What follows belongs to an exercise in optimizing a design on an open flow for small area, a short achievable clock period and few clock cycles per item; a production flow would make more cautious choices.
In this exercise RTL edits were held to simulation tests only and were not proved equivalent to the original.
The series may have gaps, and a smaller design here may also do less where the tests do not look.
No activity file was given, so power comes from the tool's default toggle rates.

[design/flow/config.mk]
export PLATFORM = sky130hd
export DESIGN_NAME = cordic
export DESIGN_NICKNAME = cordic
export VERILOG_FILES = /design/flow/design.v
export SDC_FILE = /design/flow/constraint.sdc
export NUM_CORES = 4
export LEC_CHECK = 0
export ABC_AREA = 1
export CAP_MARGIN = 20
export CORE_MARGIN = 2
export CORE_UTILIZATION = 40
export SETUP_SLACK_MARGIN = 2.0
export SLEW_MARGIN = 20
[design/flow/constraint.sdc]
create_clock -name core_clock -period 5.5 [get_ports {clk_i}]
set_input_delay 1.1000 -clock core_clock [delete_from_list [all_inputs] [get_ports {clk_i}]]
set_output_delay 1.1000 -clock core_clock [all_outputs]
set_load 0.01 [all_outputs]
[design/flow/design.v]
module cordic #(
    parameter int Width = 16
) (
    input  logic             clk_i,
    input  logic             rst_i,
    input  logic             start_cordic_i,
    input  logic [Width-1:0] x0_i,
    input  logic [Width-1:0] y0_i,
    input  logic [Width-1:0] z0_i,
    output logic [Width-1:0] xn_o,
    output logic [Width-1:0] yn_o,
    output logic [Width-1:0] zn_o,
    output logic             done_tick_cordic_o
);
  function automatic logic [15:0] atan(input logic [3:0] i);
    case (i)
      4'd0: atan = 16'h2D00;
      4'd1: atan = 16'h1A91;
      4'd2: atan = 16'h0E09;
      4'd3: atan = 16'h0720;
      4'd4: atan = 16'h0394;
      4'd5: atan = 16'h01CA;
      4'd6: atan = 16'h00E5;
      4'd7: atan = 16'h0073;
      4'd8: atan = 16'h0039;
      4'd9: atan = 16'h001D;
      4'd10: atan = 16'h000E;
      4'd11: atan = 16'h0007;
      4'd12: atan = 16'h0004;
      4'd13: atan = 16'h0002;
      4'd14: atan = 16'h0001;
      default: atan = 16'h0000;
    endcase
  endfunction
  function automatic logic [15:0] asr(input logic [15:0] v, input int k);
    for (int b = 0; b < 16; b++) asr[b] = (b + k > 15) ? v[15] : v[b + k];
  endfunction
  logic [15:0] x_q, y_q, z_q;
  logic        busy_q;   
  logic        done_q;
  logic neg;
  assign neg = z_q[15];
  logic [15:0] xi, yi;   
  assign xi = x_q ^ {16{neg}};
  assign yi = y_q ^ {16{~neg}};
  logic [15:0] xs, ys, az;
  logic [3:0] lo_q, hi_q;
  logic       last;
  assign last = hi_q[3] & lo_q[2];
  logic [15:0] xl, yl;
  always_comb begin
    xl = 16'd0;
    yl = 16'd0;
    for (int i = 0; i < 4; i++) begin
      xl = xl | ({16{lo_q[i]}} & asr(xi, i));
      yl = yl | ({16{lo_q[i]}} & asr(yi, i));
    end
    xs = 16'd0;
    ys = 16'd0;
    for (int i = 0; i < 4; i++) begin
      xs = xs | ({16{hi_q[i]}} & asr(xl, (4 * i)));
      ys = ys | ({16{hi_q[i]}} & asr(yl, (4 * i)));
    end
    az = 16'd0;
    for (int i = 0; i < 15; i++) begin
      az = az | ({16{hi_q[i/4] & lo_q[i%4]}} & atan(i));
    end
  end
  logic [15:0] x_d, y_d, z_d, azi;
  logic        cx, cy, cz;
  assign cx  = ~neg & busy_q;
  assign cy  = neg & busy_q;
  assign cz  = ~neg & busy_q;
  assign azi = az ^ {16{~neg & busy_q}};
  logic [16:0] x_g0, x_p0;
  assign x_g0 = {x_q & ys, cx};
  assign x_p0 = {x_q ^ ys, 1'b0};
  logic x_g0_, x_p0_;
  assign x_g0_ = x_g0[1] | (x_p0[1] & x_g0[0]);
  assign x_p0_ = x_p0[1] & x_p0[0];
  logic x_g1_, x_p1_;
  assign x_g1_ = x_g0[3] | (x_p0[3] & x_g0[2]);
  assign x_p1_ = x_p0[3] & x_p0[2];
  logic x_g2_, x_p2_;
  assign x_g2_ = x_g0[5] | (x_p0[5] & x_g0[4]);
  assign x_p2_ = x_p0[5] & x_p0[4];
  logic x_g3_, x_p3_;
  assign x_g3_ = x_g0[7] | (x_p0[7] & x_g0[6]);
  assign x_p3_ = x_p0[7] & x_p0[6];
  logic x_g4_, x_p4_;
  assign x_g4_ = x_g0[9] | (x_p0[9] & x_g0[8]);
  assign x_p4_ = x_p0[9] & x_p0[8];
  logic x_g5_, x_p5_;
  assign x_g5_ = x_g0[11] | (x_p0[11] & x_g0[10]);
  assign x_p5_ = x_p0[11] & x_p0[10];
  logic x_g6_, x_p6_;
  assign x_g6_ = x_g0[13] | (x_p0[13] & x_g0[12]);
  assign x_p6_ = x_p0[13] & x_p0[12];
  logic x_g7_, x_p7_;
  assign x_g7_ = x_g0[15] | (x_p0[15] & x_g0[14]);
  assign x_p7_ = x_p0[15] & x_p0[14];
  logic x_g8_, x_p8_;
  assign x_g8_ = x_g0[2] | (x_p0[2] & x_g0_);
  assign x_p8_ = x_p0[2] & x_p0_;
  logic x_g9_, x_p9_;
  assign x_g9_ = x_g1_ | (x_p1_ & x_g0_);
  assign x_p9_ = x_p1_ & x_p0_;
  logic x_g10_, x_p10_;
  assign x_g10_ = x_g0[6] | (x_p0[6] & x_g2_);
  assign x_p10_ = x_p0[6] & x_p2_;
  logic x_g11_, x_p11_;
  assign x_g11_ = x_g3_ | (x_p3_ & x_g2_);
  assign x_p11_ = x_p3_ & x_p2_;
  logic x_g12_, x_p12_;
  assign x_g12_ = x_g0[10] | (x_p0[10] & x_g4_);
  assign x_p12_ = x_p0[10] & x_p4_;
  logic x_g13_, x_p13_;
  assign x_g13_ = x_g5_ | (x_p5_ & x_g4_);
  assign x_p13_ = x_p5_ & x_p4_;
  logic x_g14_, x_p14_;
  assign x_g14_ = x_g0[14] | (x_p0[14] & x_g6_);
  assign x_p14_ = x_p0[14] & x_p6_;
  logic x_g15_, x_p15_;
  assign x_g15_ = x_g7_ | (x_p7_ & x_g6_);
  assign x_p15_ = x_p7_ & x_p6_;
  logic x_g16_, x_p16_;
  assign x_g16_ = x_g0[4] | (x_p0[4] & x_g9_);
  assign x_p16_ = x_p0[4] & x_p9_;
  logic x_g17_, x_p17_;
  assign x_g17_ = x_g2_ | (x_p2_ & x_g9_);
  assign x_p17_ = x_p2_ & x_p9_;
  logic x_g18_, x_p18_;
  assign x_g18_ = x_g10_ | (x_p10_ & x_g9_);
  assign x_p18_ = x_p10_ & x_p9_;
  logic x_g19_, x_p19_;
  assign x_g19_ = x_g11_ | (x_p11_ & x_g9_);
  assign x_p19_ = x_p11_ & x_p9_;
  logic x_g20_, x_p20_;
  assign x_g20_ = x_g0[12] | (x_p0[12] & x_g13_);
  assign x_p20_ = x_p0[12] & x_p13_;
  logic x_g21_, x_p21_;
  assign x_g21_ = x_g6_ | (x_p6_ & x_g13_);
  assign x_p21_ = x_p6_ & x_p13_;
  logic x_g22_, x_p22_;
  assign x_g22_ = x_g14_ | (x_p14_ & x_g13_);
  assign x_p22_ = x_p14_ & x_p13_;
  logic x_g23_, x_p23_;
  assign x_g23_ = x_g15_ | (x_p15_ & x_g13_);
  assign x_p23_ = x_p15_ & x_p13_;
  logic x_g24_, x_p24_;
  assign x_g24_ = x_g0[8] | (x_p0[8] & x_g19_);
  assign x_p24_ = x_p0[8] & x_p19_;
  logic x_g25_, x_p25_;
  assign x_g25_ = x_g4_ | (x_p4_ & x_g19_);
  assign x_p25_ = x_p4_ & x_p19_;
  logic x_g26_, x_p26_;
  assign x_g26_ = x_g12_ | (x_p12_ & x_g19_);
  assign x_p26_ = x_p12_ & x_p19_;
  logic x_g27_, x_p27_;
  assign x_g27_ = x_g13_ | (x_p13_ & x_g19_);
  assign x_p27_ = x_p13_ & x_p19_;
  logic x_g28_, x_p28_;
  assign x_g28_ = x_g20_ | (x_p20_ & x_g19_);
  assign x_p28_ = x_p20_ & x_p19_;
  logic x_g29_, x_p29_;
  assign x_g29_ = x_g21_ | (x_p21_ & x_g19_);
  assign x_p29_ = x_p21_ & x_p19_;
  logic x_g30_, x_p30_;
  assign x_g30_ = x_g22_ | (x_p22_ & x_g19_);
  assign x_p30_ = x_p22_ & x_p19_;
  logic x_g31_, x_p31_;
  assign x_g31_ = x_g23_ | (x_p23_ & x_g19_);
  assign x_p31_ = x_p23_ & x_p19_;
  logic x_g32_, x_p32_;
  assign x_g32_ = x_g0[16] | (x_p0[16] & x_g31_);
  assign x_p32_ = x_p0[16] & x_p31_;
  assign x_d[0] = x_p0[1] ^ x_g0[0];
  assign x_d[1] = x_p0[2] ^ x_g0_;
  assign x_d[2] = x_p0[3] ^ x_g8_;
  assign x_d[3] = x_p0[4] ^ x_g9_;
  assign x_d[4] = x_p0[5] ^ x_g16_;
  assign x_d[5] = x_p0[6] ^ x_g17_;
  assign x_d[6] = x_p0[7] ^ x_g18_;
  assign x_d[7] = x_p0[8] ^ x_g19_;
  assign x_d[8] = x_p0[9] ^ x_g24_;
  assign x_d[9] = x_p0[10] ^ x_g25_;
  assign x_d[10] = x_p0[11] ^ x_g26_;
  assign x_d[11] = x_p0[12] ^ x_g27_;
  assign x_d[12] = x_p0[13] ^ x_g28_;
  assign x_d[13] = x_p0[14] ^ x_g29_;
  assign x_d[14] = x_p0[15] ^ x_g30_;
  assign x_d[15] = x_p0[16] ^ x_g31_;
  logic [16:0] y_g0, y_p0;
  assign y_g0 = {y_q & xs, cy};
  assign y_p0 = {y_q ^ xs, 1'b0};
  logic y_g0_, y_p0_;
  assign y_g0_ = y_g0[1] | (y_p0[1] & y_g0[0]);
  assign y_p0_ = y_p0[1] & y_p0[0];
  logic y_g1_, y_p1_;
  assign y_g1_ = y_g0[3] | (y_p0[3] & y_g0[2]);
  assign y_p1_ = y_p0[3] & y_p0[2];
  logic y_g2_, y_p2_;
  assign y_g2_ = y_g0[5] | (y_p0[5] & y_g0[4]);
  assign y_p2_ = y_p0[5] & y_p0[4];
  logic y_g3_, y_p3_;
  assign y_g3_ = y_g0[7] | (y_p0[7] & y_g0[6]);
  assign y_p3_ = y_p0[7] & y_p0[6];
  logic y_g4_, y_p4_;
  assign y_g4_ = y_g0[9] | (y_p0[9] & y_g0[8]);
  assign y_p4_ = y_p0[9] & y_p0[8];
  logic y_g5_, y_p5_;
  assign y_g5_ = y_g0[11] | (y_p0[11] & y_g0[10]);
  assign y_p5_ = y_p0[11] & y_p0[10];
  logic y_g6_, y_p6_;
  assign y_g6_ = y_g0[13] | (y_p0[13] & y_g0[12]);
  assign y_p6_ = y_p0[13] & y_p0[12];
  logic y_g7_, y_p7_;
  assign y_g7_ = y_g0[15] | (y_p0[15] & y_g0[14]);
  assign y_p7_ = y_p0[15] & y_p0[14];
  logic y_g8_, y_p8_;
  assign y_g8_ = y_g0[2] | (y_p0[2] & y_g0_);
  assign y_p8_ = y_p0[2] & y_p0_;
  logic y_g9_, y_p9_;
  assign y_g9_ = y_g1_ | (y_p1_ & y_g0_);
  assign y_p9_ = y_p1_ & y_p0_;
  logic y_g10_, y_p10_;
  assign y_g10_ = y_g0[6] | (y_p0[6] & y_g2_);
  assign y_p10_ = y_p0[6] & y_p2_;
  logic y_g11_, y_p11_;
  assign y_g11_ = y_g3_ | (y_p3_ & y_g2_);
  assign y_p11_ = y_p3_ & y_p2_;
  logic y_g12_, y_p12_;
  assign y_g12_ = y_g0[10] | (y_p0[10] & y_g4_);
  assign y_p12_ = y_p0[10] & y_p4_;
  logic y_g13_, y_p13_;
  assign y_g13_ = y_g5_ | (y_p5_ & y_g4_);
  assign y_p13_ = y_p5_ & y_p4_;
  logic y_g14_, y_p14_;
  assign y_g14_ = y_g0[14] | (y_p0[14] & y_g6_);
  assign y_p14_ = y_p0[14] & y_p6_;
  logic y_g15_, y_p15_;
  assign y_g15_ = y_g7_ | (y_p7_ & y_g6_);
  assign y_p15_ = y_p7_ & y_p6_;
  logic y_g16_, y_p16_;
  assign y_g16_ = y_g0[4] | (y_p0[4] & y_g9_);
  assign y_p16_ = y_p0[4] & y_p9_;
  logic y_g17_, y_p17_;
  assign y_g17_ = y_g2_ | (y_p2_ & y_g9_);
  assign y_p17_ = y_p2_ & y_p9_;
  logic y_g18_, y_p18_;
  assign y_g18_ = y_g10_ | (y_p10_ & y_g9_);
  assign y_p18_ = y_p10_ & y_p9_;
  logic y_g19_, y_p19_;
  assign y_g19_ = y_g11_ | (y_p11_ & y_g9_);
  assign y_p19_ = y_p11_ & y_p9_;
  logic y_g20_, y_p20_;
  assign y_g20_ = y_g0[12] | (y_p0[12] & y_g13_);
  assign y_p20_ = y_p0[12] & y_p13_;
  logic y_g21_, y_p21_;
  assign y_g21_ = y_g6_ | (y_p6_ & y_g13_);
  assign y_p21_ = y_p6_ & y_p13_;
  logic y_g22_, y_p22_;
  assign y_g22_ = y_g14_ | (y_p14_ & y_g13_);
  assign y_p22_ = y_p14_ & y_p13_;
  logic y_g23_, y_p23_;
  assign y_g23_ = y_g15_ | (y_p15_ & y_g13_);
  assign y_p23_ = y_p15_ & y_p13_;
  logic y_g24_, y_p24_;
  assign y_g24_ = y_g0[8] | (y_p0[8] & y_g19_);
  assign y_p24_ = y_p0[8] & y_p19_;
  logic y_g25_, y_p25_;
  assign y_g25_ = y_g4_ | (y_p4_ & y_g19_);
  assign y_p25_ = y_p4_ & y_p19_;
  logic y_g26_, y_p26_;
  assign y_g26_ = y_g12_ | (y_p12_ & y_g19_);
  assign y_p26_ = y_p12_ & y_p19_;
  logic y_g27_, y_p27_;
  assign y_g27_ = y_g13_ | (y_p13_ & y_g19_);
  assign y_p27_ = y_p13_ & y_p19_;
  logic y_g28_, y_p28_;
  assign y_g28_ = y_g20_ | (y_p20_ & y_g19_);
  assign y_p28_ = y_p20_ & y_p19_;
  logic y_g29_, y_p29_;
  assign y_g29_ = y_g21_ | (y_p21_ & y_g19_);
  assign y_p29_ = y_p21_ & y_p19_;
  logic y_g30_, y_p30_;
  assign y_g30_ = y_g22_ | (y_p22_ & y_g19_);
  assign y_p30_ = y_p22_ & y_p19_;
  logic y_g31_, y_p31_;
  assign y_g31_ = y_g23_ | (y_p23_ & y_g19_);
  assign y_p31_ = y_p23_ & y_p19_;
  logic y_g32_, y_p32_;
  assign y_g32_ = y_g0[16] | (y_p0[16] & y_g31_);
  assign y_p32_ = y_p0[16] & y_p31_;
  assign y_d[0] = y_p0[1] ^ y_g0[0];
  assign y_d[1] = y_p0[2] ^ y_g0_;
  assign y_d[2] = y_p0[3] ^ y_g8_;
  assign y_d[3] = y_p0[4] ^ y_g9_;
  assign y_d[4] = y_p0[5] ^ y_g16_;
  assign y_d[5] = y_p0[6] ^ y_g17_;
  assign y_d[6] = y_p0[7] ^ y_g18_;
  assign y_d[7] = y_p0[8] ^ y_g19_;
  assign y_d[8] = y_p0[9] ^ y_g24_;
  assign y_d[9] = y_p0[10] ^ y_g25_;
  assign y_d[10] = y_p0[11] ^ y_g26_;
  assign y_d[11] = y_p0[12] ^ y_g27_;
  assign y_d[12] = y_p0[13] ^ y_g28_;
  assign y_d[13] = y_p0[14] ^ y_g29_;
  assign y_d[14] = y_p0[15] ^ y_g30_;
  assign y_d[15] = y_p0[16] ^ y_g31_;
  logic [16:0] z_g0, z_p0;
  assign z_g0 = {z_q & azi, cz};
  assign z_p0 = {z_q ^ azi, 1'b0};
  logic z_g0_, z_p0_;
  assign z_g0_ = z_g0[1] | (z_p0[1] & z_g0[0]);
  assign z_p0_ = z_p0[1] & z_p0[0];
  logic z_g1_, z_p1_;
  assign z_g1_ = z_g0[3] | (z_p0[3] & z_g0[2]);
  assign z_p1_ = z_p0[3] & z_p0[2];
  logic z_g2_, z_p2_;
  assign z_g2_ = z_g0[5] | (z_p0[5] & z_g0[4]);
  assign z_p2_ = z_p0[5] & z_p0[4];
  logic z_g3_, z_p3_;
  assign z_g3_ = z_g0[7] | (z_p0[7] & z_g0[6]);
  assign z_p3_ = z_p0[7] & z_p0[6];
  logic z_g4_, z_p4_;
  assign z_g4_ = z_g0[9] | (z_p0[9] & z_g0[8]);
  assign z_p4_ = z_p0[9] & z_p0[8];
  logic z_g5_, z_p5_;
  assign z_g5_ = z_g0[11] | (z_p0[11] & z_g0[10]);
  assign z_p5_ = z_p0[11] & z_p0[10];
  logic z_g6_, z_p6_;
  assign z_g6_ = z_g0[13] | (z_p0[13] & z_g0[12]);
  assign z_p6_ = z_p0[13] & z_p0[12];
  logic z_g7_, z_p7_;
  assign z_g7_ = z_g0[15] | (z_p0[15] & z_g0[14]);
  assign z_p7_ = z_p0[15] & z_p0[14];
  logic z_g8_, z_p8_;
  assign z_g8_ = z_g1_ | (z_p1_ & z_g0_);
  assign z_p8_ = z_p1_ & z_p0_;
  logic z_g9_, z_p9_;
  assign z_g9_ = z_g3_ | (z_p3_ & z_g2_);
  assign z_p9_ = z_p3_ & z_p2_;
  logic z_g10_, z_p10_;
  assign z_g10_ = z_g5_ | (z_p5_ & z_g4_);
  assign z_p10_ = z_p5_ & z_p4_;
  logic z_g11_, z_p11_;
  assign z_g11_ = z_g7_ | (z_p7_ & z_g6_);
  assign z_p11_ = z_p7_ & z_p6_;
  logic z_g12_, z_p12_;
  assign z_g12_ = z_g9_ | (z_p9_ & z_g8_);
  assign z_p12_ = z_p9_ & z_p8_;
  logic z_g13_, z_p13_;
  assign z_g13_ = z_g11_ | (z_p11_ & z_g10_);
  assign z_p13_ = z_p11_ & z_p10_;
  logic z_g14_, z_p14_;
  assign z_g14_ = z_g13_ | (z_p13_ & z_g12_);
  assign z_p14_ = z_p13_ & z_p12_;
  logic z_g15_, z_p15_;
  assign z_g15_ = z_g10_ | (z_p10_ & z_g12_);
  assign z_p15_ = z_p10_ & z_p12_;
  logic z_g16_, z_p16_;
  assign z_g16_ = z_g2_ | (z_p2_ & z_g8_);
  assign z_p16_ = z_p2_ & z_p8_;
  logic z_g17_, z_p17_;
  assign z_g17_ = z_g4_ | (z_p4_ & z_g12_);
  assign z_p17_ = z_p4_ & z_p12_;
  logic z_g18_, z_p18_;
  assign z_g18_ = z_g6_ | (z_p6_ & z_g15_);
  assign z_p18_ = z_p6_ & z_p15_;
  logic z_g19_, z_p19_;
  assign z_g19_ = z_g0[2] | (z_p0[2] & z_g0_);
  assign z_p19_ = z_p0[2] & z_p0_;
  logic z_g20_, z_p20_;
  assign z_g20_ = z_g0[4] | (z_p0[4] & z_g8_);
  assign z_p20_ = z_p0[4] & z_p8_;
  logic z_g21_, z_p21_;
  assign z_g21_ = z_g0[6] | (z_p0[6] & z_g16_);
  assign z_p21_ = z_p0[6] & z_p16_;
  logic z_g22_, z_p22_;
  assign z_g22_ = z_g0[8] | (z_p0[8] & z_g12_);
  assign z_p22_ = z_p0[8] & z_p12_;
  logic z_g23_, z_p23_;
  assign z_g23_ = z_g0[10] | (z_p0[10] & z_g17_);
  assign z_p23_ = z_p0[10] & z_p17_;
  logic z_g24_, z_p24_;
  assign z_g24_ = z_g0[12] | (z_p0[12] & z_g15_);
  assign z_p24_ = z_p0[12] & z_p15_;
  logic z_g25_, z_p25_;
  assign z_g25_ = z_g0[14] | (z_p0[14] & z_g18_);
  assign z_p25_ = z_p0[14] & z_p18_;
  logic z_g26_, z_p26_;
  assign z_g26_ = z_g0[16] | (z_p0[16] & z_g14_);
  assign z_p26_ = z_p0[16] & z_p14_;
  assign z_d[0] = z_p0[1] ^ z_g0[0];
  assign z_d[1] = z_p0[2] ^ z_g0_;
  assign z_d[2] = z_p0[3] ^ z_g19_;
  assign z_d[3] = z_p0[4] ^ z_g8_;
  assign z_d[4] = z_p0[5] ^ z_g20_;
  assign z_d[5] = z_p0[6] ^ z_g16_;
  assign z_d[6] = z_p0[7] ^ z_g21_;
  assign z_d[7] = z_p0[8] ^ z_g12_;
  assign z_d[8] = z_p0[9] ^ z_g22_;
  assign z_d[9] = z_p0[10] ^ z_g17_;
  assign z_d[10] = z_p0[11] ^ z_g23_;
  assign z_d[11] = z_p0[12] ^ z_g15_;
  assign z_d[12] = z_p0[13] ^ z_g24_;
  assign z_d[13] = z_p0[14] ^ z_g18_;
  assign z_d[14] = z_p0[15] ^ z_g25_;
  assign z_d[15] = z_p0[16] ^ z_g14_;
  always_ff @(posedge clk_i) begin
    if (start_cordic_i) begin
      x_q <= x0_i;
      y_q <= y0_i;
      z_q <= z0_i;
    end else begin
      x_q <= x_d;
      y_q <= y_d;
      z_q <= z_d;
    end
  end
  always_ff @(posedge clk_i, posedge rst_i) begin
    if (rst_i) begin
      lo_q   <= 4'd0;
      hi_q   <= 4'd0;
      busy_q <= 1'b0;
      done_q <= 1'b0;
    end else begin
      if (start_cordic_i) begin
        lo_q <= 4'd1;
        hi_q <= 4'd1;
      end else if (last) begin
        lo_q <= 4'd0;
        hi_q <= 4'd0;
      end else begin
        lo_q <= {lo_q[2:0], lo_q[3]};
        if (lo_q[3]) hi_q <= {hi_q[2:0], 1'b0};
      end
      busy_q <= start_cordic_i || (busy_q && !last);
      done_q <= busy_q && last && !start_cordic_i;
    end
  end
  assign xn_o = x_q;
  assign yn_o = y_q;
  assign zn_o = z_q;
  assign done_tick_cordic_o = done_q;
endmodule
[design/flow/run.sh]
#!/bin/bash
# synth_recipe.tcl (not shown) runs the flow's synth.tcl, then flattens the netlist and writes it again
# the make line also repeats each setting of config.mk as NAME=value (left out here)
make -C /OpenROAD-flow-scripts/flow DESIGN_CONFIG=/design/flow/config.mk WORK_HOME=/design/flow/orfs CLKGATE_MAP_FILE= SYNTH_SCRIPT=/design/flow/synth_recipe.tcl finish
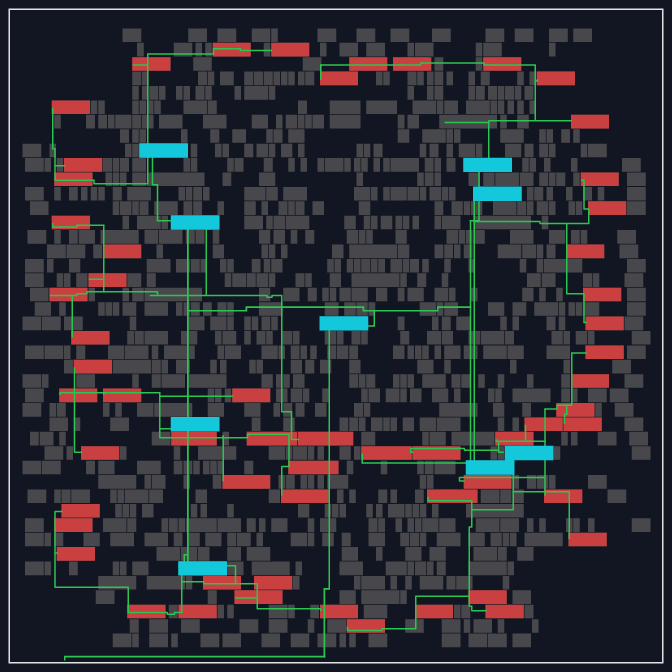
(run_1/clk_routes.png)
Key: flip-flops = red [count 58]; clock wires = green [length 1190 um]; clock drivers = cyan [count 9]
Position of the flops: all over the die. There are 10 routed clock nets.
skew final: 0.005986 ns
clock network power: 0.756 mW
worst skew pair latency: 0.34 ns
Clock power frac: 0.139

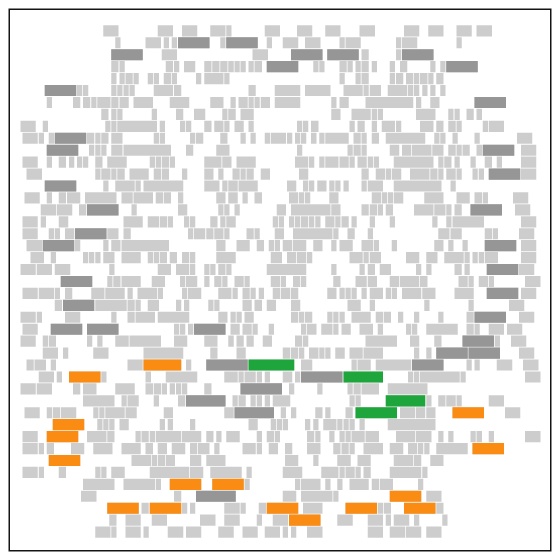
(run_1/flops_by_reg.png)
Other sequential cells in the stronger gray, the rest of the logic in the fainter gray.
Key: z_q = orange [placed flops 16]; hi_q = green [placed flops 4]
Another 38 sequential cells are not colored.
Final Util: 0.5202
Seq/total area: 0.1695

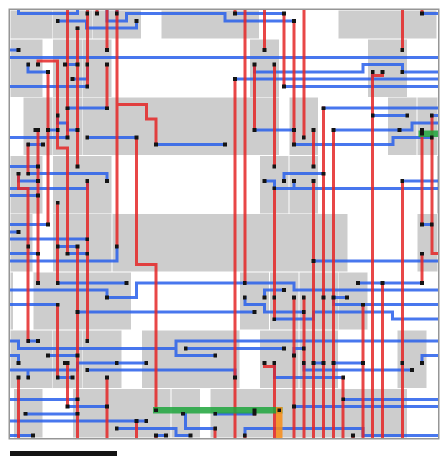
(run_1/detail.png)
Bar = 5 um. Region (21, 82) to (41, 102) um. Cells in gray, sequential cells in the stronger gray; small squares are vias.
Key: metal 2 = red; metal 3 = green; metal 1 = blue; metal 4 = orange
Sequential cells in the window: 0. Most frequent: nand2_1 (10), inv_1 (7). 35 logic cells have their middle in the window.

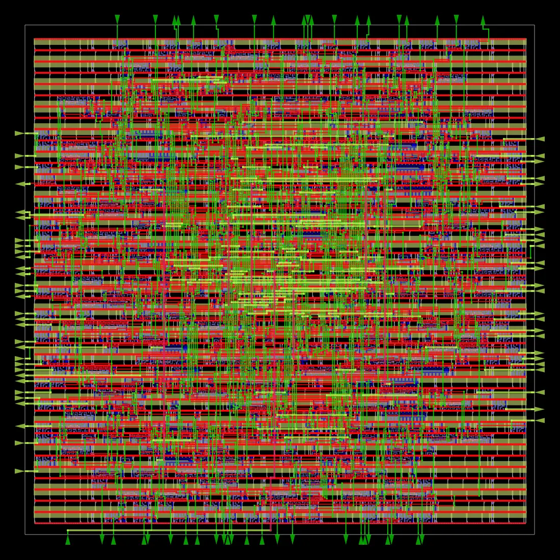
(run_1/routing.png)
met2 wire length: 6.860 mm
average wire per standard cell: 15.37 um
DRT Wirelength: 17.01 mm

==> flow_metrics.tcl, run 1 <==
set metrics [dict create \
    ff2ff_path_depth 17 \
    synth.distinct_cells 52 \
    multiInputGateArea_um2 3976 \
    area_delta_synth_final_pct 27.31 \
    critical_path_class "reg2reg" \
    synth_edf_count 0 \
    synth_top_flop_cell "dfxtp_1" \
    clk_pin_slew_worst_paths_ns 0.06 \
    r2r_end "y_q[8]" \
    dp_cells 1084 \
    syn_nets 948 \
    place_area_um2 6680 \
    antenna_left 0 \
    slowest_stage "fa_1" \
    finalHoldWorstSlack_ns 0.5162 \
    worstSetupEndpointType "flop" \
    slew_headroom 0.3669 \
    cts_buffers 9 \
    cp-start-kind "flop" \
    synthesis.area_um2 5672 \
    fin_crit_sh 0.5998 \
    antenna_found_initial 0 \
    powerDensity_nw_per_um2 754.0 \
    worstPathRequired_ns 5.70 \
    synth_top_family_by_area "simple AND/OR/NAND/NOR gates" \
    async_flop_share 0.1724 \
    finalHoldViolCount 0 \
    cp_top_family "compound AO/OA/AOI/OAI gates" \
    seq_area_um2 1224 \
    crit_chain "clkbuf_16 -> or2_1 -> nand2_2 -> o22ai_1 -> a21oi_1 -> o21ai_1 -> a21oi_1 -> o211ai_1 -> ha_1 -> nand3_1 -> nand3_1 -> nand4_1 -> o211ai_1 -> inv_1 -> fa_1 -> xor2_1 -> o21ai_0" \
    arrival_ns 3.50 \
    nets 1030 \
    cts_buffer_depth 2 \
    leakagePower_nw 3.406 \
    drv_slew 0 \
    grt_first_pass_wirelength_mm 26.16 \
    r2r_slack_ns 2.20 \
    dp_hpwl_mm 12.10 \
    grt_max_degree 77 \
    fin_setup_tns_ns 0 \
    drt_drc_violations_left 0 \
    std_cell_rows 43 \
    max_slew.worst_pin.slew_ns 0.9438 \
    synth_xor_area_frac 0.06265 \
    root_buffer "clkbuf_16" \
    outcome "complete, no violations" \
    die_x_um 123.1 \
    crit_fanout 19 \
    io_pins 100 \
    hold_path.startpoint "z_q[0]" \
    drv_cap 0 \
    clock-sinks 58 \
    crit-reg2reg-launch "z_q[15]" \
    viasPerCell 5.185 \
    grt_usage 0.2217 \
    gp_congestion 0.9205 \
    grt-ovfl-total 0 \
    die_area_um2 15150 \
    vdd_drop_max_uv 303.3 \
    initial_core_util 0.4086 \
    finalSetupViolCount 0 \
    synth_compound_area_frac 0.1851 \
    fin_cells 1107 \
    avgSynthCellArea_um2 6.752 \
    drtIter0Drc 416 \
    fin_crit_ns 3.299 \
    diodes 0 \
    timing.fmax_mhz 303.1 \
    worstHoldPathType "reg2reg" \
    fin_area_um2 7221 \
    fillerInstances 1438 \
    synth-simple-area-share 0.3024 \
    cts_tree "yes" \
    drive_above_1_share 0.09277 \
    dr.pass1.iters 5 \
    rsz0062_at_grt "no" \
    seq_area_frac_synth 0.2135 \
    yosys_warnings 1 \
    htree_levels 3 \
    grt_pass1_vias 5089 \
    cts_hold_buf 0 \
    ys_ff_latch 58 \
    holdPathStages 2 \
    synth_mux_area_frac 0 \
    crit_buf_inv 2 \
    synth_fa_ha_area_frac 0.1456 \
    fp.dieH_um 123.1 \
    core-area_um2 13880 \
    holdPathEnd "z_q[0]" \
    critPathMaxStageDelay_ns 0.41 \
    vias 5740 \
    postSynthCellCount 840 \
    port_buffers 99 \
]
Testbench counts for the RTL of run 1, summed over its fixed seeds: cycles 8,200, items 512.
## run 1: worst reg2reg max path: stages, from the launching register on
cell,delay (ns)
dfxtp_4,0.38
clkbuf_16,0.20
or2_1,0.25
nand2_2,0.12
o22ai_1,0.09
a21oi_1,0.13
o21ai_1,0.15
a21oi_1,0.16
o211ai_1,0.13
ha_1,0.35
nand3_1,0.08
nand3_1,0.12
nand4_1,0.09
o211ai_1,0.16
inv_1,0.12
fa_1,0.41
xor2_1,0.16
o21ai_0,0.08
## run 1: routing by layer
metal,GRT usage,vias to the layer above,wire (um)
li1,-,2962,-
met1,0.3376,2549,8659
met2,0.3170,212,6860
met3,0.03875,17,1229
met4,0.06392,0,264
met5,0,-,0
## run 1: flip-flops by register name, indices dropped and copies added (netlist names)
name	cells
hi_q	4
x_q	16
done_q	1
z_q	16
busy_q	1
y_q	16
lo_q	4
## run 1: kinds of logic (layout without fill, tap and decap cells)
family	count (synthesis)	in the layout
AOI/OAI and AO/OA	171	171
and+or+nand+nor	400	400
DFF	58	58
adders and majority gates	57	57
xor gates and xnor gates	38	38
buffers and inverters	116	203
## run 1: layout by cell type, fill, tap and decap left out, types with 5 or more instances in the layout
cell and instances:
inv_1 70, or2_1 6, o221ai_1 7, ha_1 42
or2_2 13, a21o_1 6, a21oi_1 48, nand4_1 9
o211ai_1 8, a31oi_1 5, o22ai_1 29, nand2_2 13
xor2_1 24, o21ai_0 42, xnor2_1 11, nor2_1 72
bufinv_16 5, fa_1 14, nor3_1 7, dfxtp_1 47
clkbuf_16 11, clkdlybuf4s50_1 98, dfrtp_1 5, nand2_1 231
nand3_1 37
## run 1: where the power goes
group          switching [mW]  leakage, nW  total (mW)  internal (mW)
Sequential              0.249        0.524       0.876          0.627
Combinational            2.14         2.70        3.81           1.67
Clock                   0.221        0.184       0.756          0.535
## run 1: cell type report
type                            instances  area share
Sequential cell                        58      0.1695
Inverter                               79     0.04349
Timing Repair inverter                  2    0.001733
Clock buffer                           11     0.03223
Timing Repair Buffer                  106      0.1504
Multi-Input combinational cell        666      0.5507
Tap cell                              180     0.03119
Clock inverter                          5     0.02079
## run 1: worst max path at each step
stage               startpoint     end  depth (start not counted)
floorplan              z_q[15]  y_q[8]                         18
global placement       lo_q[0]  x_q[8]                         13
detailed placement     lo_q[0]  x_q[8]                         13
CTS                    z_q[15]  x_q[8]                         16
global route           z_q[15]  y_q[8]                         17
finish                 z_q[15]  y_q[8]                         17
## run 1: per-stage QoR
stage | power (mW) | util | worst slack, ns
floorplan | 3.512 | - | 2.540
global placement | 4.499 | 0.4813 | 1.661
detailed placement | 4.501 | 0.4813 | 1.618
CTS | 5.307 | 0.5109 | 2.004
global route | 5.986 | 0.5202 | 1.995
finish | 5.444 | 0.5202 | 2.201
## run 1: synth_stat cells, drive strengths merged (2+ instances only)
master | number | area, um^2
nand3 | 39 | 205.2
fa | 15 | 300.3
o221ai | 7 | 61.31
o21bai | 2 | 15.01
a211oi | 4 | 40.03
a21o | 6 | 45.04
xnor2 | 13 | 128.9
a21boi | 2 | 15.01
clkinv | 3 | 11.26
or2 | 19 | 118.9
nand4 | 9 | 56.30
nand2 | 245 | 954.7
ha | 42 | 525.5
o211ai | 8 | 60.06
nor2 | 77 | 314.0
a21oi | 49 | 256.5
clkbuf | 12 | 45.04
buf | 25 | 172.7
o2111ai | 5 | 43.79
xor2 | 25 | 226.5
dfrtp | 10 | 250.2
nor3 | 10 | 60.06
o22ai | 30 | 193.9
a31oi | 5 | 31.28
o21ai | 46 | 230.2
dfxtp | 48 | 960.9
inv | 76 | 285.3
a22o | 3 | 26.28
## run 1: repair_timing
item / 4_1_cts / 5_1_grt
setup endpoints to repair: 29 / 25
resized for setup: 9 / 21
hold endpoints to repair: 0 / 0
setup buffers: 0 / 3
pin swaps: 0 / 4
gates cloned: 1 / 3
==> run_1/wires.png <==
Bar = 20 um. Only two layers are drawn.
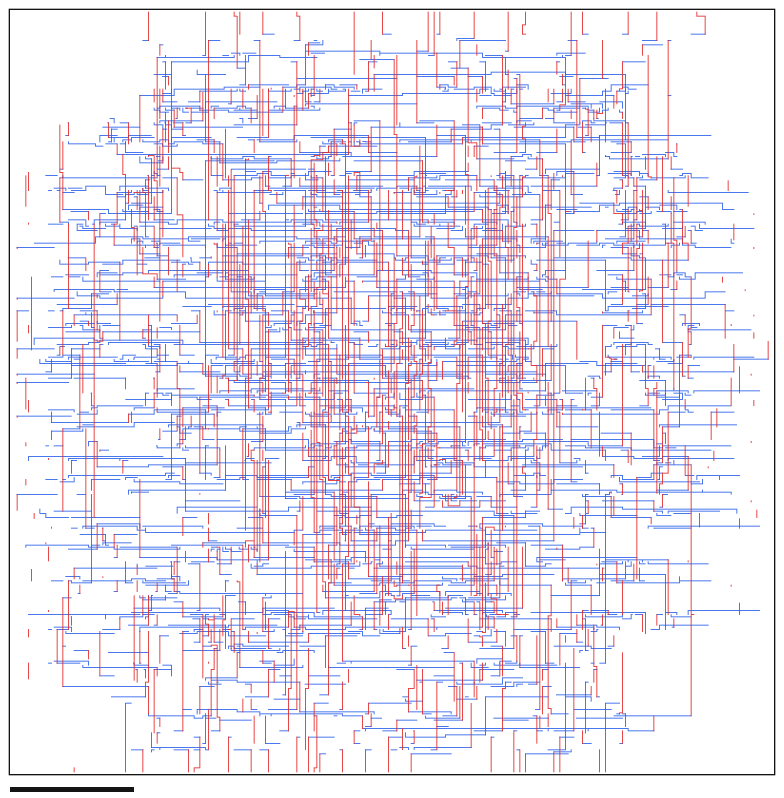

==> run 1 -> run 2 <==
==> design/flow/flow/run.sh (new file) <==
#!/bin/bash
# The standard layout (standard.sh, standard synthesis included), with
# one change: the port buffers that placement inserts are the smallest buffer
# cell, sky130_fd_sc_hd__buf_1, instead of the one OpenROAD picks by default.
# Every input and output port still gets its buffer. Full output in standard.log.
set -euo pipefail
export BUFFER_PORTS_ARGS="-buffer_cell sky130_fd_sc_hd__buf_1"
bash standard.sh > standard.log 2>&1
==> design/flow/standard.sh (new file) <==
#!/bin/bash
# synth_recipe.tcl (not shown) runs the flow's synth.tcl, then flattens the netlist and writes it again
# the make line also repeats each setting of config.mk as NAME=value (left out here)
make -C /OpenROAD-flow-scripts/flow DESIGN_CONFIG=/design/flow/config.mk WORK_HOME=/design/flow/orfs CLKGATE_MAP_FILE= SYNTH_SCRIPT=/design/flow/synth_recipe.tcl "${@:-finish}"
removed: design/flow/run.sh
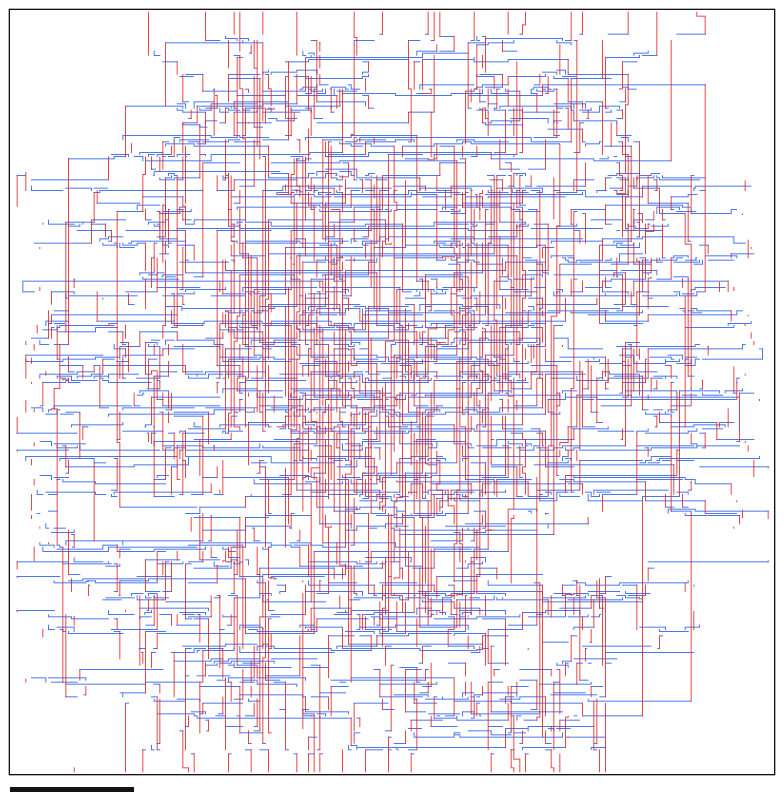
(run_2/wires.png)
Bar = 20 um. Only two layers are drawn.
Key: metal 2 = red [wire length 6670 um]; metal 1 = blue [wire length 8310 um]
average wire per standard cell: 14.64 um
Total Routing Usage GR: 0.2222
vias: 5741
DRT Wirelength: 16.34 mm

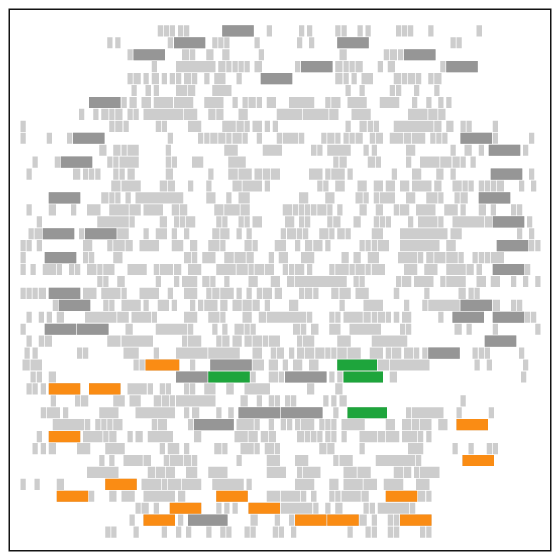
(run_2/flops_by_reg.png)
Other sequential cells in the stronger gray, the rest of the logic in the fainter gray.
Key: hi_q = green [placed flops 4]; z_q = orange [placed flops 16]
Another 38 sequential cells are not colored.
Seq/total area: 0.1839
FF+latch area: 1219 um^2
Final Util: 0.4775

==> run 2 against run 1 <==
Compared with the run above: still clean; critical endpoint unchanged; worst setup slack worse by 0.0033 ns; cell count up 0.81%; cell area down 8.2%; non-clock buffer count up 9.
==> flow_metrics.tcl, run 2 <==
set metrics [dict create \
    gp_congestion 0.9434 \
    finalHoldViolCount 0 \
    dp_cells 1085 \
    drive_above_1_share 0.1079 \
    clkLatencyLatePin_ns 0.35 \
    cts_hold_buf 0 \
    antenna_left 0 \
    finalSetupViolCount 0 \
    grt_pass1_vias 5221 \
    viasPerCell 5.144 \
    synth_top_area_cell "dfxtp_1" \
    powerDensity_nw_per_um2 766.3 \
    rsz0062_at_grt "no" \
    crit_buf_inv 3 \
    clock-sinks 58 \
    cts_buffer_depth 2 \
    leakagePower_nw 3.164 \
    grt_first_pass_wirelength_mm 26.46 \
    p_comb_frac 0.710 \
    critical_path_class "reg2reg" \
    dp_hpwl_mm 12.00 \
    drv_slew 0 \
    postSynthCellCount 840 \
    arrival_ns 3.50 \
    seqPwrFrac 0.170 \
    fp.dieH_um 123.1 \
    worstSetupEndpointType "flop" \
    cpMostUsedCell "a21oi_1" \
    cts_buffers 9 \
    fin_setup_tns_ns 0 \
    die_area_um2 15150 \
    intPower_mw 2.483 \
    antenna_found_initial 0 \
    vdd_drop_max_uv 315.3 \
    clk_pin_slew_worst_paths_ns 0.06 \
    grt_max_degree 78 \
    multiInputGateArea_um2 4003 \
    grt-ovfl-total 0 \
    dr.pass1.iters 5 \
    yosys_warnings 1 \
    cp_top_family "compound AO/OA/AOI/OAI gates" \
    async_flop_share 0.1724 \
    initial_core_util 0.4086 \
    port_buffers 99 \
    area_delta_synth_final_pct 16.85 \
    slew_headroom 0.3942 \
    std_cell_rows 43 \
    synth_commonest_cells "nand2_1 (233), inv_1 (73), nor2_1 (73), a21oi_1 (48), dfxtp_1 (48)" \
    root_buffer "clkbuf_16" \
    crit_fanout 19 \
    seq_area_frac_synth 0.2135 \
    fillerInstances 1498 \
    drtIter0Drc 361 \
    switching_share 0.5110 \
    drv_cap 0 \
    crit_chain "bufbuf_16 -> or2_1 -> nand2_1 -> inv_1 -> a21oi_1 -> a21oi_1 -> a21oi_1 -> o211ai_1 -> ha_1 -> nand3_1 -> nand3_2 -> nand4_1 -> o211ai_1 -> inv_1 -> fa_1 -> xor2_1 -> o21ai_0" \
    fin_skew_ns 0.009964 \
    worstHoldPathType "reg2reg" \
    avgSynthCellArea_um2 6.752 \
    timing.fmax_mhz 302.8 \
    synth_top_flop_cell "dfxtp_1" \
    final_common_cell "nand2_1" \
    synth_most_common_cell "nand2_1" \
    power_switching_mw 2.595 \
    drt_drc_violations_left 0 \
    fin_crit_sh 0.6004 \
    netlist_top_cells_area "dfxtp_1 (17%), nand2_1 (15%), ha_1 (9.3%), fa_1 (5.3%), inv_1 (4.8%)" \
    io_pins 100 \
    diodes 0 \
    htree_levels 3 \
    fin_crit_ns 3.302 \
    syn_nets 948 \
    layout_common_cells "nand2_1 (230), buf_1 (98), nor2_1 (72)" \
    synth_edf_count 0 \
    synthesis.area_um2 5672 \
    die_x_um 123.1 \
    clockPowerShare 0.120 \
    outcome "complete, no violations" \
    fin_cells 1116 \
    worstPathRequired_ns 5.70 \
    nets 1039 \
    max_slew.worst_pin.slew_ns 0.9030 \
    critPathMaxStageDelay_ns 0.41 \
    synth_top_area_frac 0.1694 \
    slowest_stage "fa_1" \
    synth.distinct_cells 52 \
    ys_ff_latch 58 \
    cp-start-kind "flop" \
    cts_tree "yes" \
    core-area_um2 13880 \
    reg_top3 "x_q (16), y_q (16), z_q (16)" \
]
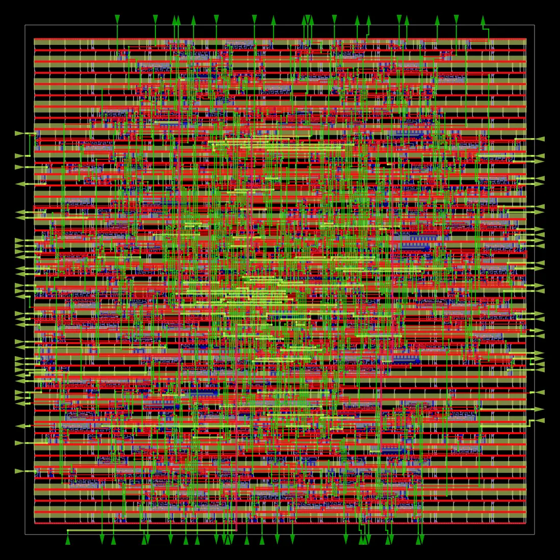
(run_2/routing.png)
DR WL met3: 1.094 mm
top sig layer: met4

run 2: changes by cell type in the layout (fill, tap and decap cells not counted), sizes merged:
cell,before,now
clkbuf,13,11
clkinv,2,5
buf,6,113
clkinvlp,5,6
bufbuf,0,1
bufinv,5,2
clkdlybuf4s50,98,0
run 2: repair_timing:
action / 4_1_cts / 5_1_grt
endpoints found under the setup margin: 27 / 22
pin swaps: 0 / 6
resized for setup: 12 / 21
gates cloned: 2 / 1
buffers inserted: 0 / 12
run 2: power by group through the flow:
| stage | Combinational [mW] | Sequential [mW] | Clock, mW |
|---|---|---|---|
| finish | 3.60 | 0.864 | 0.610 |
| CTS | 3.48 | 0.864 | 0.620 |
| global placement | 3.39 | 0.863 | 0 |
| detailed placement | 3.41 | 0.863 | 0 |
| floorplan | 2.64 | 0.876 | 0 |
| global route | 4.11 | 0.892 | 0.638 |
run 2: stage by stage:
step / cell area [um^2] / power (mW) / setup WS (ns) / util / hold slack [ns]
3_3_place_gp: 6075 / 4.256 / 1.709 / 0.4376 / 0.5248
3_5_place_dp: 6075 / 4.270 / 1.672 / 0.4376 / 0.5244
6_report: 6628 / 5.078 / 2.198 / 0.4775 / 0.5294
5_1_grt: 6628 / 5.644 / 1.995 / 0.4775 / 0.5582
4_1_cts: 6452 / 4.964 / 2.031 / 0.4648 / 0.5311
2_1_floorplan: 5672 / 3.512 / 2.540 / - / 0.5292
run 2: routing by layer:
layer | track usage | routed length, um | vias up
met5 | 0 | 0 | -
met4 | 0.06889 | 266 | 0
met3 | 0.03367 | 1094 | 18
met2 | 0.3211 | 6669 | 193
met1 | 0.3367 | 8311 | 2557
li1 | - | - | 2973
run 2: cell families (layout without fill, tap and decap cells):
kind of cell | count (synthesis) | count (layout) | share of synthesized area
flops | 58 | 58 | 0.2135
fa+ha+maj | 57 | 57 | 0.1456
xor+xnor | 38 | 38 | 0.06265
simple gates | 400 | 400 | 0.3025
compound gates | 171 | 171 | 0.1851
buf+inv | 116 | 212 | 0.09066
run 2: area by class of cell:
type,instances,share of cell area
clock inverter,6,0.01246
timing repair buffer,115,0.08193
sequential,58,0.1839
clock buffer,10,0.03455
multi-input combinational,666,0.6039
inverter,79,0.04739
tap,180,0.03398
timing repair inverter,2,0.001888
run 2: path summary, 6_finish.rpt:
check / start / to / slack (ns) / cells past startpoint
worst max-delay path: z_q[15] / y_q[8] / 2.20 / 17
worst min-delay path: z_q[0] / z_q[0] / 0.53 / 2
max in group asynchronous: rst_i / hi_q[0] / 4.46 / 2
min in group asynchronous: rst_i / done_q / 0.71 / 2
worst min register to register: z_q[0] / z_q[0] / 0.53 / 2
worst max register to register: z_q[15] / y_q[8] / 2.20 / 17
run 2: tightest hold or removal path, delay by kind of cell, from the launching register on:
kind | cells | cell delay, ns
DFF | 1 | 0.32
and+or+nand+nor | 1 | 0.09
AOI/OAI and AO/OA | 1 | 0.07
==> run 2 -> run 3 <==
--- a/design/flow/config.mk
+++ b/design/flow/config.mk
@@ -10,4 +10,4 @@
 export CORE_MARGIN = 2
-export CORE_UTILIZATION = 40
-export SETUP_SLACK_MARGIN = 2.0
+export CORE_UTILIZATION = 60
+export SETUP_SLACK_MARGIN = 2.2
 export SLEW_MARGIN = 20
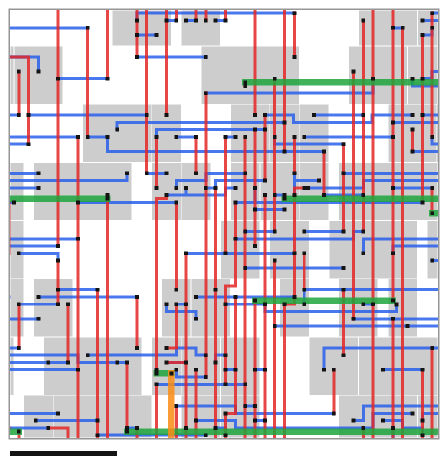
(run_3/detail.png)
Bar = 5 um. Region (15, 66) to (35, 86) um. Cells in gray, sequential cells in the stronger gray; small squares are vias.
Key: metal 4 = orange; metal 3 = green; metal 2 = red; metal 1 = blue
Most frequent: nand2_1 (7), o21ai_0 (5). 40 logic cells have their middle in the window. Sequential cells in the window: 0.

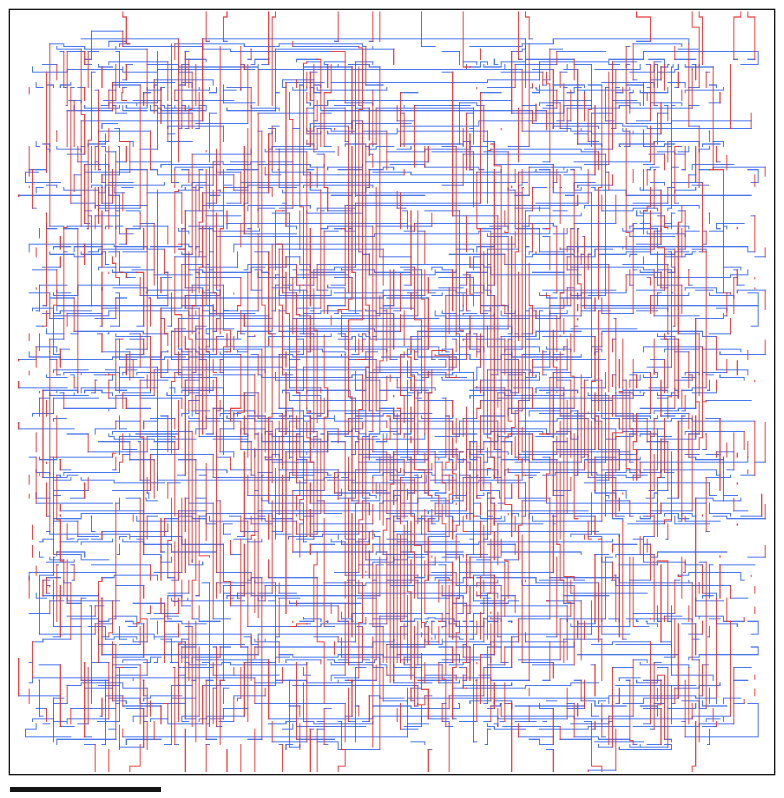
(run_3/wires.png)
Bar = 20 um. Only two layers are drawn.
Key: metal 2 = red [wire length 8200 um]; metal 1 = blue [wire length 8020 um]
Total Routing Usage GR: 0.3338
vias: 6378
DRT Wirelength: 18.33 mm
average wire per standard cell: 16.79 um

==> run 3 against run 2 <==
Compared with the run above: first-iteration DRC count increased by 58%; power increased by 9.7%; routed wire length increased by 12%; critical path depth increased by 3; sequential share of layout area decreased by 1.0 points; synthesized cell count unchanged; cell area increased by 7.6%; combinational power increased by 18%; highest routed layer unchanged.
==> flow_metrics.tcl, run 3 <==
set metrics [dict create \
    outcome "complete, no violations" \
    fin_area_um2 7128 \
    fin_cells 1092 \
    synth_top_area_cell "dfxtp_1" \
    crit_fanout 12 \
    synth_edf_count 0 \
    max_slew.worst_pin.slew_ns 0.9157 \
    clk_pin_slew_worst_paths_ns 0.08 \
    syn_nets 948 \
    yosys_warnings 1 \
    drive_above_1_share 0.1978 \
    grt_pass1_vias 5594 \
    worstHoldPathType "reg2reg" \
    gp_congestion 0.9165 \
    worstPathRequired_ns 5.74 \
    clock-sinks 58 \
    root_buffer "clkbuf_8" \
    drt_drc_violations_left 0 \
    slew_headroom 0.3858 \
    critPathCapture "x_q[12]" \
    area_delta_synth_final_pct 25.68 \
    cts_hold_buf 0 \
    cts_tree "yes" \
    fin_crit_ns 3.319 \
    synth_xor_area_frac 0.06265 \
    layout_common_cells "nand2_1 (219), buf_1 (98), nor2_1 (69)" \
    std_cell_rows 35 \
    timing.fmax_mhz 301.3 \
    avgSynthCellArea_um2 6.752 \
    grt-ovfl-total 0 \
    io_pins 100 \
    grt_max_degree 77 \
    synth_fa_ha_area_frac 0.1456 \
    seq_area_frac_synth 0.2135 \
    cp-startpoint "lo_q[1]" \
    p_total_mw 5.569 \
    synth-simple-area-share 0.3024 \
    finalSetupViolCount 0 \
    arrival_ns 3.56 \
    postSynthCellCount 840 \
    htree_levels 3 \
    finalHoldViolCount 0 \
    dp_cells 1016 \
    final_common_cell "nand2_1" \
    drtIter0Drc 572 \
    critical_path_class "reg2reg" \
    synth_top_flop_cell "dfxtp_1" \
    ff2ff_path_depth 20 \
    dr.pass1.iters 5 \
    drv_slew 0 \
    worstSetupEndpointType "flop" \
    synth.distinct_cells 52 \
    rsz0062_at_grt "yes" \
    place_area_um2 5988 \
    die_area_um2 10250 \
    drv_cap 0 \
    antenna_left 0 \
    nets 1084 \
    cts_buffer_depth 2 \
    synth_top_area_frac 0.1694 \
    synth_commonest_cells "nand2_1 (233), inv_1 (73), nor2_1 (73), a21oi_1 (48), dfxtp_1 (48)" \
    cts_buffers 9 \
    r2r_end "x_q[12]" \
    fp.dieH_um 101.2 \
    die_x_um 101.2 \
    viasPerCell 5.841 \
    fin_ws_ns 2.181 \
    fin_setup_tns_ns 0 \
    powerDensity_nw_per_um2 781.2 \
    diodes 0 \
    core-area_um2 9196 \
    port_buffers 99 \
    holdPathStages 2 \
    vdd_drop_max_uv 426.5 \
    leakagePower_nw 3.417 \
    synth_top_family_by_area "simple AND/OR/NAND/NOR gates" \
    dp_slack_ns 1.609 \
    synth_compound_area_frac 0.1851 \
    dp_hpwl_mm 12.27 \
    crit-reg2reg-launch "lo_q[1]" \
]
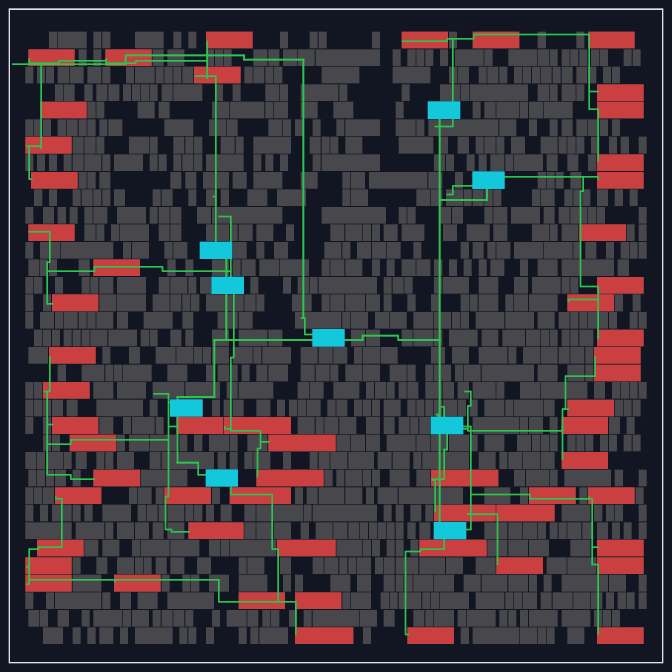
(run_3/clk_routes.png)
Key: clock drivers = cyan [count 9]; clock wires = green [length 926 um]; flip-flops = red [count 58]
Position of the flops: all over the die.
clock network power: 0.454 mW
skew final: 0.008503 ns
worst skew pair latency: 0.35 ns
Clock power frac: 0.082

## run 3: stage by stage
step,util,hold slack [ns]
detailed placement,0.6512,0.5159
global route,0.7751,0.5792
finish,0.7751,0.5416
floorplan,-,0.5292
CTS,0.6903,0.5267
global placement,0.6512,0.5142
## run 3: kinds of logic (layout without fill, tap and decap cells)
kind of cell,count (synthesis),count (layout)
AO/OA/AOI/OAI,171,171
buffers and inverters,116,257
AND/OR/NAND/NOR,400,400
XOR/XNOR,38,38
flip-flops,58,58
adder cells (fa/ha/maj),57,57
## run 3: cell type report
class                           count  area [um^2]
Fill cell                         714         2068
Timing Repair inverter              1        7.507
Multi-Input combinational cell    666         4239
Tap cell                          111        138.9
Timing Repair Buffer              161        965.9
Clock buffer                       11        141.4
Clock inverter                      5        77.57
Inverter                           79        321.6
Sequential cell                    58         1236
## run 3: where the power goes
part           leakage, nW  switching, mW  internal, mW
Combinational         2.79           2.44          1.80
Clock                0.109          0.188         0.266
Sequential           0.520          0.246         0.627
Total                 3.42           2.87          2.70
## run 3: worst min path at each step
stage	startpoint	end
floorplan	z_q[0]	z_q[0]
global placement	z_q[0]	z_q[0]
detailed placement	z_q[0]	z_q[0]
CTS	z_q[0]	z_q[0]
global route	z_q[0]	z_q[0]
finish	z_q[0]	z_q[0]
## run 3: what timing repair did
action                                  4_1_cts  5_1_grt
resized for setup                            26       79
pin swaps                                     4       38
endpoints found under the setup margin       38       29
setup buffers                                 3       51
cloned                                        2        4
## run 3: worst max-delay path: stages (launching register included)
cell and delay [ns]:
dfrtp_4 0.53, buf_4 0.16, clkinvlp_4 0.23, o21ai_0 0.19
a21oi_1 0.20, o22ai_1 0.12, a21oi_1 0.16, o211ai_1 0.13
fa_2 0.40, nand3_2 0.08, nand3_2 0.08, nand4_1 0.07
o211ai_1 0.13, buf_4 0.15, buf_4 0.13, nand2_1 0.08
nand2_2 0.09, nand2_1 0.10, nand2_1 0.05, nand3_1 0.08
nand2_1 0.05
## run 3: layer usage
layer  GRT usage  routed length, um  vias up
li1            -                  -     3058
met1      0.4645               8021     2917
met2      0.5405               8203      341
met3     0.04417               1485       62
met4      0.1008                622        0
met5           0                  0        -
==> run 3 -> run 4 <==
==> design/flow/flow/run.sh (replaced) <==
#!/bin/bash
# The standard layout (standard.sh), with two changes:
#  - synthesis maps additions to ordinary logic cells (ADDER_MAP_FILE empty,
#    so Yosys does not extract full/half-adder cells); registers are unchanged;
#  - the port buffers that placement inserts are the smallest buffer cell,
#    sky130_fd_sc_hd__buf_1, instead of the one OpenROAD picks by default.
#    Every input and output port still gets its buffer.
# Full output in standard.log.
set -euo pipefail
export ADDER_MAP_FILE=
export BUFFER_PORTS_ARGS="-buffer_cell sky130_fd_sc_hd__buf_1"
bash standard.sh > standard.log 2>&1
--- a/design/flow/config.mk
+++ b/design/flow/config.mk
@@ -11,3 +11,3 @@
 export CORE_UTILIZATION = 60
-export SETUP_SLACK_MARGIN = 2.2
+export SETUP_SLACK_MARGIN = 2.6
 export SLEW_MARGIN = 20
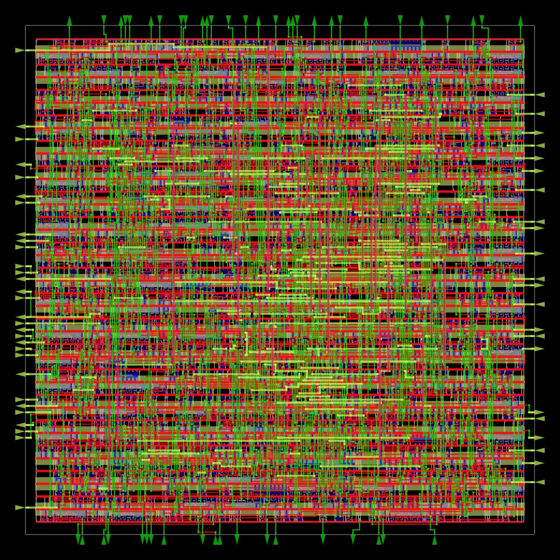
(run_4/routing.png)
DR WL met3: 1.438 mm
DRT Wirelength: 19.72 mm
vias: 7897
average wire per standard cell: 13.16 um
met1 wire length: 8.690 mm

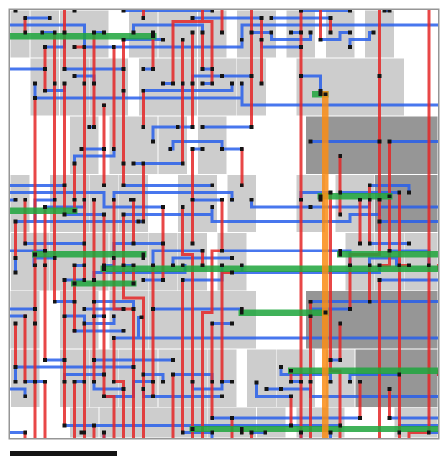
(run_4/detail.png)
Bar = 5 um. Region (17, 72) to (37, 92) um. Cells in gray, sequential cells in the stronger gray; small squares are vias.
Key: metal 3 = green; metal 1 = blue; metal 4 = orange; metal 2 = red
Sequential cells in the window: 2. Most frequent: nand2_1 (18), nand3_1 (9), inv_1 (8). 59 logic cells have their middle in the window. Netlist names of flops here include hi_q (2).

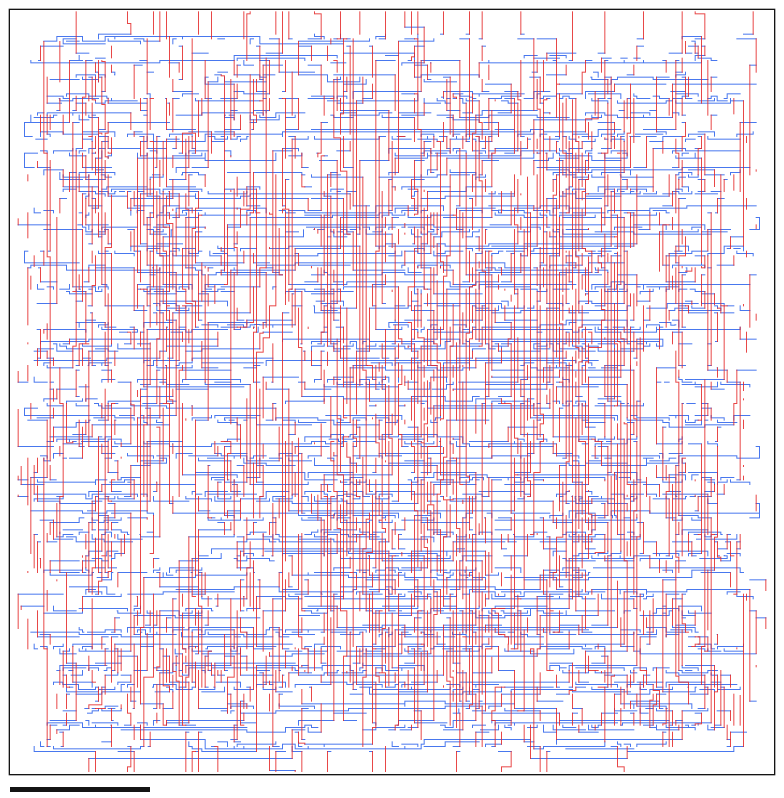
(run_4/wires.png)
Bar = 20 um. Only two layers are drawn.
Key: metal 2 = red [wire length 8950 um]; metal 1 = blue [wire length 8690 um]
Total Routing Usage GR: 0.3374

==> run 4 against run 3 <==
Compared with the run above: sequential cell count is the same; critical path type unchanged; still clean; sequential share of layout area shrank 0.66 points; cell count grew 37%; clock power shrank 1%; maximum frequency grew 22%.
==> flow_metrics.tcl, run 4 <==
set metrics [dict create \
    leakagePower_nw 4.182 \
    die_x_um 109.0 \
    clkLatencyLatePin_ns 0.38 \
    cts_tree "yes" \
    initial_core_util 0.6131 \
    nets 1404 \
    holdPathStages 2 \
    fp.dieH_um 109.0 \
    p_comb_frac 0.748 \
    critPathMaxStageDelay_ns 0.49 \
    outcome "complete, no violations" \
    clk_pin_slew_worst_paths_ns 0.08 \
    crit_chain "buf_6 -> nand2_1 -> and2_4 -> nand2_1 -> nand2_1 -> nor2_2 -> nor2_1 -> nor2_2 -> nand2_1 -> nand2_2 -> nand2_1 -> inv_2 -> nand2_1 -> nor2_2 -> nand2_4 -> nand2_8 -> nand2_2 -> nand2_1 -> nand2_1 -> nand3_1 -> nand2_1" \
    fin_crit_ns 2.719 \
    io_pins 100 \
    async_flop_share 0.1724 \
    grt_first_pass_wirelength_mm 31.89 \
    synth_top_flop_cell "dfxtp_1" \
    r2r_slack_ns 2.78 \
    hold_path.startpoint "z_q[0]" \
    switching_share 0.5767 \
    cts_hold_buf 0 \
    core-area_um2 10790 \
    drv_cap 0 \
    cp_top_family "simple AND/OR/NAND/NOR gates" \
    crit-reg2reg-launch "z_q[15]" \
    arrival_ns 2.99 \
    drt_drc_violations_left 0 \
    grt_pass1_vias 7061 \
    vdd_drop_max_uv 403.5 \
    power_switching_mw 2.972 \
    viasPerCell 5.272 \
    synth_commonest_cells "nand2_1 (505), nand3_1 (174), inv_1 (141), nor2_1 (127), dfxtp_1 (48)" \
    synth.distinct_cells 43 \
    dp_slack_ns 2.077 \
    crit_fanout 12 \
    timing.fmax_mhz 367.7 \
    fillerInstances 1093 \
    slowest_stage "dfxtp_4" \
    gp_congestion 0.9737 \
    cp-start-kind "flop" \
    synth_top_area_frac 0.2864 \
    clock-sinks 58 \
    netlist_top_cells_area "nand2_1 (29%), dfxtp_1 (15%), nand3_1 (13%), inv_1 (8.0%), nor2_1 (7.2%)" \
    top_usage_layer "met2" \
    avgSynthCellArea_um2 5.211 \
    fin_setup_tns_ns 0 \
    cts_buffers 9 \
    ys_ff_latch 58 \
    intPower_mw 2.181 \
    fin_crit_sh 0.4944 \
    gr-usage-met1 0.4200 \
    yosys_warnings 1 \
    grt_max_degree 58 \
    drive_above_1_share 0.09278 \
    diodes 0 \
    grt_use_met3 0.05081 \
    antenna_found_initial 0 \
    crit_buf_inv 2 \
    use_met2 0.5590 \
    holdPathEnd "z_q[0]" \
    root_buffer "clkbuf_8" \
    synthesis.area_um2 6618 \
    dp_hpwl_mm 14.09 \
    fin_util 0.6822 \
    r2r_end "y_q[8]" \
    dr.pass1.iters 5 \
    finalHoldViolCount 0 \
    syn_nets 1321 \
    antenna_left 0 \
    slew_headroom 0.4359 \
    dp_cells 1472 \
    synth_most_common_cell "nand2_1" \
    worstSetupEndpointType "flop" \
    drv_slew 0 \
    fin_skew_ns 0.01017 \
    fin_ws_ns 2.781 \
    port_buffers 99 \
    fin_cells 1498 \
    clockPowerShare 0.087 \
    rsz0062_at_grt "no" \
    worstHoldPathType "reg2reg" \
    htree_levels 3 \
    cpMostUsedCell "nand2_1" \
    worstPathRequired_ns 5.77 \
    final_common_cell "nand2_1" \
    drtIter0Drc 604 \
    reg_top3 "x_q (16), y_q (16), z_q (16)" \
    grt-ovfl-total 0 \
    postSynthCellCount 1270 \
    ff2ff_path_depth 21 \
    max_slew.worst_pin.slew_ns 0.8449 \
    area_delta_synth_final_pct 11.27 \
    critical_path_class "reg2reg" \
    finalSetupViolCount 0 \
    seq_area_frac_synth 0.1830 \
    synth_edf_count 0 \
    layout_common_cells "nand2_1 (498), nand3_1 (172), inv_1 (141)" \
    powerDensity_nw_per_um2 699.8 \
    seqPwrFrac 0.165 \
    synth_top_area_cell "nand2_1" \
    die_area_um2 11890 \
    std_cell_rows 38 \
    cts_buffer_depth 2 \
]
run 4: changes by cell type in the layout (fill, tap and decap cells not counted), sizes merged, moves of 13 or more:
| cell | change |
|---|---|
| nand2 | +287 |
| nand3 | +136 |
| inv | +87 |
| nor2 | +63 |
| buf | -45 |
| ha | -42 |
| o22ai | -30 |
| a21oi | -21 |
| fa | -15 |
| or2 | -13 |
run 4: layer usage:
layer  routed length (um)  part of all wire  vias up
li1                     -                 -     4138
met1                 8690              0.44     3369
met2                 8951              0.45      334
met3                 1438             0.073       56
met4                  636             0.032        0
met5                    0                 0        -
run 4: what timing repair did:
action / CTS / global route
setup endpoints to repair: 35 / 32
pin swaps: 0 / 1
endpoints found under the hold margin: 0 / 0
gates cloned: 0 / 0
gates resized for setup: 4 / 26
setup buffers: 1 / 9
run 4: worst max-delay path by stage:
stage | depth (start not counted) | to | from
finish | 21 | y_q[8] | z_q[15]
global route | 20 | x_q[14] | z_q[15]
CTS | 21 | x_q[15] | lo_q[3]
detailed placement | 20 | y_q[8] | z_q[15]
global placement | 20 | y_q[8] | z_q[15]
floorplan | 23 | y_q[8] | z_q[15]
run 4: area by class of cell:
| class | instances | area (um^2) | share of cell area |
|---|---|---|---|
| Clock inverter | 5 | 61.31 | 0.008326 |
| Multi-Input combinational cell | 1009 | 4617 | 0.6270 |
| Clock buffer | 11 | 151.4 | 0.02056 |
| Tap cell | 140 | 175.2 | 0.02379 |
| Timing Repair Buffer | 113 | 509.2 | 0.06916 |
| Inverter | 162 | 620.6 | 0.08428 |
| Sequential cell | 58 | 1229 | 0.1669 |
run 4: power groups by stage:
stage	clock network (mW)	registers [mW]	logic [mW]
floorplan	0	0.867	2.98
global placement	0	0.887	3.61
detailed placement	0	0.890	3.65
CTS	0.450	0.862	3.73
global route	0.460	0.884	4.43
finish	0.449	0.851	3.85
run 4: cell families after synthesis:
kind of cell / count (synthesis) / share of synthesized area
xor gates and xnor gates: 29 / 0.03838
DFF: 58 / 0.1830
AOI/OAI and AO/OA: 104 / 0.08811
buffers and inverters: 203 / 0.1271
and+or+nand+nor: 876 / 0.5634
run 4: through the flow:
stage	power (mW)	hold WS (ns)	cell area, um^2
2_1_floorplan	3.842	0.5292	6618
3_3_place_gp	4.494	0.5110	6967
3_5_place_dp	4.542	0.5139	6967
4_1_cts	5.039	0.5257	7213
5_1_grt	5.772	0.5541	7363
6_report	5.153	0.5297	7363
run 4: worst register-to-register path: stages (launching register included):
cell,delay [ns]
dfxtp_4,0.49
buf_6,0.23
nand2_1,0.12
and2_4,0.18
nand2_1,0.05
nand2_1,0.06
nor2_2,0.16
nor2_1,0.07
nor2_2,0.17
nand2_1,0.09
nand2_2,0.10
nand2_1,0.09
inv_2,0.06
nand2_1,0.10
nor2_2,0.15
nand2_4,0.09
nand2_8,0.11
nand2_2,0.07
nand2_1,0.06
nand2_1,0.05
nand3_1,0.06
nand2_1,0.06
==> run 4 -> run 5 <==
--- a/design/flow/config.mk
+++ b/design/flow/config.mk
@@ -11,2 +11,3 @@
 export CORE_UTILIZATION = 60
+export PLACE_DENSITY = 0.8
 export SETUP_SLACK_MARGIN = 2.6
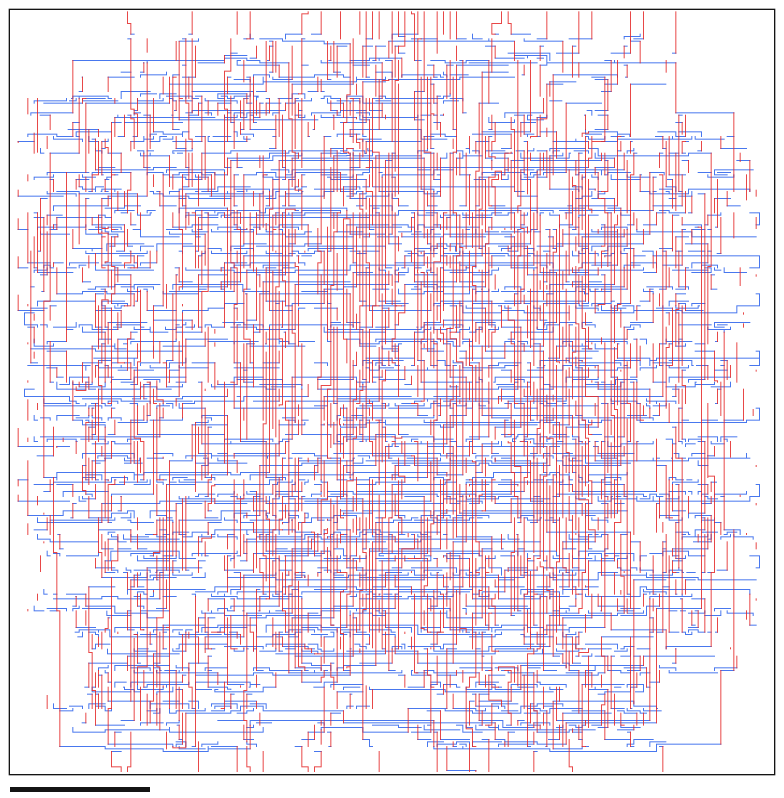
(run_5/wires.png)
Bar = 20 um. Only two layers are drawn.
Key: metal 2 = red [wire length 8480 um]; metal 1 = blue [wire length 8590 um]
DRT Wirelength: 19.11 mm
vias: 7966

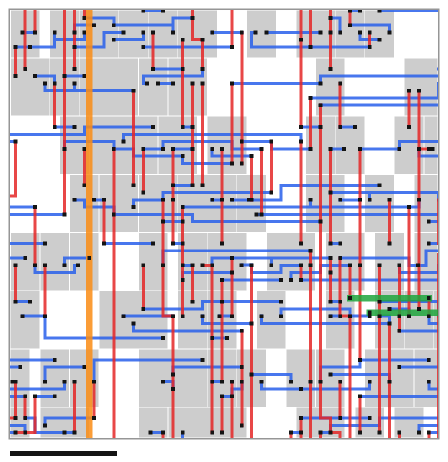
(run_5/detail.png)
Bar = 5 um. Region (17, 72) to (37, 92) um. Cells in gray, sequential cells in the stronger gray; small squares are vias.
Key: metal 2 = red; metal 3 = green; metal 1 = blue; metal 4 = orange
Most frequent: nand2_1 (26), inv_1 (10), nand3_1 (9). 66 logic cells have their middle in the window. Sequential cells in the window: 0.

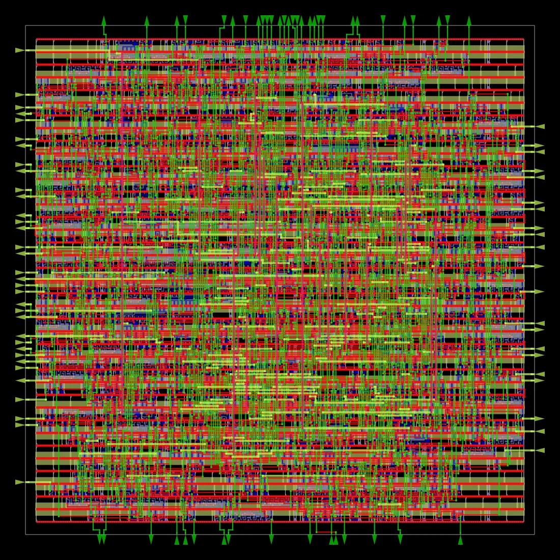
(run_5/routing.png)
DR WL met3: 1.381 mm
met1 wire length: 8.588 mm
Total Routing Usage GR: 0.3275

==> run 5 against run 4 <==
Compared with the run above: synthesized area stayed put; first-iteration DRC count is 2.3% lower; still clean; clock skew about the same; routed wire length is 3.1% lower; maximum frequency increased by 2.0%; non-clock buffer count is 3 higher.
==> flow_metrics.tcl, run 5 <==
set metrics [dict create \
    outcome "complete, no violations" \
    ys_ff_latch 58 \
    port_buffers 99 \
    gp_congestion 1.017 \
    netlist_top_cells_area "nand2_1 (29%), dfxtp_1 (15%), nand3_1 (13%), inv_1 (8.0%), nor2_1 (7.2%)" \
    htree_levels 3 \
    wl_per_cell_um 12.73 \
    antenna_left 0 \
    dr.pass1.iters 6 \
    nets 1407 \
    dp_cells 1472 \
    synth_edf_count 0 \
    ff2ff_path_depth 20 \
    hold_path.startpoint "z_q[0]" \
    clk_pin_slew_worst_paths_ns 0.08 \
    fp.dieH_um 109.0 \
    max_slew.worst_pin.slew_ns 0.8242 \
    cts_buffers 9 \
    seq_area_frac_synth 0.1830 \
    slew_headroom 0.4497 \
    std_cell_rows 38 \
    root_buffer "clkbuf_8" \
    vdd_drop_max_uv 384.8 \
    area_delta_synth_final_pct 11.31 \
    async_flop_share 0.1724 \
    powerDensity_nw_per_um2 697.1 \
    finalHoldWorstSlack_ns 0.5494 \
    grt_first_pass_wirelength_mm 30.99 \
    dp_hpwl_mm 13.79 \
    core-area_um2 10790 \
    synthesis.area_um2 6618 \
    drive_above_1_share 0.09184 \
    cts_tree "yes" \
    fin_ws_ns 2.833 \
    synth_top_area_cell "nand2_1" \
    holdPathStages 2 \
    dr.max_layer_used "met4" \
    fin_util 0.6825 \
    r2r_end "y_q[8]" \
    fin_cells 1501 \
    fin_skew_ns 0.01033 \
    synth_top_area_frac 0.2864 \
    grt_pass1_vias 6772 \
    fin_setup_tns_ns 0 \
    drv_slew 0 \
    avgSynthCellArea_um2 5.211 \
    leakagePower_nw 4.183 \
    finalHoldViolCount 0 \
    multiInputGateArea_um2 4593 \
    die_area_um2 11890 \
    grt-ovfl-total 0 \
    fillerInstances 1080 \
    drv_cap 0 \
    fin_crit_sh 0.4850 \
    dp_slack_ns 2.017 \
    worstPathRequired_ns 5.77 \
    postSynthCellCount 1270 \
    synth_most_common_cell "nand2_1" \
    cp-start-kind "flop" \
    worstHoldPathType "reg2reg" \
    cts_buffer_depth 2 \
    layout_common_cells "nand2_1 (501), nand3_1 (174), inv_1 (140)" \
    drtIter0Drc 590 \
    syn_nets 1321 \
    clock-sinks 58 \
    holdPathEnd "z_q[0]" \
    initial_core_util 0.6131 \
    diodes 0 \
    viasPerCell 5.307 \
    cts_hold_buf 0 \
    synth_top_flop_cell "dfxtp_1" \
    io_pins 100 \
    critical_path_class "reg2reg" \
    worstSetupEndpointType "flop" \
    fin_crit_ns 2.667 \
    finalSetupViolCount 0 \
    r2r_slack_ns 2.83 \
    rsz0062_at_grt "yes" \
    drt_drc_violations_left 0 \
    antenna_found_initial 0 \
    yosys_warnings 1 \
    final_common_cell "nand2_1" \
    die_x_um 109.0 \
    synth_commonest_cells "nand2_1 (505), nand3_1 (174), inv_1 (141), nor2_1 (127), dfxtp_1 (48)" \
    synth.distinct_cells 43 \
    timing.fmax_mhz 374.9 \
    grt_max_degree 58 \
    crit_fanout 32 \
    clkLatencyLatePin_ns 0.38 \
    reg_top3 "x_q (16), y_q (16), z_q (16)" \
    seq_area_um2 1225 \
    crit-reg2reg-launch "lo_q[1]" \
    arrival_ns 2.94 \
    wl_met2_mm 8.478 \
]
[run 5: worst max-delay path by stage]
stage	from	to	slack, ns	cells past startpoint
after floorplan	z_q[15]	y_q[8]	3.36	23
after global placement	z_q[15]	y_q[8]	2.10	20
after detailed placement	z_q[15]	y_q[8]	2.02	20
after global routing	lo_q[1]	x_q[14]	2.56	17
after CTS	hi_q[1]	z_q[10]	2.60	17
final	lo_q[1]	y_q[8]	2.83	20
[run 5: logic make-up after synthesis]
kind of cell,synth area share
AOI/OAI and AO/OA,0.08811
xor gates and xnor gates,0.03838
buffers and inverters,0.1271
DFF,0.1830
and+or+nand+nor,0.5634
[run 5: through the flow]
stage	total power, mW	instance area [um^2]
2_1_floorplan	3.842	6618
3_3_place_gp	4.469	6967
3_5_place_dp	4.538	6967
4_1_cts	5.041	7212
5_1_grt	5.741	7366
6_report	5.135	7366
[run 5: critical path, stage by stage, from the launching register on]
cell and delay [ns]:
dfrtp_1 0.34, buf_6 0.27, inv_1 0.19, nand3_1 0.16, nand2_1 0.14, nor2_2 0.19, inv_1 0.08, nand2_1 0.08
a21oi_2 0.04, nand2_1 0.12, nand2_1 0.06, nand2_1 0.13, nand2_2 0.09, nor2_2 0.16, nand2_4 0.10, nand2_8 0.11
nand2_2 0.08, nand2_1 0.06, nand2_1 0.04, nand3_1 0.05, nand2_1 0.06
[run 5: power breakdown]
| group | switching (mW) | internal (mW) | leakage (nW) | total [mW] |
|---|---|---|---|---|
| Sequential | 0.229 | 0.619 | 0.525 | 0.847 |
| Clock | 0.206 | 0.258 | 0.106 | 0.463 |
| Combinational | 2.52 | 1.31 | 3.55 | 3.82 |
| Total | 2.95 | 2.18 | 4.18 | 5.13 |
[run 5: timing repair]
item / in CTS / in global routing
cloned: 0 / 0
endpoints found under the hold margin: 0 / 0
setup endpoints to repair: 34 / 33
pin swaps: 0 / 1
buffers inserted: 1 / 12
gates resized for setup: 3 / 22
[run 5: cell type report]
| class | count | share of cell area |
|---|---|---|
| inverter | 162 | 0.08476 |
| sequential | 58 | 0.1663 |
| timing repair buffer | 116 | 0.07100 |
| clock buffer | 9 | 0.01682 |
| tap | 140 | 0.02378 |
| multi-input combinational | 1009 | 0.6236 |
| clock inverter | 7 | 0.01376 |
[run 5: per-layer routing]
layer | global-route usage | vias to the layer above
met5 | 0 | -
met4 | 0.1603 | 0
met3 | 0.05439 | 59
met2 | 0.5173 | 328
met1 | 0.4318 | 3437
li1 | - | 4142
==> run 5 -> run 6 <==
--- a/design/flow/config.mk
+++ b/design/flow/config.mk
@@ -10,4 +10,3 @@
 export CORE_MARGIN = 2
-export CORE_UTILIZATION = 60
-export PLACE_DENSITY = 0.8
+export CORE_UTILIZATION = 40
 export SETUP_SLACK_MARGIN = 2.6
==> run 6 against run 5 <==
Compared with the run above: synthesized area stayed put; register-to-register slack hardly changed; highest routed layer unchanged; sequential cell count stayed put; critical endpoint is now x_q[9]; worst setup slack better by 0.014 ns; cell count is 5.5% higher; clock power is 18% higher; largest power group unchanged; sequential share of layout area is 0.45 points lower.
==> flow_metrics.tcl, run 6 <==
set metrics [dict create \
    fin_setup_tns_ns 0 \
    seq_area_frac_synth 0.1830 \
    io_pins 100 \
    area_delta_synth_final_pct 14.63 \
    fin_crit_ns 2.654 \
    timing.fmax_mhz 376.9 \
    vdd_drop_max_uv 244.4 \
    p_total_mw 5.290 \
    core-area_um2 16350 \
    cts_hold_buf 0 \
    p_comb_frac 0.735 \
    synthesis.area_um2 6618 \
    synth_commonest_cells "nand2_1 (505), nand3_1 (174), inv_1 (141), nor2_1 (127), dfxtp_1 (48)" \
    cp-start-kind "flop" \
    fin_cells 1584 \
    drv_cap 0 \
    drive_above_1_share 0.09531 \
    final_common_cell "nand2_1" \
    syn_nets 1321 \
    reg_top3 "x_q (16), y_q (16), z_q (16)" \
    drt_drc_violations_left 0 \
    synth_edf_count 0 \
    cts_buffer_depth 2 \
    seqPwrFrac 0.162 \
    wl_per_cell_um 13.14 \
    synth_most_common_cell "nand2_1" \
    dp_hpwl_mm 15.22 \
    drtIter0Drc 587 \
    wl_mm 20.82 \
    grt_usage 0.2334 \
    crit_buf_inv 1 \
    synth.distinct_cells 43 \
    drv_slew 0 \
    clk_pin_slew_worst_paths_ns 0.06 \
    finalSetupViolCount 0 \
    fin_crit_sh 0.4825 \
    leakagePower_nw 4.221 \
    vias 7673 \
    synth_top_area_frac 0.2864 \
    worstHoldPathType "reg2reg" \
    htree_levels 3 \
    critical_path_class "reg2reg" \
    switching_share 0.5679 \
    layout_common_cells "nand2_1 (502), nand3_1 (173), inv_1 (138)" \
    port_buffers 99 \
    fin_ws_ns 2.846 \
    cpMostUsedCell "nand2_1" \
    cp_top_family "simple AND/OR/NAND/NOR gates" \
    gp_congestion 0.9813 \
    initial_core_util 0.4048 \
    dr.pass1.iters 5 \
    rsz0062_at_grt "yes" \
    cts_buffers 9 \
    slowest_stage "dfxtp_4" \
    arrival_ns 2.89 \
    synth_top_flop_cell "dfxtp_1" \
    intPower_mw 2.286 \
    grt-ovfl-total 0 \
    finalHoldViolCount 0 \
    postSynthCellCount 1270 \
    power_switching_mw 3.004 \
    max_slew.worst_pin.slew_ns 0.9078 \
    outcome "complete, no violations" \
    fp.dieH_um 132.6 \
    cts_tree "yes" \
    die_x_um 132.6 \
    nets 1410 \
    diodes 0 \
    worstSetupEndpointType "flop" \
    worstPathRequired_ns 5.73 \
    netlist_top_cells_area "nand2_1 (29%), dfxtp_1 (15%), nand3_1 (13%), inv_1 (8.0%), nor2_1 (7.2%)" \
    antenna_left 0 \
    dp_cells 1552 \
    die_area_um2 17590 \
    dp_slack_ns 2.006 \
    crit_chain "buf_4 -> nand2_1 -> nand3_1 -> nand2_1 -> nor2_1 -> nor2_1 -> nor2_1 -> nand2_1 -> nor2_1 -> o21ai_1 -> nand2_1 -> nand2_2 -> nand2_2 -> nand2_4 -> nand2_1 -> nand3_1 -> nand3_1 -> nand2_1" \
    ys_ff_latch 58 \
    grt_first_pass_wirelength_mm 33.34 \
    clkLatencyLatePin_ns 0.35 \
    grt_pass1_vias 6660 \
    slew_headroom 0.3939 \
    viasPerCell 4.844 \
    root_buffer "clkbuf_16" \
    antenna_found_initial 0 \
    synth_top_area_cell "nand2_1" \
    avgSynthCellArea_um2 5.211 \
    critPathMaxStageDelay_ns 0.44 \
    std_cell_rows 47 \
    yosys_warnings 1 \
    clock-sinks 58 \
    async_flop_share 0.1724 \
    powerDensity_nw_per_um2 697.4 \
    crit_fanout 8 \
    grt_max_degree 58 \
]
==> run 6: changes by cell type in the layout (fill, tap and decap cells not counted), moves of 3 or more <==
cell | before | now
clkinvlp_4 | 3 | 7
clkbuf_16 | 0 | 9
clkbuf_8 | 9 | 1
nor2_2 | 18 | 15
==> run 6: cell families after synthesis <==
| logic type | count (synthesis) | synth area share |
|---|---|---|
| AO/OA/AOI/OAI | 104 | 0.08811 |
| XOR/XNOR | 29 | 0.03838 |
| buffers and inverters | 203 | 0.1271 |
| flip-flops | 58 | 0.1830 |
| AND/OR/NAND/NOR | 876 | 0.5634 |
==> run 6: area by class of cell <==
type / instances / area, um^2
fillers: 1921 / 8762
multi-input cells: 1009 / 4603
repair buffers: 119 / 570.5
flip-flops and latches: 58 / 1227
well taps: 220 / 275.3
clock buffers: 10 / 239.0
clock inverters: 6 / 42.54
inverters: 162 / 628.1
==> run 6: power groups by stage <==
stage / combinational [mW] / sequential, mW / clock (mW)
after CTS: 3.75 / 0.885 / 0.555
final: 3.89 / 0.857 / 0.545
after floorplan: 2.98 / 0.867 / 0
after global placement: 3.64 / 0.910 / 0
after detailed placement: 3.67 / 0.909 / 0
after global routing: 4.45 / 0.890 / 0.574
==> run 6: worst paths after layout <==
| path | from | endpoint | slack (ns) | cells past startpoint |
|---|---|---|---|---|
| setup / recovery | z_q[15] | x_q[9] | 2.85 | 18 |
| hold / removal | z_q[0] | z_q[0] | 0.52 | 2 |
| setup reg to reg | z_q[15] | x_q[9] | 2.85 | 18 |
| hold reg to reg | z_q[0] | z_q[0] | 0.52 | 2 |
| max in group asynchronous | rst_i | hi_q[0] | 4.44 | 2 |
| min in group asynchronous | rst_i | lo_q[0] | 0.72 | 2 |
==> run 6: tightest hold or removal path: stages, from the launching register on <==
cell and delay [ns]:
dfxtp_1 0.32, nand3_1 0.08, a31oi_1 0.07
==> run 6: layer usage <==
metal | routed length (um) | vias to the layer above | GRT usage
met5 | 0 | - | 0
li1 | - | 4139 | -
met3 | 1341 | 21 | 0.03870
met4 | 361 | 0 | 0.07168
met2 | 8699 | 238 | 0.3520
met1 | 10420 | 3275 | 0.3390
==> run 6: stage by stage <==
step	cell area (um^2)	hold slack (ns)
detailed placement	7067	0.5196
global placement	7067	0.5077
finish	7586	0.5242
global route	7586	0.5555
CTS	7402	0.5279
floorplan	6618	0.5292
==> run 6: what timing repair did <==
| action | CTS | global route |
|---|---|---|
| pin swaps | 0 | 2 |
| endpoints found under the setup margin | 36 | 31 |
| setup buffers | 2 | 14 |
| gates resized for setup | 9 | 20 |
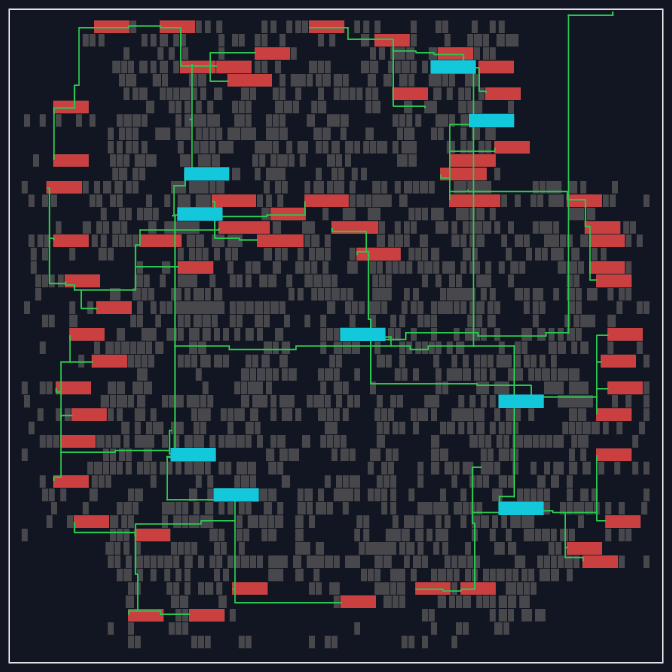
(run_6/clk_routes.png)
Key: clock wires = green [length 1180 um]; flip-flops = red [count 58]; clock drivers = cyan [count 9]
Position of the flops: all over the die.
clock network power: 0.545 mW
Clock power frac: 0.103
skew final: 0.009373 ns

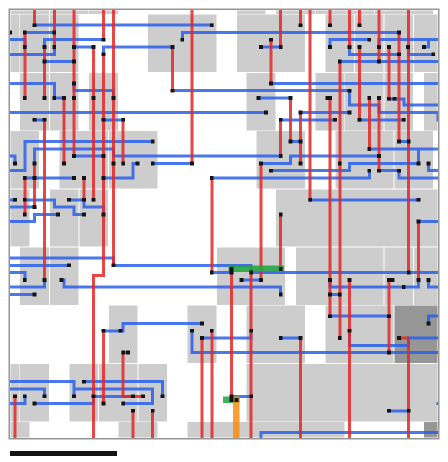
(run_6/detail.png)
Bar = 5 um. Region (23, 89) to (43, 109) um. Cells in gray, sequential cells in the stronger gray; small squares are vias.
Key: metal 3 = green; metal 1 = blue; metal 4 = orange; metal 2 = red
Sequential cells in the window: 0. Most frequent: nand2_1 (10), inv_1 (8), nor2_1 (5). 40 logic cells have their middle in the window.

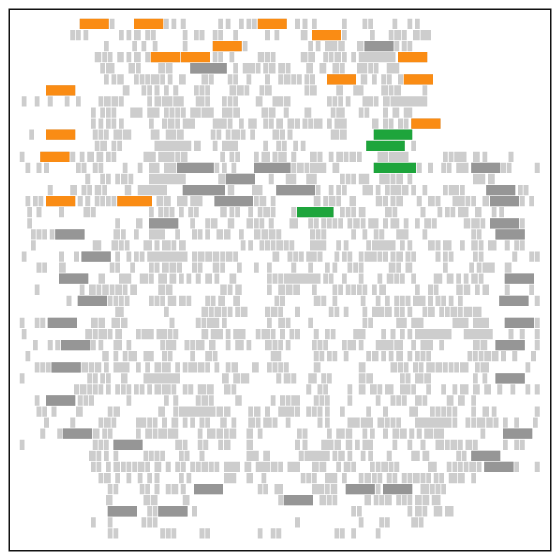
(run_6/flops_by_reg.png)
Other sequential cells in the stronger gray, the rest of the logic in the fainter gray.
Key: hi_q = green [placed flops 4]; z_q = orange [placed flops 16]
Final Util: 0.4640
Seq/total area: 0.1618

==> run 6 -> run 7 <==
--- a/design/flow/config.mk
+++ b/design/flow/config.mk
@@ -7,3 +7,2 @@
 export LEC_CHECK = 0
-export ABC_AREA = 1
 export CAP_MARGIN = 20
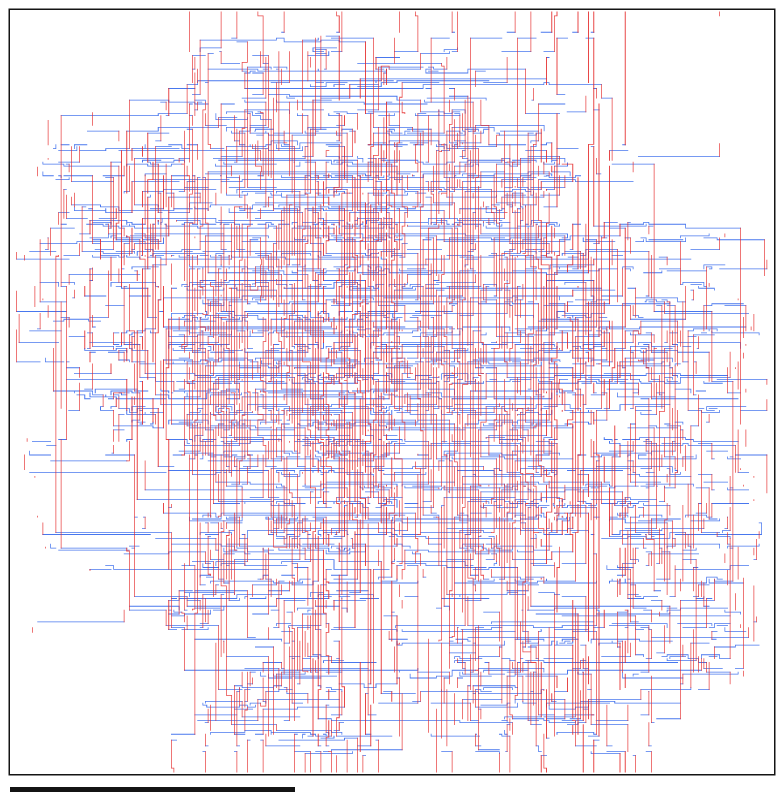
(run_7/wires.png)
Bar = 50 um. Only two layers are drawn.
Key: metal 2 = red [wire length 11500 um]; metal 1 = blue [wire length 10500 um]
vias: 7851
DRT Wirelength: 25.15 mm
average wire per standard cell: 20.20 um
Total Routing Usage GR: 0.2640

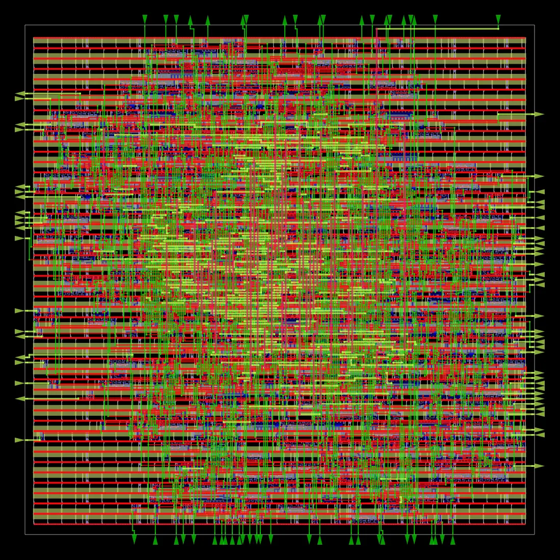
(run_7/routing.png)
met1 wire length: 10.50 mm
DR WL met3: 2.097 mm
met2 wire length: 11.46 mm

==> run 7 against run 6 <==
Compared with the run above: sequential power rose by 44%; sequential cell count unchanged; global-route usage grew 3.1 points; clock skew about the same; first-iteration DRC count increased by 54%; count of clock-buffer cells in the layout increased by 1; sequential share of layout area shrank 2.5 points; largest power group unchanged; worst setup slack worse by 1.3 ns; combinational power rose by 27%; clock power up 15%; still clean on timing, DRC and antenna; cell count down 21%.
==> flow_metrics.tcl, run 7 <==
set metrics [dict create \
    outcome "complete, no violations" \
    io_pins 100 \
    antenna_found_initial 0 \
    final_common_cell "buf_1" \
    clkLatencyLatePin_ns 0.35 \
    synthesis.area_um2 6755 \
    cts_buffer_depth 2 \
    nets 1071 \
    worstHoldPathType "reg2reg" \
    rsz0062_at_grt "yes" \
    synth_edf_count 0 \
    diodes 0 \
    die_area_um2 17940 \
    critPathMaxStageDelay_ns 0.49 \
    cts_buffers 9 \
    finalHoldWorstSlack_ns 0.5349 \
    critical_path_class "reg2reg" \
    synth_top_area_frac 0.1422 \
    fin_skew_ns 0.009505 \
    timing.fmax_mhz 249.9 \
    die_x_um 134.0 \
    fin_crit_ns 4.002 \
    syn_nets 955 \
    antenna_left 0 \
    reg_top3 "x_q (16), y_q (16), z_q (16)" \
    drv_cap 0 \
    root_buffer "clkbuf_16" \
    yosys_warnings 1 \
    cp-start-kind "flop" \
    avgSynthCellArea_um2 7.473 \
    port_buffers 99 \
    worstPathRequired_ns 5.72 \
    crit_buf_inv 2 \
    finalSetupViolCount 0 \
    synth_commonest_cells "nand2_1 (78), xnor2_1 (61), dfxtp_1 (48), o21ai_0 (47), a22oi_1 (46)" \
    dr.pass1.iters 6 \
    drv_slew 0 \
    cp_top_family "compound AO/OA/AOI/OAI gates" \
    slowest_stage "dfrtp_4" \
    drtIter0Drc 903 \
    max_slew.worst_pin.slew_ns 0.8944 \
    grt_max_degree 69 \
    grt_pass1_vias 6992 \
    viasPerCell 6.306 \
    finalHoldViolCount 0 \
    drive_above_1_share 0.2722 \
    layout_common_cells "buf_1 (99), nand2_1 (75), buf_4 (62)" \
    vdd_drop_max_uv 407.9 \
    drt_drc_violations_left 0 \
    fin_crit_sh 0.7277 \
    synth.distinct_cells 87 \
    clk_pin_slew_worst_paths_ns 0.06 \
    netlist_top_cells_area "dfxtp_1 (14%), xnor2_1 (7.9%), a22oi_1 (5.1%), nand2_1 (4.3%), dfrtp_1 (3.7%)" \
    async_flop_share 0.1724 \
    fp.dieH_um 134.0 \
    arrival_ns 4.22 \
    cpMostUsedCell "maj3_2" \
    crit_chain "buf_12 -> or3_4 -> buf_4 -> a22o_1 -> mux2_4 -> a222oi_1 -> nand2_2 -> a21o_1 -> a31oi_4 -> o31ai_4 -> maj3_2 -> maj3_2 -> xnor2_2 -> o21ai_1" \
    worstSetupEndpointType "flop" \
    std_cell_rows 47 \
    slew_headroom 0.4031 \
    synth_top_area_cell "dfxtp_1" \
    grt-ovfl-total 0 \
    leakagePower_nw 3.405 \
    clock-sinks 58 \
    htree_levels 3 \
    powerDensity_nw_per_um2 750.4 \
    gp_congestion 0.9175 \
    fin_setup_tns_ns 0 \
    ys_ff_latch 58 \
]
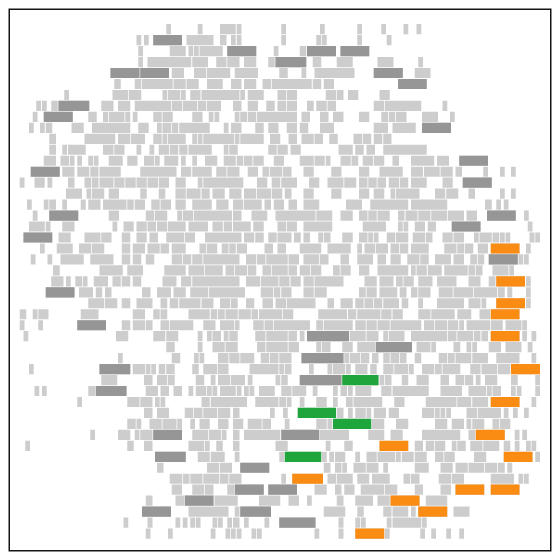
(run_7/flops_by_reg.png)
Other sequential cells in the stronger gray, the rest of the logic in the fainter gray.
Key: hi_q = green [placed flops 4, where bottom middle]; z_q = orange [placed flops 16, where bottom right]
Seq/total area: 0.1365
Final Util: 0.5477
FF+latch area: 1235 um^2
Seq power: 1.23 mW

## run 7: cell count changes after synthesis, moves of 28 or more
cell,previous run,this run
nand2b_1,0,33
clkbuf_1,9,40
nor2_1,127,44
o22ai_1,0,28
xnor2_1,11,61
nand3_1,174,30
a22oi_1,0,46
inv_1,141,30
nand2_1,505,78
## run 7: repair_timing
| item | 4_1_cts | 5_1_grt |
|---|---|---|
| gates resized for setup | 70 | 114 |
| endpoints found under the setup margin | 42 | 40 |
| hold buffers | 0 | 0 |
| pin swaps | 37 | 53 |
| hold endpoints to repair | 0 | 0 |
| buffers inserted | 42 | 34 |
| cloned | 2 | 3 |
## run 7: per-stage QoR
| stage | utilization | cell area, um^2 | power, mW | setup WS [ns] | instances |
|---|---|---|---|---|---|
| CTS | 0.4938 | 8160 | 5.857 | 1.509 | 1208 |
| finish | 0.5477 | 9050 | 6.791 | 1.498 | 1245 |
| global route | 0.5477 | 9050 | 7.222 | 1.368 | 1245 |
| global placement | 0.4354 | 7194 | 4.835 | 1.039 | 1148 |
| floorplan | - | 6867 | 4.037 | 1.886 | 904 |
| detailed placement | 0.4354 | 7194 | 4.851 | 1.049 | 1148 |
## run 7: worst reg2reg max path: stages, from the launching register on
cell	delay, ns
dfrtp_4	0.49
buf_12	0.16
or3_4	0.34
buf_4	0.17
a22o_1	0.21
mux2_4	0.30
a222oi_1	0.50
nand2_2	0.21
a21o_1	0.23
a31oi_4	0.21
o31ai_4	0.13
maj3_2	0.37
maj3_2	0.33
xnor2_2	0.15
o21ai_1	0.07
## run 7: path summary, 6_finish.rpt
| check | start | end | slack (ns) | cells after the start |
|---|---|---|---|---|
| max | lo_q[2] | x_q[14] | 1.50 | 14 |
| min | busy_q | busy_q | 0.53 | 2 |
| min reg2reg | busy_q | busy_q | 0.53 | 2 |
| max in group asynchronous | rst_i | lo_q[2] | 4.47 | 2 |
| max reg2reg | lo_q[2] | x_q[14] | 1.50 | 14 |
| min in group asynchronous | rst_i | hi_q[3] | 0.70 | 2 |
## run 7: kinds of logic (layout without fill, tap and decap cells)
| family | count (synthesis) | after routing | synth area share |
|---|---|---|---|
| compound gates | 309 | 309 | 0.3449 |
| simple gates | 287 | 287 | 0.2182 |
| mux | 24 | 24 | 0.03871 |
| fa+ha+maj | 16 | 16 | 0.02501 |
| xor+xnor | 88 | 88 | 0.1141 |
| flops | 58 | 58 | 0.1793 |
| buf+inv | 122 | 243 | 0.07983 |
## run 7: routing by layer
metal | track usage | vias to the layer above | share of wire
li1 | - | 3590 | -
met1 | 0.3407 | 3700 | 0.42
met2 | 0.4148 | 454 | 0.46
met3 | 0.06274 | 107 | 0.083
met4 | 0.1265 | 0 | 0.044
met5 | 0 | - | 0
## run 7: power breakdown
group	switching [mW]	internal, mW	total [mW]	leakage (nW)
clock	0.229	0.396	0.625	0.146
sequential	0.597	0.633	1.23	0.521
combinational	2.45	2.49	4.94	2.74
total	3.27	3.52	6.79	3.41
## run 7: final cells by class
type	instances	area, um^2
Tap cell	220	275.3
Clock inverter	5	80.08
Timing Repair Buffer	194	1343
Fill cell	1534	7475
Sequential cell	58	1235
Inverter	32	137.6
Multi-Input combinational cell	724	5739
Timing Repair inverter	1	7.507
Clock buffer	11	232.7
==> run 7 -> run 8 <==
--- a/design/flow/flow/run.sh
+++ b/design/flow/flow/run.sh
@@ -10,2 +10,3 @@
 export ADDER_MAP_FILE=
+export RECOVER_POWER=50
 export BUFFER_PORTS_ARGS="-buffer_cell sky130_fd_sc_hd__buf_1"
--- a/design/flow/config.mk
+++ b/design/flow/config.mk
@@ -7,2 +7,3 @@
 export LEC_CHECK = 0
+export ABC_AREA = 1
 export CAP_MARGIN = 20
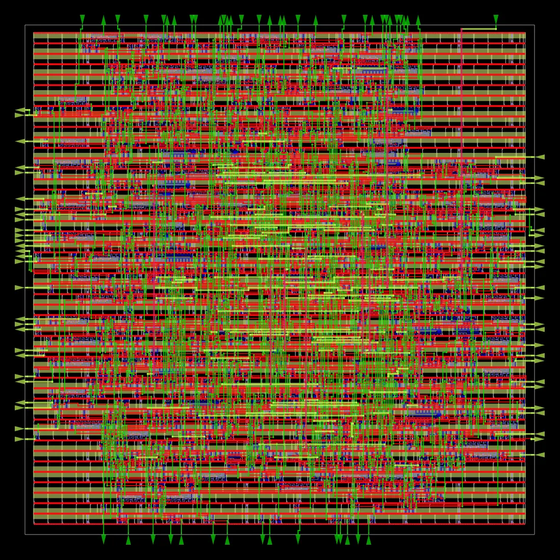
(run_8/routing.png)
DRT Wirelength: 20.82 mm
DR WL met3: 1.341 mm
average wire per standard cell: 13.14 um
Total Routing Usage GR: 0.2334

==> run 8 against run 7 <==
Compared with the run above: power is 22% lower; cell count is 27% higher; sequential cell count stayed put; critical endpoint is now x_q[9]; global-route usage is 3.1 points lower; die area is 2.0% lower.
==> flow_metrics.tcl, run 8 <==
set metrics [dict create \
    drv_slew 0 \
    clockPowerShare 0.103 \
    dp_hpwl_mm 15.22 \
    drt_drc_violations_left 0 \
    grt_max_degree 58 \
    core-area_um2 16350 \
    reg_top3 "x_q (16), y_q (16), z_q (16)" \
    r2r_end "x_q[9]" \
    synth_commonest_cells "nand2_1 (505), nand3_1 (174), inv_1 (141), nor2_1 (127), dfxtp_1 (48)" \
    drv_cap 0 \
    clkLatencyLatePin_ns 0.35 \
    synth_top_area_cell "nand2_1" \
    htree_levels 3 \
    grt-ovfl-total 0 \
    hold_path.startpoint "z_q[0]" \
    cp-start-kind "flop" \
    cts_tree "yes" \
    gp_congestion 0.9813 \
    fillerInstances 1921 \
    fin_cells 1584 \
    switching_share 0.5679 \
    fin_crit_sh 0.4825 \
    diodes 0 \
    outcome "complete, no violations" \
    rsz0062_at_grt "yes" \
    cts_buffers 9 \
    io_pins 100 \
    crit-reg2reg-launch "z_q[15]" \
    leakagePower_nw 4.221 \
    port_buffers 99 \
    worstHoldPathType "reg2reg" \
    ff2ff_path_depth 18 \
    seqPwrFrac 0.162 \
    nets 1410 \
    finalHoldViolCount 0 \
    r2r_slack_ns 2.85 \
    seq_area_frac_synth 0.1830 \
    worstPathRequired_ns 5.73 \
    finalSetupViolCount 0 \
    fp.dieH_um 132.6 \
    slew_headroom 0.3939 \
    dp_slack_ns 2.006 \
    antenna_found_initial 0 \
    yosys_warnings 1 \
    clock-sinks 58 \
    synth_top_flop_cell "dfxtp_1" \
    clk_pin_slew_worst_paths_ns 0.06 \
    grt_pass1_vias 6660 \
    final_common_cell "nand2_1" \
    synth.distinct_cells 43 \
    synth_top_area_frac 0.2864 \
    ys_ff_latch 58 \
    root_buffer "clkbuf_16" \
    syn_nets 1321 \
    synth_edf_count 0 \
    power_switching_mw 3.004 \
    layout_common_cells "nand2_1 (502), nand3_1 (173), inv_1 (138)" \
    drtIter0Drc 587 \
    fin_setup_tns_ns 0 \
    die_x_um 132.6 \
    max_slew.worst_pin.slew_ns 0.9078 \
    initial_core_util 0.4048 \
    cts_buffer_depth 2 \
    worstSetupEndpointType "flop" \
    multiInputGateArea_um2 4603 \
    viasPerCell 4.844 \
    die_area_um2 17590 \
    dp_cells 1552 \
    seq_area_um2 1227 \
    holdPathStages 2 \
    critical_path_class "reg2reg" \
    vdd_drop_max_uv 244.4 \
    fin_ws_ns 2.846 \
    area_delta_synth_final_pct 14.63 \
    p_comb_frac 0.735 \
    intPower_mw 2.286 \
    crit_fanout 8 \
    fin_skew_ns 0.009373 \
    holdPathEnd "z_q[0]" \
    arrival_ns 2.89 \
    postSynthCellCount 1270 \
    grt_first_pass_wirelength_mm 33.34 \
    netlist_top_cells_area "nand2_1 (29%), dfxtp_1 (15%), nand3_1 (13%), inv_1 (8.0%), nor2_1 (7.2%)" \
    antenna_left 0 \
    async_flop_share 0.1724 \
    std_cell_rows 47 \
    synth_most_common_cell "nand2_1" \
    avgSynthCellArea_um2 5.211 \
    p_total_mw 5.290 \
    dr.pass1.iters 5 \
    drive_above_1_share 0.09531 \
    timing.fmax_mhz 376.9 \
    fin_crit_ns 2.654 \
    synthesis.area_um2 6618 \
    powerDensity_nw_per_um2 697.4 \
]
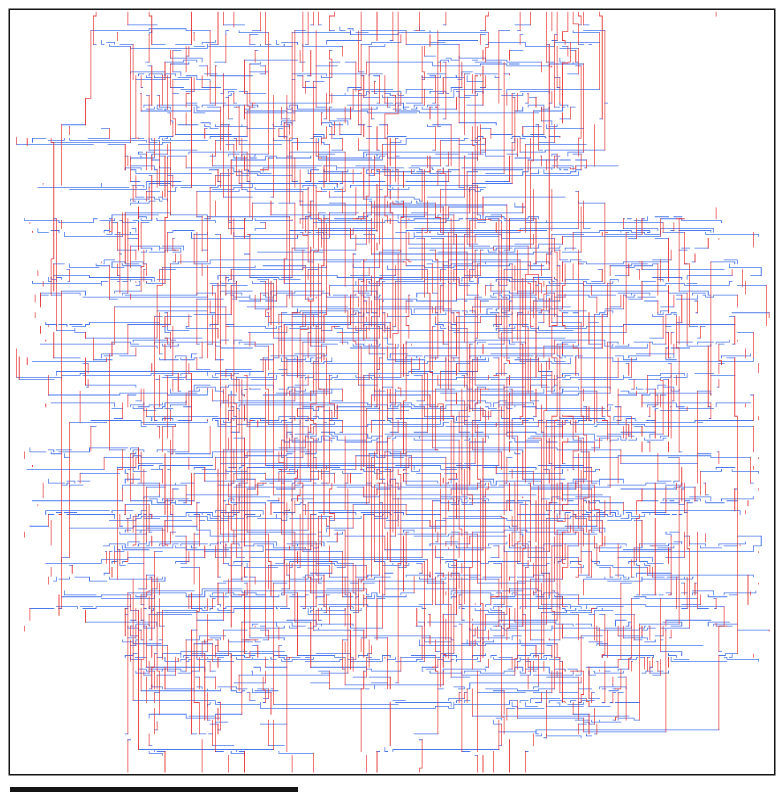
(run_8/wires.png)
Bar = 50 um. Only two layers are drawn.
Key: metal 1 = blue [wire length 10400 um]; metal 2 = red [wire length 8700 um]
vias: 7673

run 8: through the flow:
stage          cell area, um^2  hold slack, ns    util
6_report                  7586          0.5242  0.4640
5_1_grt                   7586          0.5555  0.4640
2_1_floorplan             6618          0.5292       -
3_5_place_dp              7067          0.5196  0.4323
4_1_cts                   7402          0.5279  0.4528
3_3_place_gp              7067          0.5077  0.4323
run 8: area by class of cell:
class | instances | area share
clock inverters | 6 | 0.005608
multi-input cells | 1009 | 0.6068
inverters | 162 | 0.08280
flip-flops and latches | 58 | 0.1618
well taps | 220 | 0.03629
clock buffers | 10 | 0.03150
repair buffers | 119 | 0.07521
run 8: critical path, cell delays in order, from the launching register on:
cell and delay, ns:
dfxtp_4 0.44, buf_4 0.22, nand2_1 0.09, nand3_1 0.07, nand2_1 0.05, nor2_1 0.34, nor2_1 0.07, nor2_1 0.14
nand2_1 0.09, nor2_1 0.13, o21ai_1 0.16, nand2_1 0.15, nand2_2 0.09, nand2_2 0.10, nand2_4 0.09, nand2_1 0.09
nand3_1 0.07, nand3_1 0.09, nand2_1 0.06
run 8: how the worst max path moves through the flow:
| stage | slack (ns) | to | cells after the start | from |
|---|---|---|---|---|
| floorplan | 3.36 | y_q[8] | 23 | z_q[15] |
| global placement | 2.04 | y_q[15] | 15 | z_q[15] |
| detailed placement | 2.01 | y_q[15] | 20 | z_q[15] |
| CTS | 2.64 | x_q[15] | 21 | z_q[15] |
| global route | 2.56 | x_q[11] | 23 | z_q[15] |
| finish | 2.85 | x_q[9] | 18 | z_q[15] |
run 8: logic make-up (layout without fill, tap and decap cells):
| family | Yosys count | count (layout) | share of synthesized area |
|---|---|---|---|
| and+or+nand+nor | 876 | 876 | 0.5634 |
| buffers and inverters | 203 | 297 | 0.1271 |
| AOI/OAI and AO/OA | 104 | 104 | 0.08811 |
| DFF | 58 | 58 | 0.1830 |
| xor gates and xnor gates | 29 | 29 | 0.03838 |
run 8: power groups by stage:
| stage | clock, mW | combinational (mW) | sequential (mW) |
|---|---|---|---|
| 4_1_cts | 0.555 | 3.75 | 0.885 |
| 3_5_place_dp | 0 | 3.67 | 0.909 |
| 2_1_floorplan | 0 | 2.98 | 0.867 |
| 3_3_place_gp | 0 | 3.64 | 0.910 |
| 5_1_grt | 0.574 | 4.45 | 0.890 |
| 6_report | 0.545 | 3.89 | 0.857 |
run 8: routing by layer:
layer  up-vias  wire length, um  global-route usage  share of wire
met5         -                0                   0              0
met4         0              361             0.07168          0.017
met3        21             1341             0.03870          0.064
met2       238             8699              0.3520           0.42
met1      3275            10420              0.3390           0.50
li1       4139                -                   -              -
run 8: timing repair:
action                                  4_1_cts  5_1_grt
endpoints found under the setup margin       36       31
hold buffers                                  0        0
resized for setup                             9       20
pin swaps                                     0        2
setup buffers                                 2       14
==> run 8 -> run 9 <==
--- a/design/flow/flow/run.sh
+++ b/design/flow/flow/run.sh
@@ -10,3 +10,2 @@
 export ADDER_MAP_FILE=
-export RECOVER_POWER=50
 export BUFFER_PORTS_ARGS="-buffer_cell sky130_fd_sc_hd__buf_1"
--- a/design/flow/config.mk
+++ b/design/flow/config.mk
@@ -11,2 +11,3 @@
 export CORE_UTILIZATION = 40
+export CTS_BUF_LIST = sky130_fd_sc_hd__clkbuf_8
 export SETUP_SLACK_MARGIN = 2.6
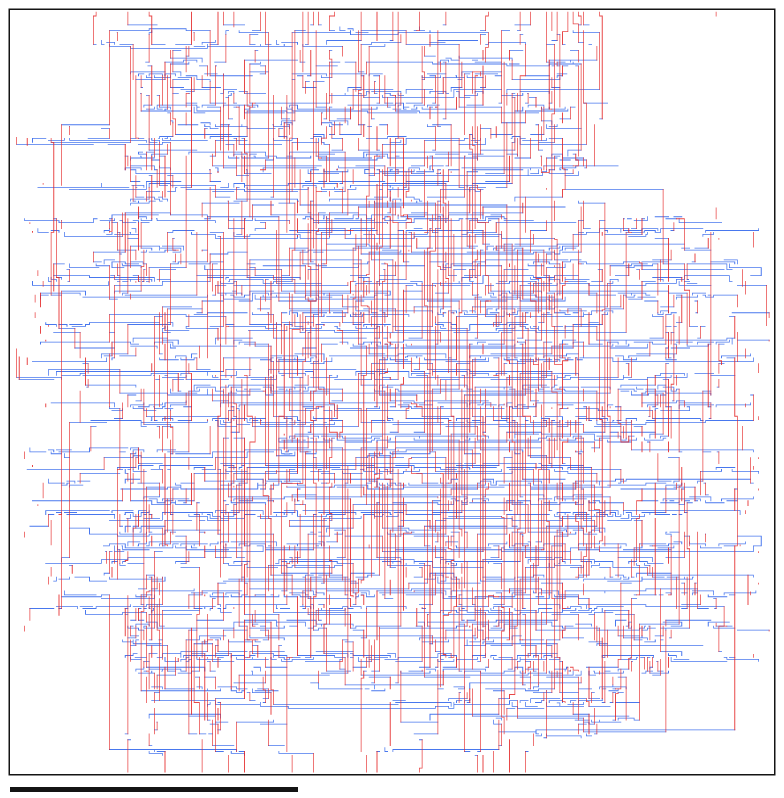
(run_9/wires.png)
Bar = 50 um. Only two layers are drawn.
Key: metal 1 = blue [wire length 10600 um]; metal 2 = red [wire length 8720 um]
vias: 7721
DRT Wirelength: 21.05 mm
Total Routing Usage GR: 0.2324

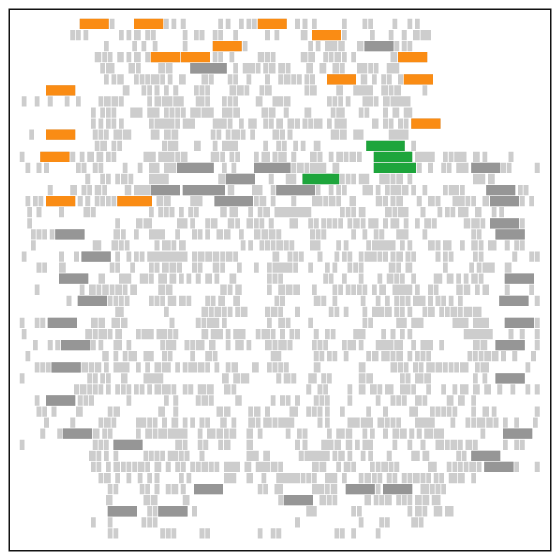
(run_9/flops_by_reg.png)
Other sequential cells in the stronger gray, the rest of the logic in the fainter gray.
Key: z_q = orange [placed flops 16]; hi_q = green [placed flops 4]
FF+latch area: 1227 um^2
Seq/total area: 0.1630
Final Util: 0.4605
Seq power: 0.856 mW

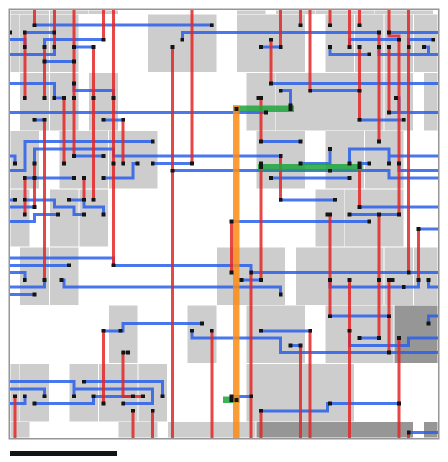
(run_9/detail.png)
Bar = 5 um. Region (23, 89) to (43, 109) um. Cells in gray, sequential cells in the stronger gray; small squares are vias.
Key: metal 3 = green; metal 4 = orange; metal 2 = red; metal 1 = blue
Most frequent: nand2_1 (10), inv_1 (8), nor2_1 (5). Sequential cells in the window: 0. 40 logic cells have their middle in the window.

==> run 9 against run 8 <==
Compared with the run above: still clean on timing, DRC and antenna; non-clock buffer count rose by 2; power fell by 2.4%; core utilization fell by 0.35 points; clock skew rose by 0.00073 ns; critical path depth rose by 2; first-iteration DRC count fell by 1.9%; sequential share of layout area rose by 0.12 points; synthesized cell count did not move.
==> flow_metrics.tcl, run 9 <==
set metrics [dict create \
    async_flop_share 0.1724 \
    timing.fmax_mhz 374.1 \
    grt-ovfl-total 0 \
    cts_buffers 9 \
    fp.dieH_um 132.6 \
    postSynthCellCount 1270 \
    fin_area_um2 7528 \
    synth_edf_count 0 \
    place_area_um2 7067 \
    dp_hpwl_mm 15.22 \
    nets 1412 \
    arrival_ns 2.94 \
    synth_top_area_frac 0.2864 \
    cts_buffer_depth 2 \
    drv_slew 0 \
    worstSetupEndpointType "flop" \
    seq_area_frac_synth 0.1830 \
    critical_path_class "reg2reg" \
    final_common_cell "nand2_1" \
    synth_most_common_cell "nand2_1" \
    leakagePower_nw 4.196 \
    synth.distinct_cells 43 \
    synthesis.area_um2 6618 \
    area_delta_synth_final_pct 13.76 \
    finalHoldViolCount 0 \
    root_buffer "clkbuf_8" \
    ys_ff_latch 58 \
    grt_max_degree 58 \
    grt_pass1_vias 6674 \
    grt_first_pass_wirelength_mm 33.22 \
    avgSynthCellArea_um2 5.211 \
    drtIter0Drc 576 \
    layout_common_cells "nand2_1 (500), nand3_1 (173), inv_1 (138)" \
    worstPathRequired_ns 5.77 \
    clk_pin_slew_worst_paths_ns 0.08 \
    drt_drc_violations_left 0 \
    netlist_top_cells_area "nand2_1 (29%), dfxtp_1 (15%), nand3_1 (13%), inv_1 (8.0%), nor2_1 (7.2%)" \
    fillerInstances 1925 \
    wl_per_cell_um 13.27 \
    antenna_found_initial 0 \
    synth_top_area_cell "nand2_1" \
    synth_top_flop_cell "dfxtp_1" \
    initial_core_util 0.4048 \
    powerDensity_nw_per_um2 685.9 \
    crit_fanout 28 \
    fin_crit_sh 0.4860 \
    cp-start-kind "flop" \
    drv_cap 0 \
    antenna_left 0 \
    htree_levels 3 \
    vdd_drop_max_uv 236.3 \
    fin_setup_tns_ns 0 \
    max_slew.worst_pin.slew_ns 0.9172 \
    fin_crit_ns 2.673 \
    diodes 0 \
    core-area_um2 16350 \
    die_x_um 132.6 \
    viasPerCell 4.868 \
    outcome "complete, no violations" \
    reg_top3 "x_q (16), y_q (16), z_q (16)" \
    clock-sinks 58 \
    std_cell_rows 47 \
    fin_skew_ns 0.01010 \
    multiInputGateArea_um2 4621 \
    synth_commonest_cells "nand2_1 (505), nand3_1 (174), inv_1 (141), nor2_1 (127), dfxtp_1 (48)" \
    clkLatencyLatePin_ns 0.37 \
    port_buffers 99 \
    gp_congestion 0.9813 \
    die_area_um2 17590 \
    finalSetupViolCount 0 \
    yosys_warnings 1 \
    drive_above_1_share 0.1003 \
    syn_nets 1321 \
    rsz0062_at_grt "no" \
    slew_headroom 0.3876 \
    dr.pass1.iters 5 \
    io_pins 100 \
    cts_tree "yes" \
    worstHoldPathType "reg2reg" \
]
==> run 9: cell types whose count changed in the layout (fill, tap and decap cells not counted), moves of 2 or more <==
cell and delta:
clkbuf_8 +10, clkbuf_16 -8, nand2_1 -2, nand2_2 +2
nor2_1 -2, nor2_2 +2
==> run 9: worst paths after layout <==
path                            slack [ns]  endpoint     from  cells after the start
worst max-delay path                  2.83   y_q[15]  lo_q[1]                     20
worst min-delay path                  0.53    z_q[0]   z_q[0]                      2
worst max register to register        2.83   y_q[15]  lo_q[1]                     20
worst min register to register        0.53    z_q[0]   z_q[0]                      2
max in group asynchronous             4.47   hi_q[0]    rst_i                      2
min in group asynchronous             0.68   hi_q[3]    rst_i                      2
==> run 9: per-layer routing <==
| layer | wire [um] | track usage | vias up | share of wire |
|---|---|---|---|---|
| met5 | 0 | 0 | - | 0 |
| met4 | 412 | 0.07826 | 0 | 0.020 |
| met3 | 1281 | 0.03908 | 27 | 0.061 |
| met2 | 8717 | 0.3489 | 234 | 0.41 |
| met1 | 10630 | 0.3359 | 3314 | 0.51 |
| li1 | - | - | 4146 | - |
==> run 9: logic make-up after synthesis <==
family	Yosys count	synth area share
XOR/XNOR	29	0.03838
flip-flops	58	0.1830
AND/OR/NAND/NOR	876	0.5634
AO/OA/AOI/OAI	104	0.08811
buffers and inverters	203	0.1271
==> run 9: critical path, cell delays in order, from the launching register on <==
cell and delay [ns]:
dfrtp_1 0.43, buf_6 0.27, inv_1 0.16, nand3_1 0.13
nand2_1 0.09, nor2_1 0.24, inv_1 0.09, nand2_1 0.09
a21oi_2 0.04, nand2_1 0.12, nand2_1 0.06, nand2_1 0.11
nand2_2 0.07, nor2_1 0.17, nor2_4 0.07, nand2_8 0.12
nand2_2 0.07, nand2_1 0.06, nand2_1 0.04, nand3_1 0.06
nand2_1 0.06
==> run 9: repair_timing <==
action,in CTS,in global routing
endpoints found under the setup margin,36,28
pin swaps,0,3
cloned,0,1
setup buffers,3,14
resized for setup,8,25
hold buffers,0,0
==> run 9: area by class of cell <==
class / count / share of cell area
multi-input combinational: 1009 / 0.6138
sequential: 58 / 0.1630
inverter: 162 / 0.08343
timing repair buffer: 121 / 0.07928
tap: 220 / 0.03656
clock buffer: 10 / 0.01828
clock inverter: 6 / 0.005651
==> run 9: report_power, final <==
part / internal, mW / switching [mW]
Sequential: 0.619 / 0.238
Combinational: 1.37 / 2.55
Clock: 0.174 / 0.208
==> run 9: metrics by stage <==
stage	hold slack, ns	total power, mW	setup slack, ns	utilization	cells
after floorplan	0.5292	3.842	3.357	-	1270
after global placement	0.5077	4.555	2.043	0.4323	1552
after detailed placement	0.5196	4.584	2.006	0.4323	1552
after CTS	0.5306	5.026	2.639	0.4469	1571
after global routing	0.5588	5.782	2.604	0.4605	1586
final	0.5303	5.164	2.827	0.4605	1586

==> screenshots <==
Routed clock nets over the placement.
panel A
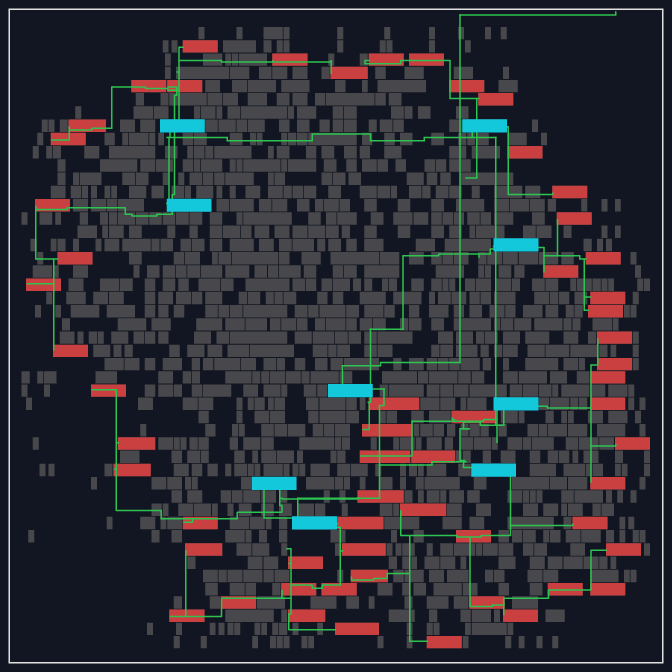
panel B
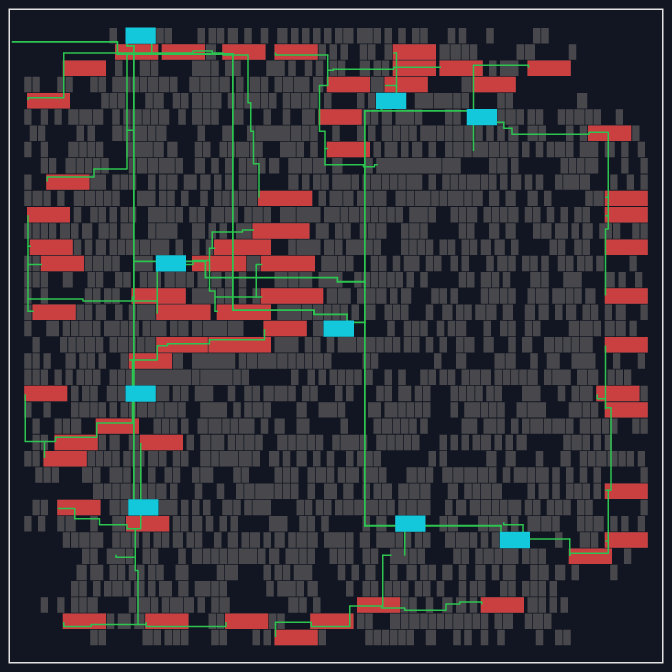
panel C
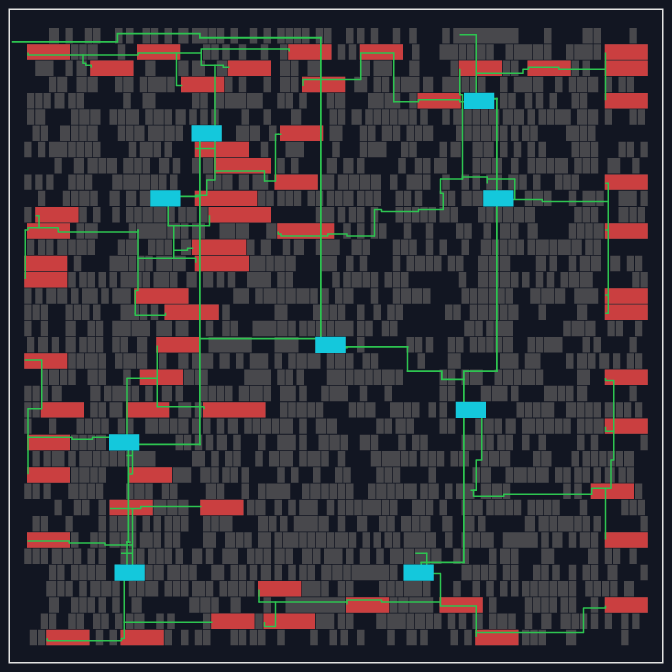
panel D
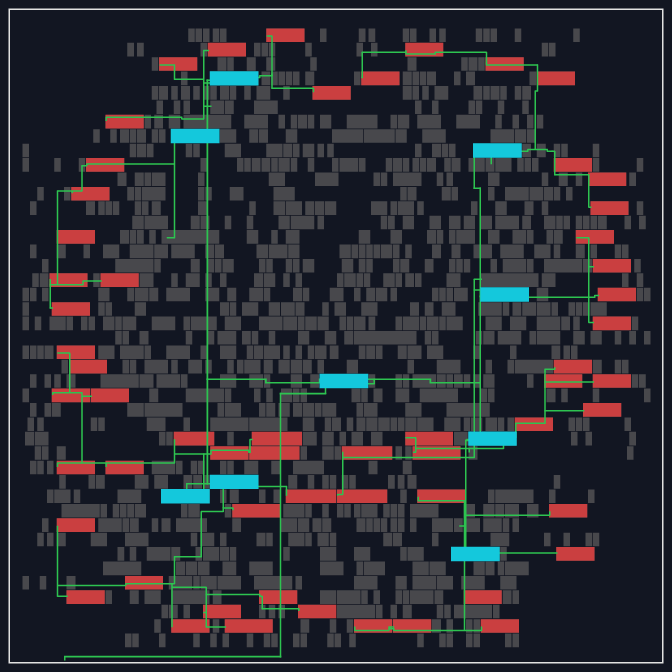
panel E
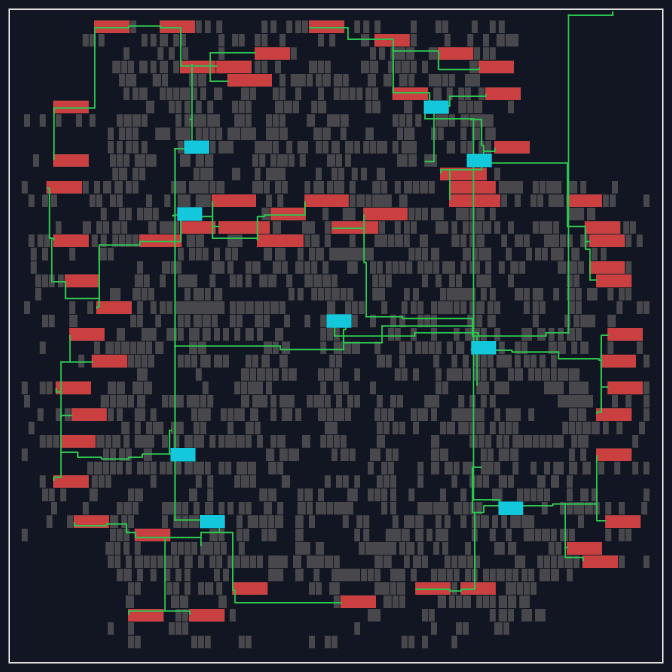
| from | picture |
|---|---|
| run 9 | panel E |
| run 7 | panel A |
| run 5 | panel B |
| run 4 | panel C |
| run 2 | panel D |


==> screenshots <==
Sequential cells grouped by signal name.
Other sequential cells in the stronger gray, the rest of the logic in the fainter gray.
shot_01.png
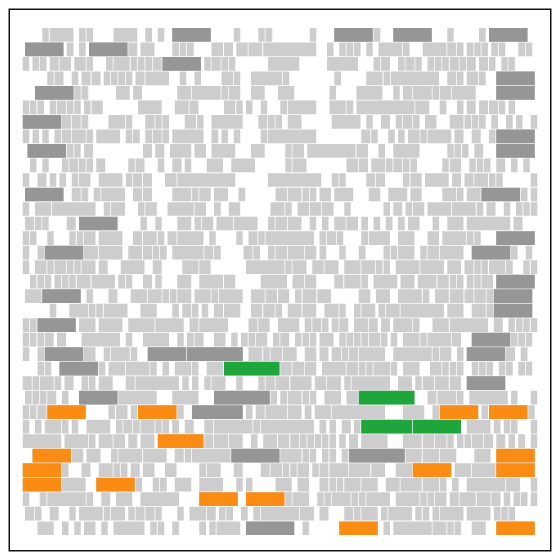
shot_02.png
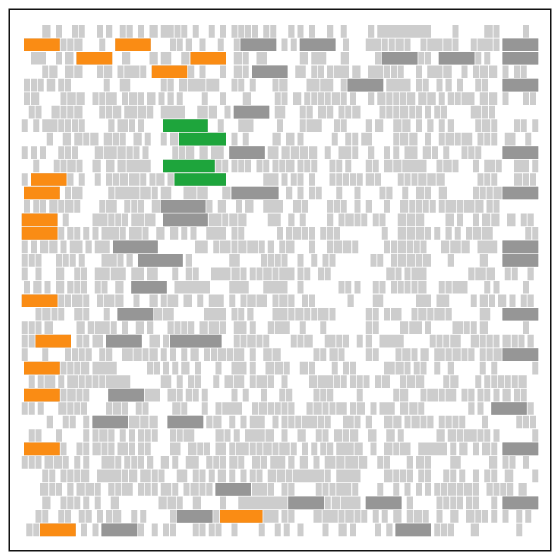
shot_03.png
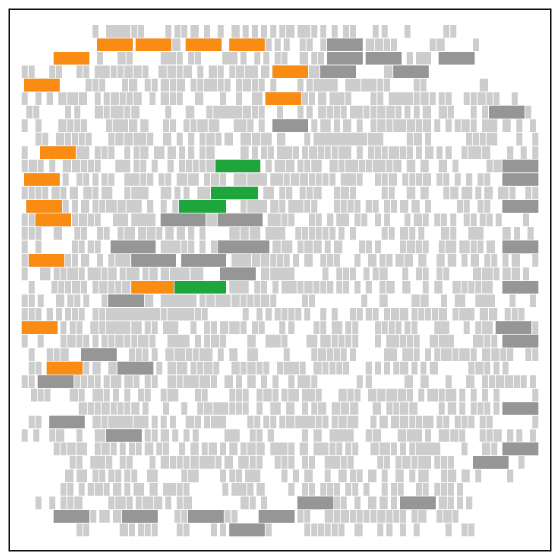
shot_02.png -> run 4
shot_01.png -> run 3
shot_03.png -> run 5

Key to shot_02.png:
Key: z_q = orange [placed flops 16]; hi_q = green [placed flops 4]

what the ideal ports hide:
How much do the figures lean on ideal ports? The routed layouts below were timed once more, with nothing changed but the port constraints. Step 1, drivers: a clkbuf_16 drives clk_i and a buf_2 each remaining input, both assumed. Step 2, shift: input delay + t, output delay - t, t = (earliest + latest rising clock arrival at the registers) / 2. This alone moves slack from input paths to output paths. Three values: ideal, step 1, step 2; two values: the first two.
| run | t, ns | slack for setup (ns) | hold WS [ns] | worst register clock-pin slew, ns |
|---|---|---|---|---|
| run 1 | 0.377 | 2.201 / 2.201 / 2.201 | 0.516 / 0.516 / 0.516 | 0.06 / 0.06 |
| run 2 | 0.378 | 2.198 / 2.198 / 2.169 | 0.529 / 0.529 / 0.529 | 0.06 / 0.06 |
| run 3 | 0.383 | 2.181 / 2.181 / 2.181 | 0.542 / 0.542 / 0.542 | 0.08 / 0.08 |
| run 4 | 0.413 | 2.781 / 2.781 / 2.750 | 0.530 / 0.530 / 0.530 | 0.08 / 0.08 |
| run 5 | 0.408 | 2.833 / 2.833 / 2.749 | 0.549 / 0.549 / 0.549 | 0.08 / 0.08 |
| run 6 | 0.390 | 2.846 / 2.846 / 2.685 | 0.524 / 0.524 / 0.524 | 0.06 / 0.06 |
| run 7 | 0.397 | 1.498 / 1.498 / 1.498 | 0.535 / 0.535 / 0.535 | 0.06 / 0.06 |
| run 8 | 0.390 | 2.846 / 2.846 / 2.685 | 0.524 / 0.524 / 0.524 | 0.06 / 0.06 |
| run 9 | 0.411 | 2.827 / 2.827 / 2.677 | 0.530 / 0.530 / 0.530 | 0.08 / 0.08 |
After both steps every run listed still meets setup and hold.
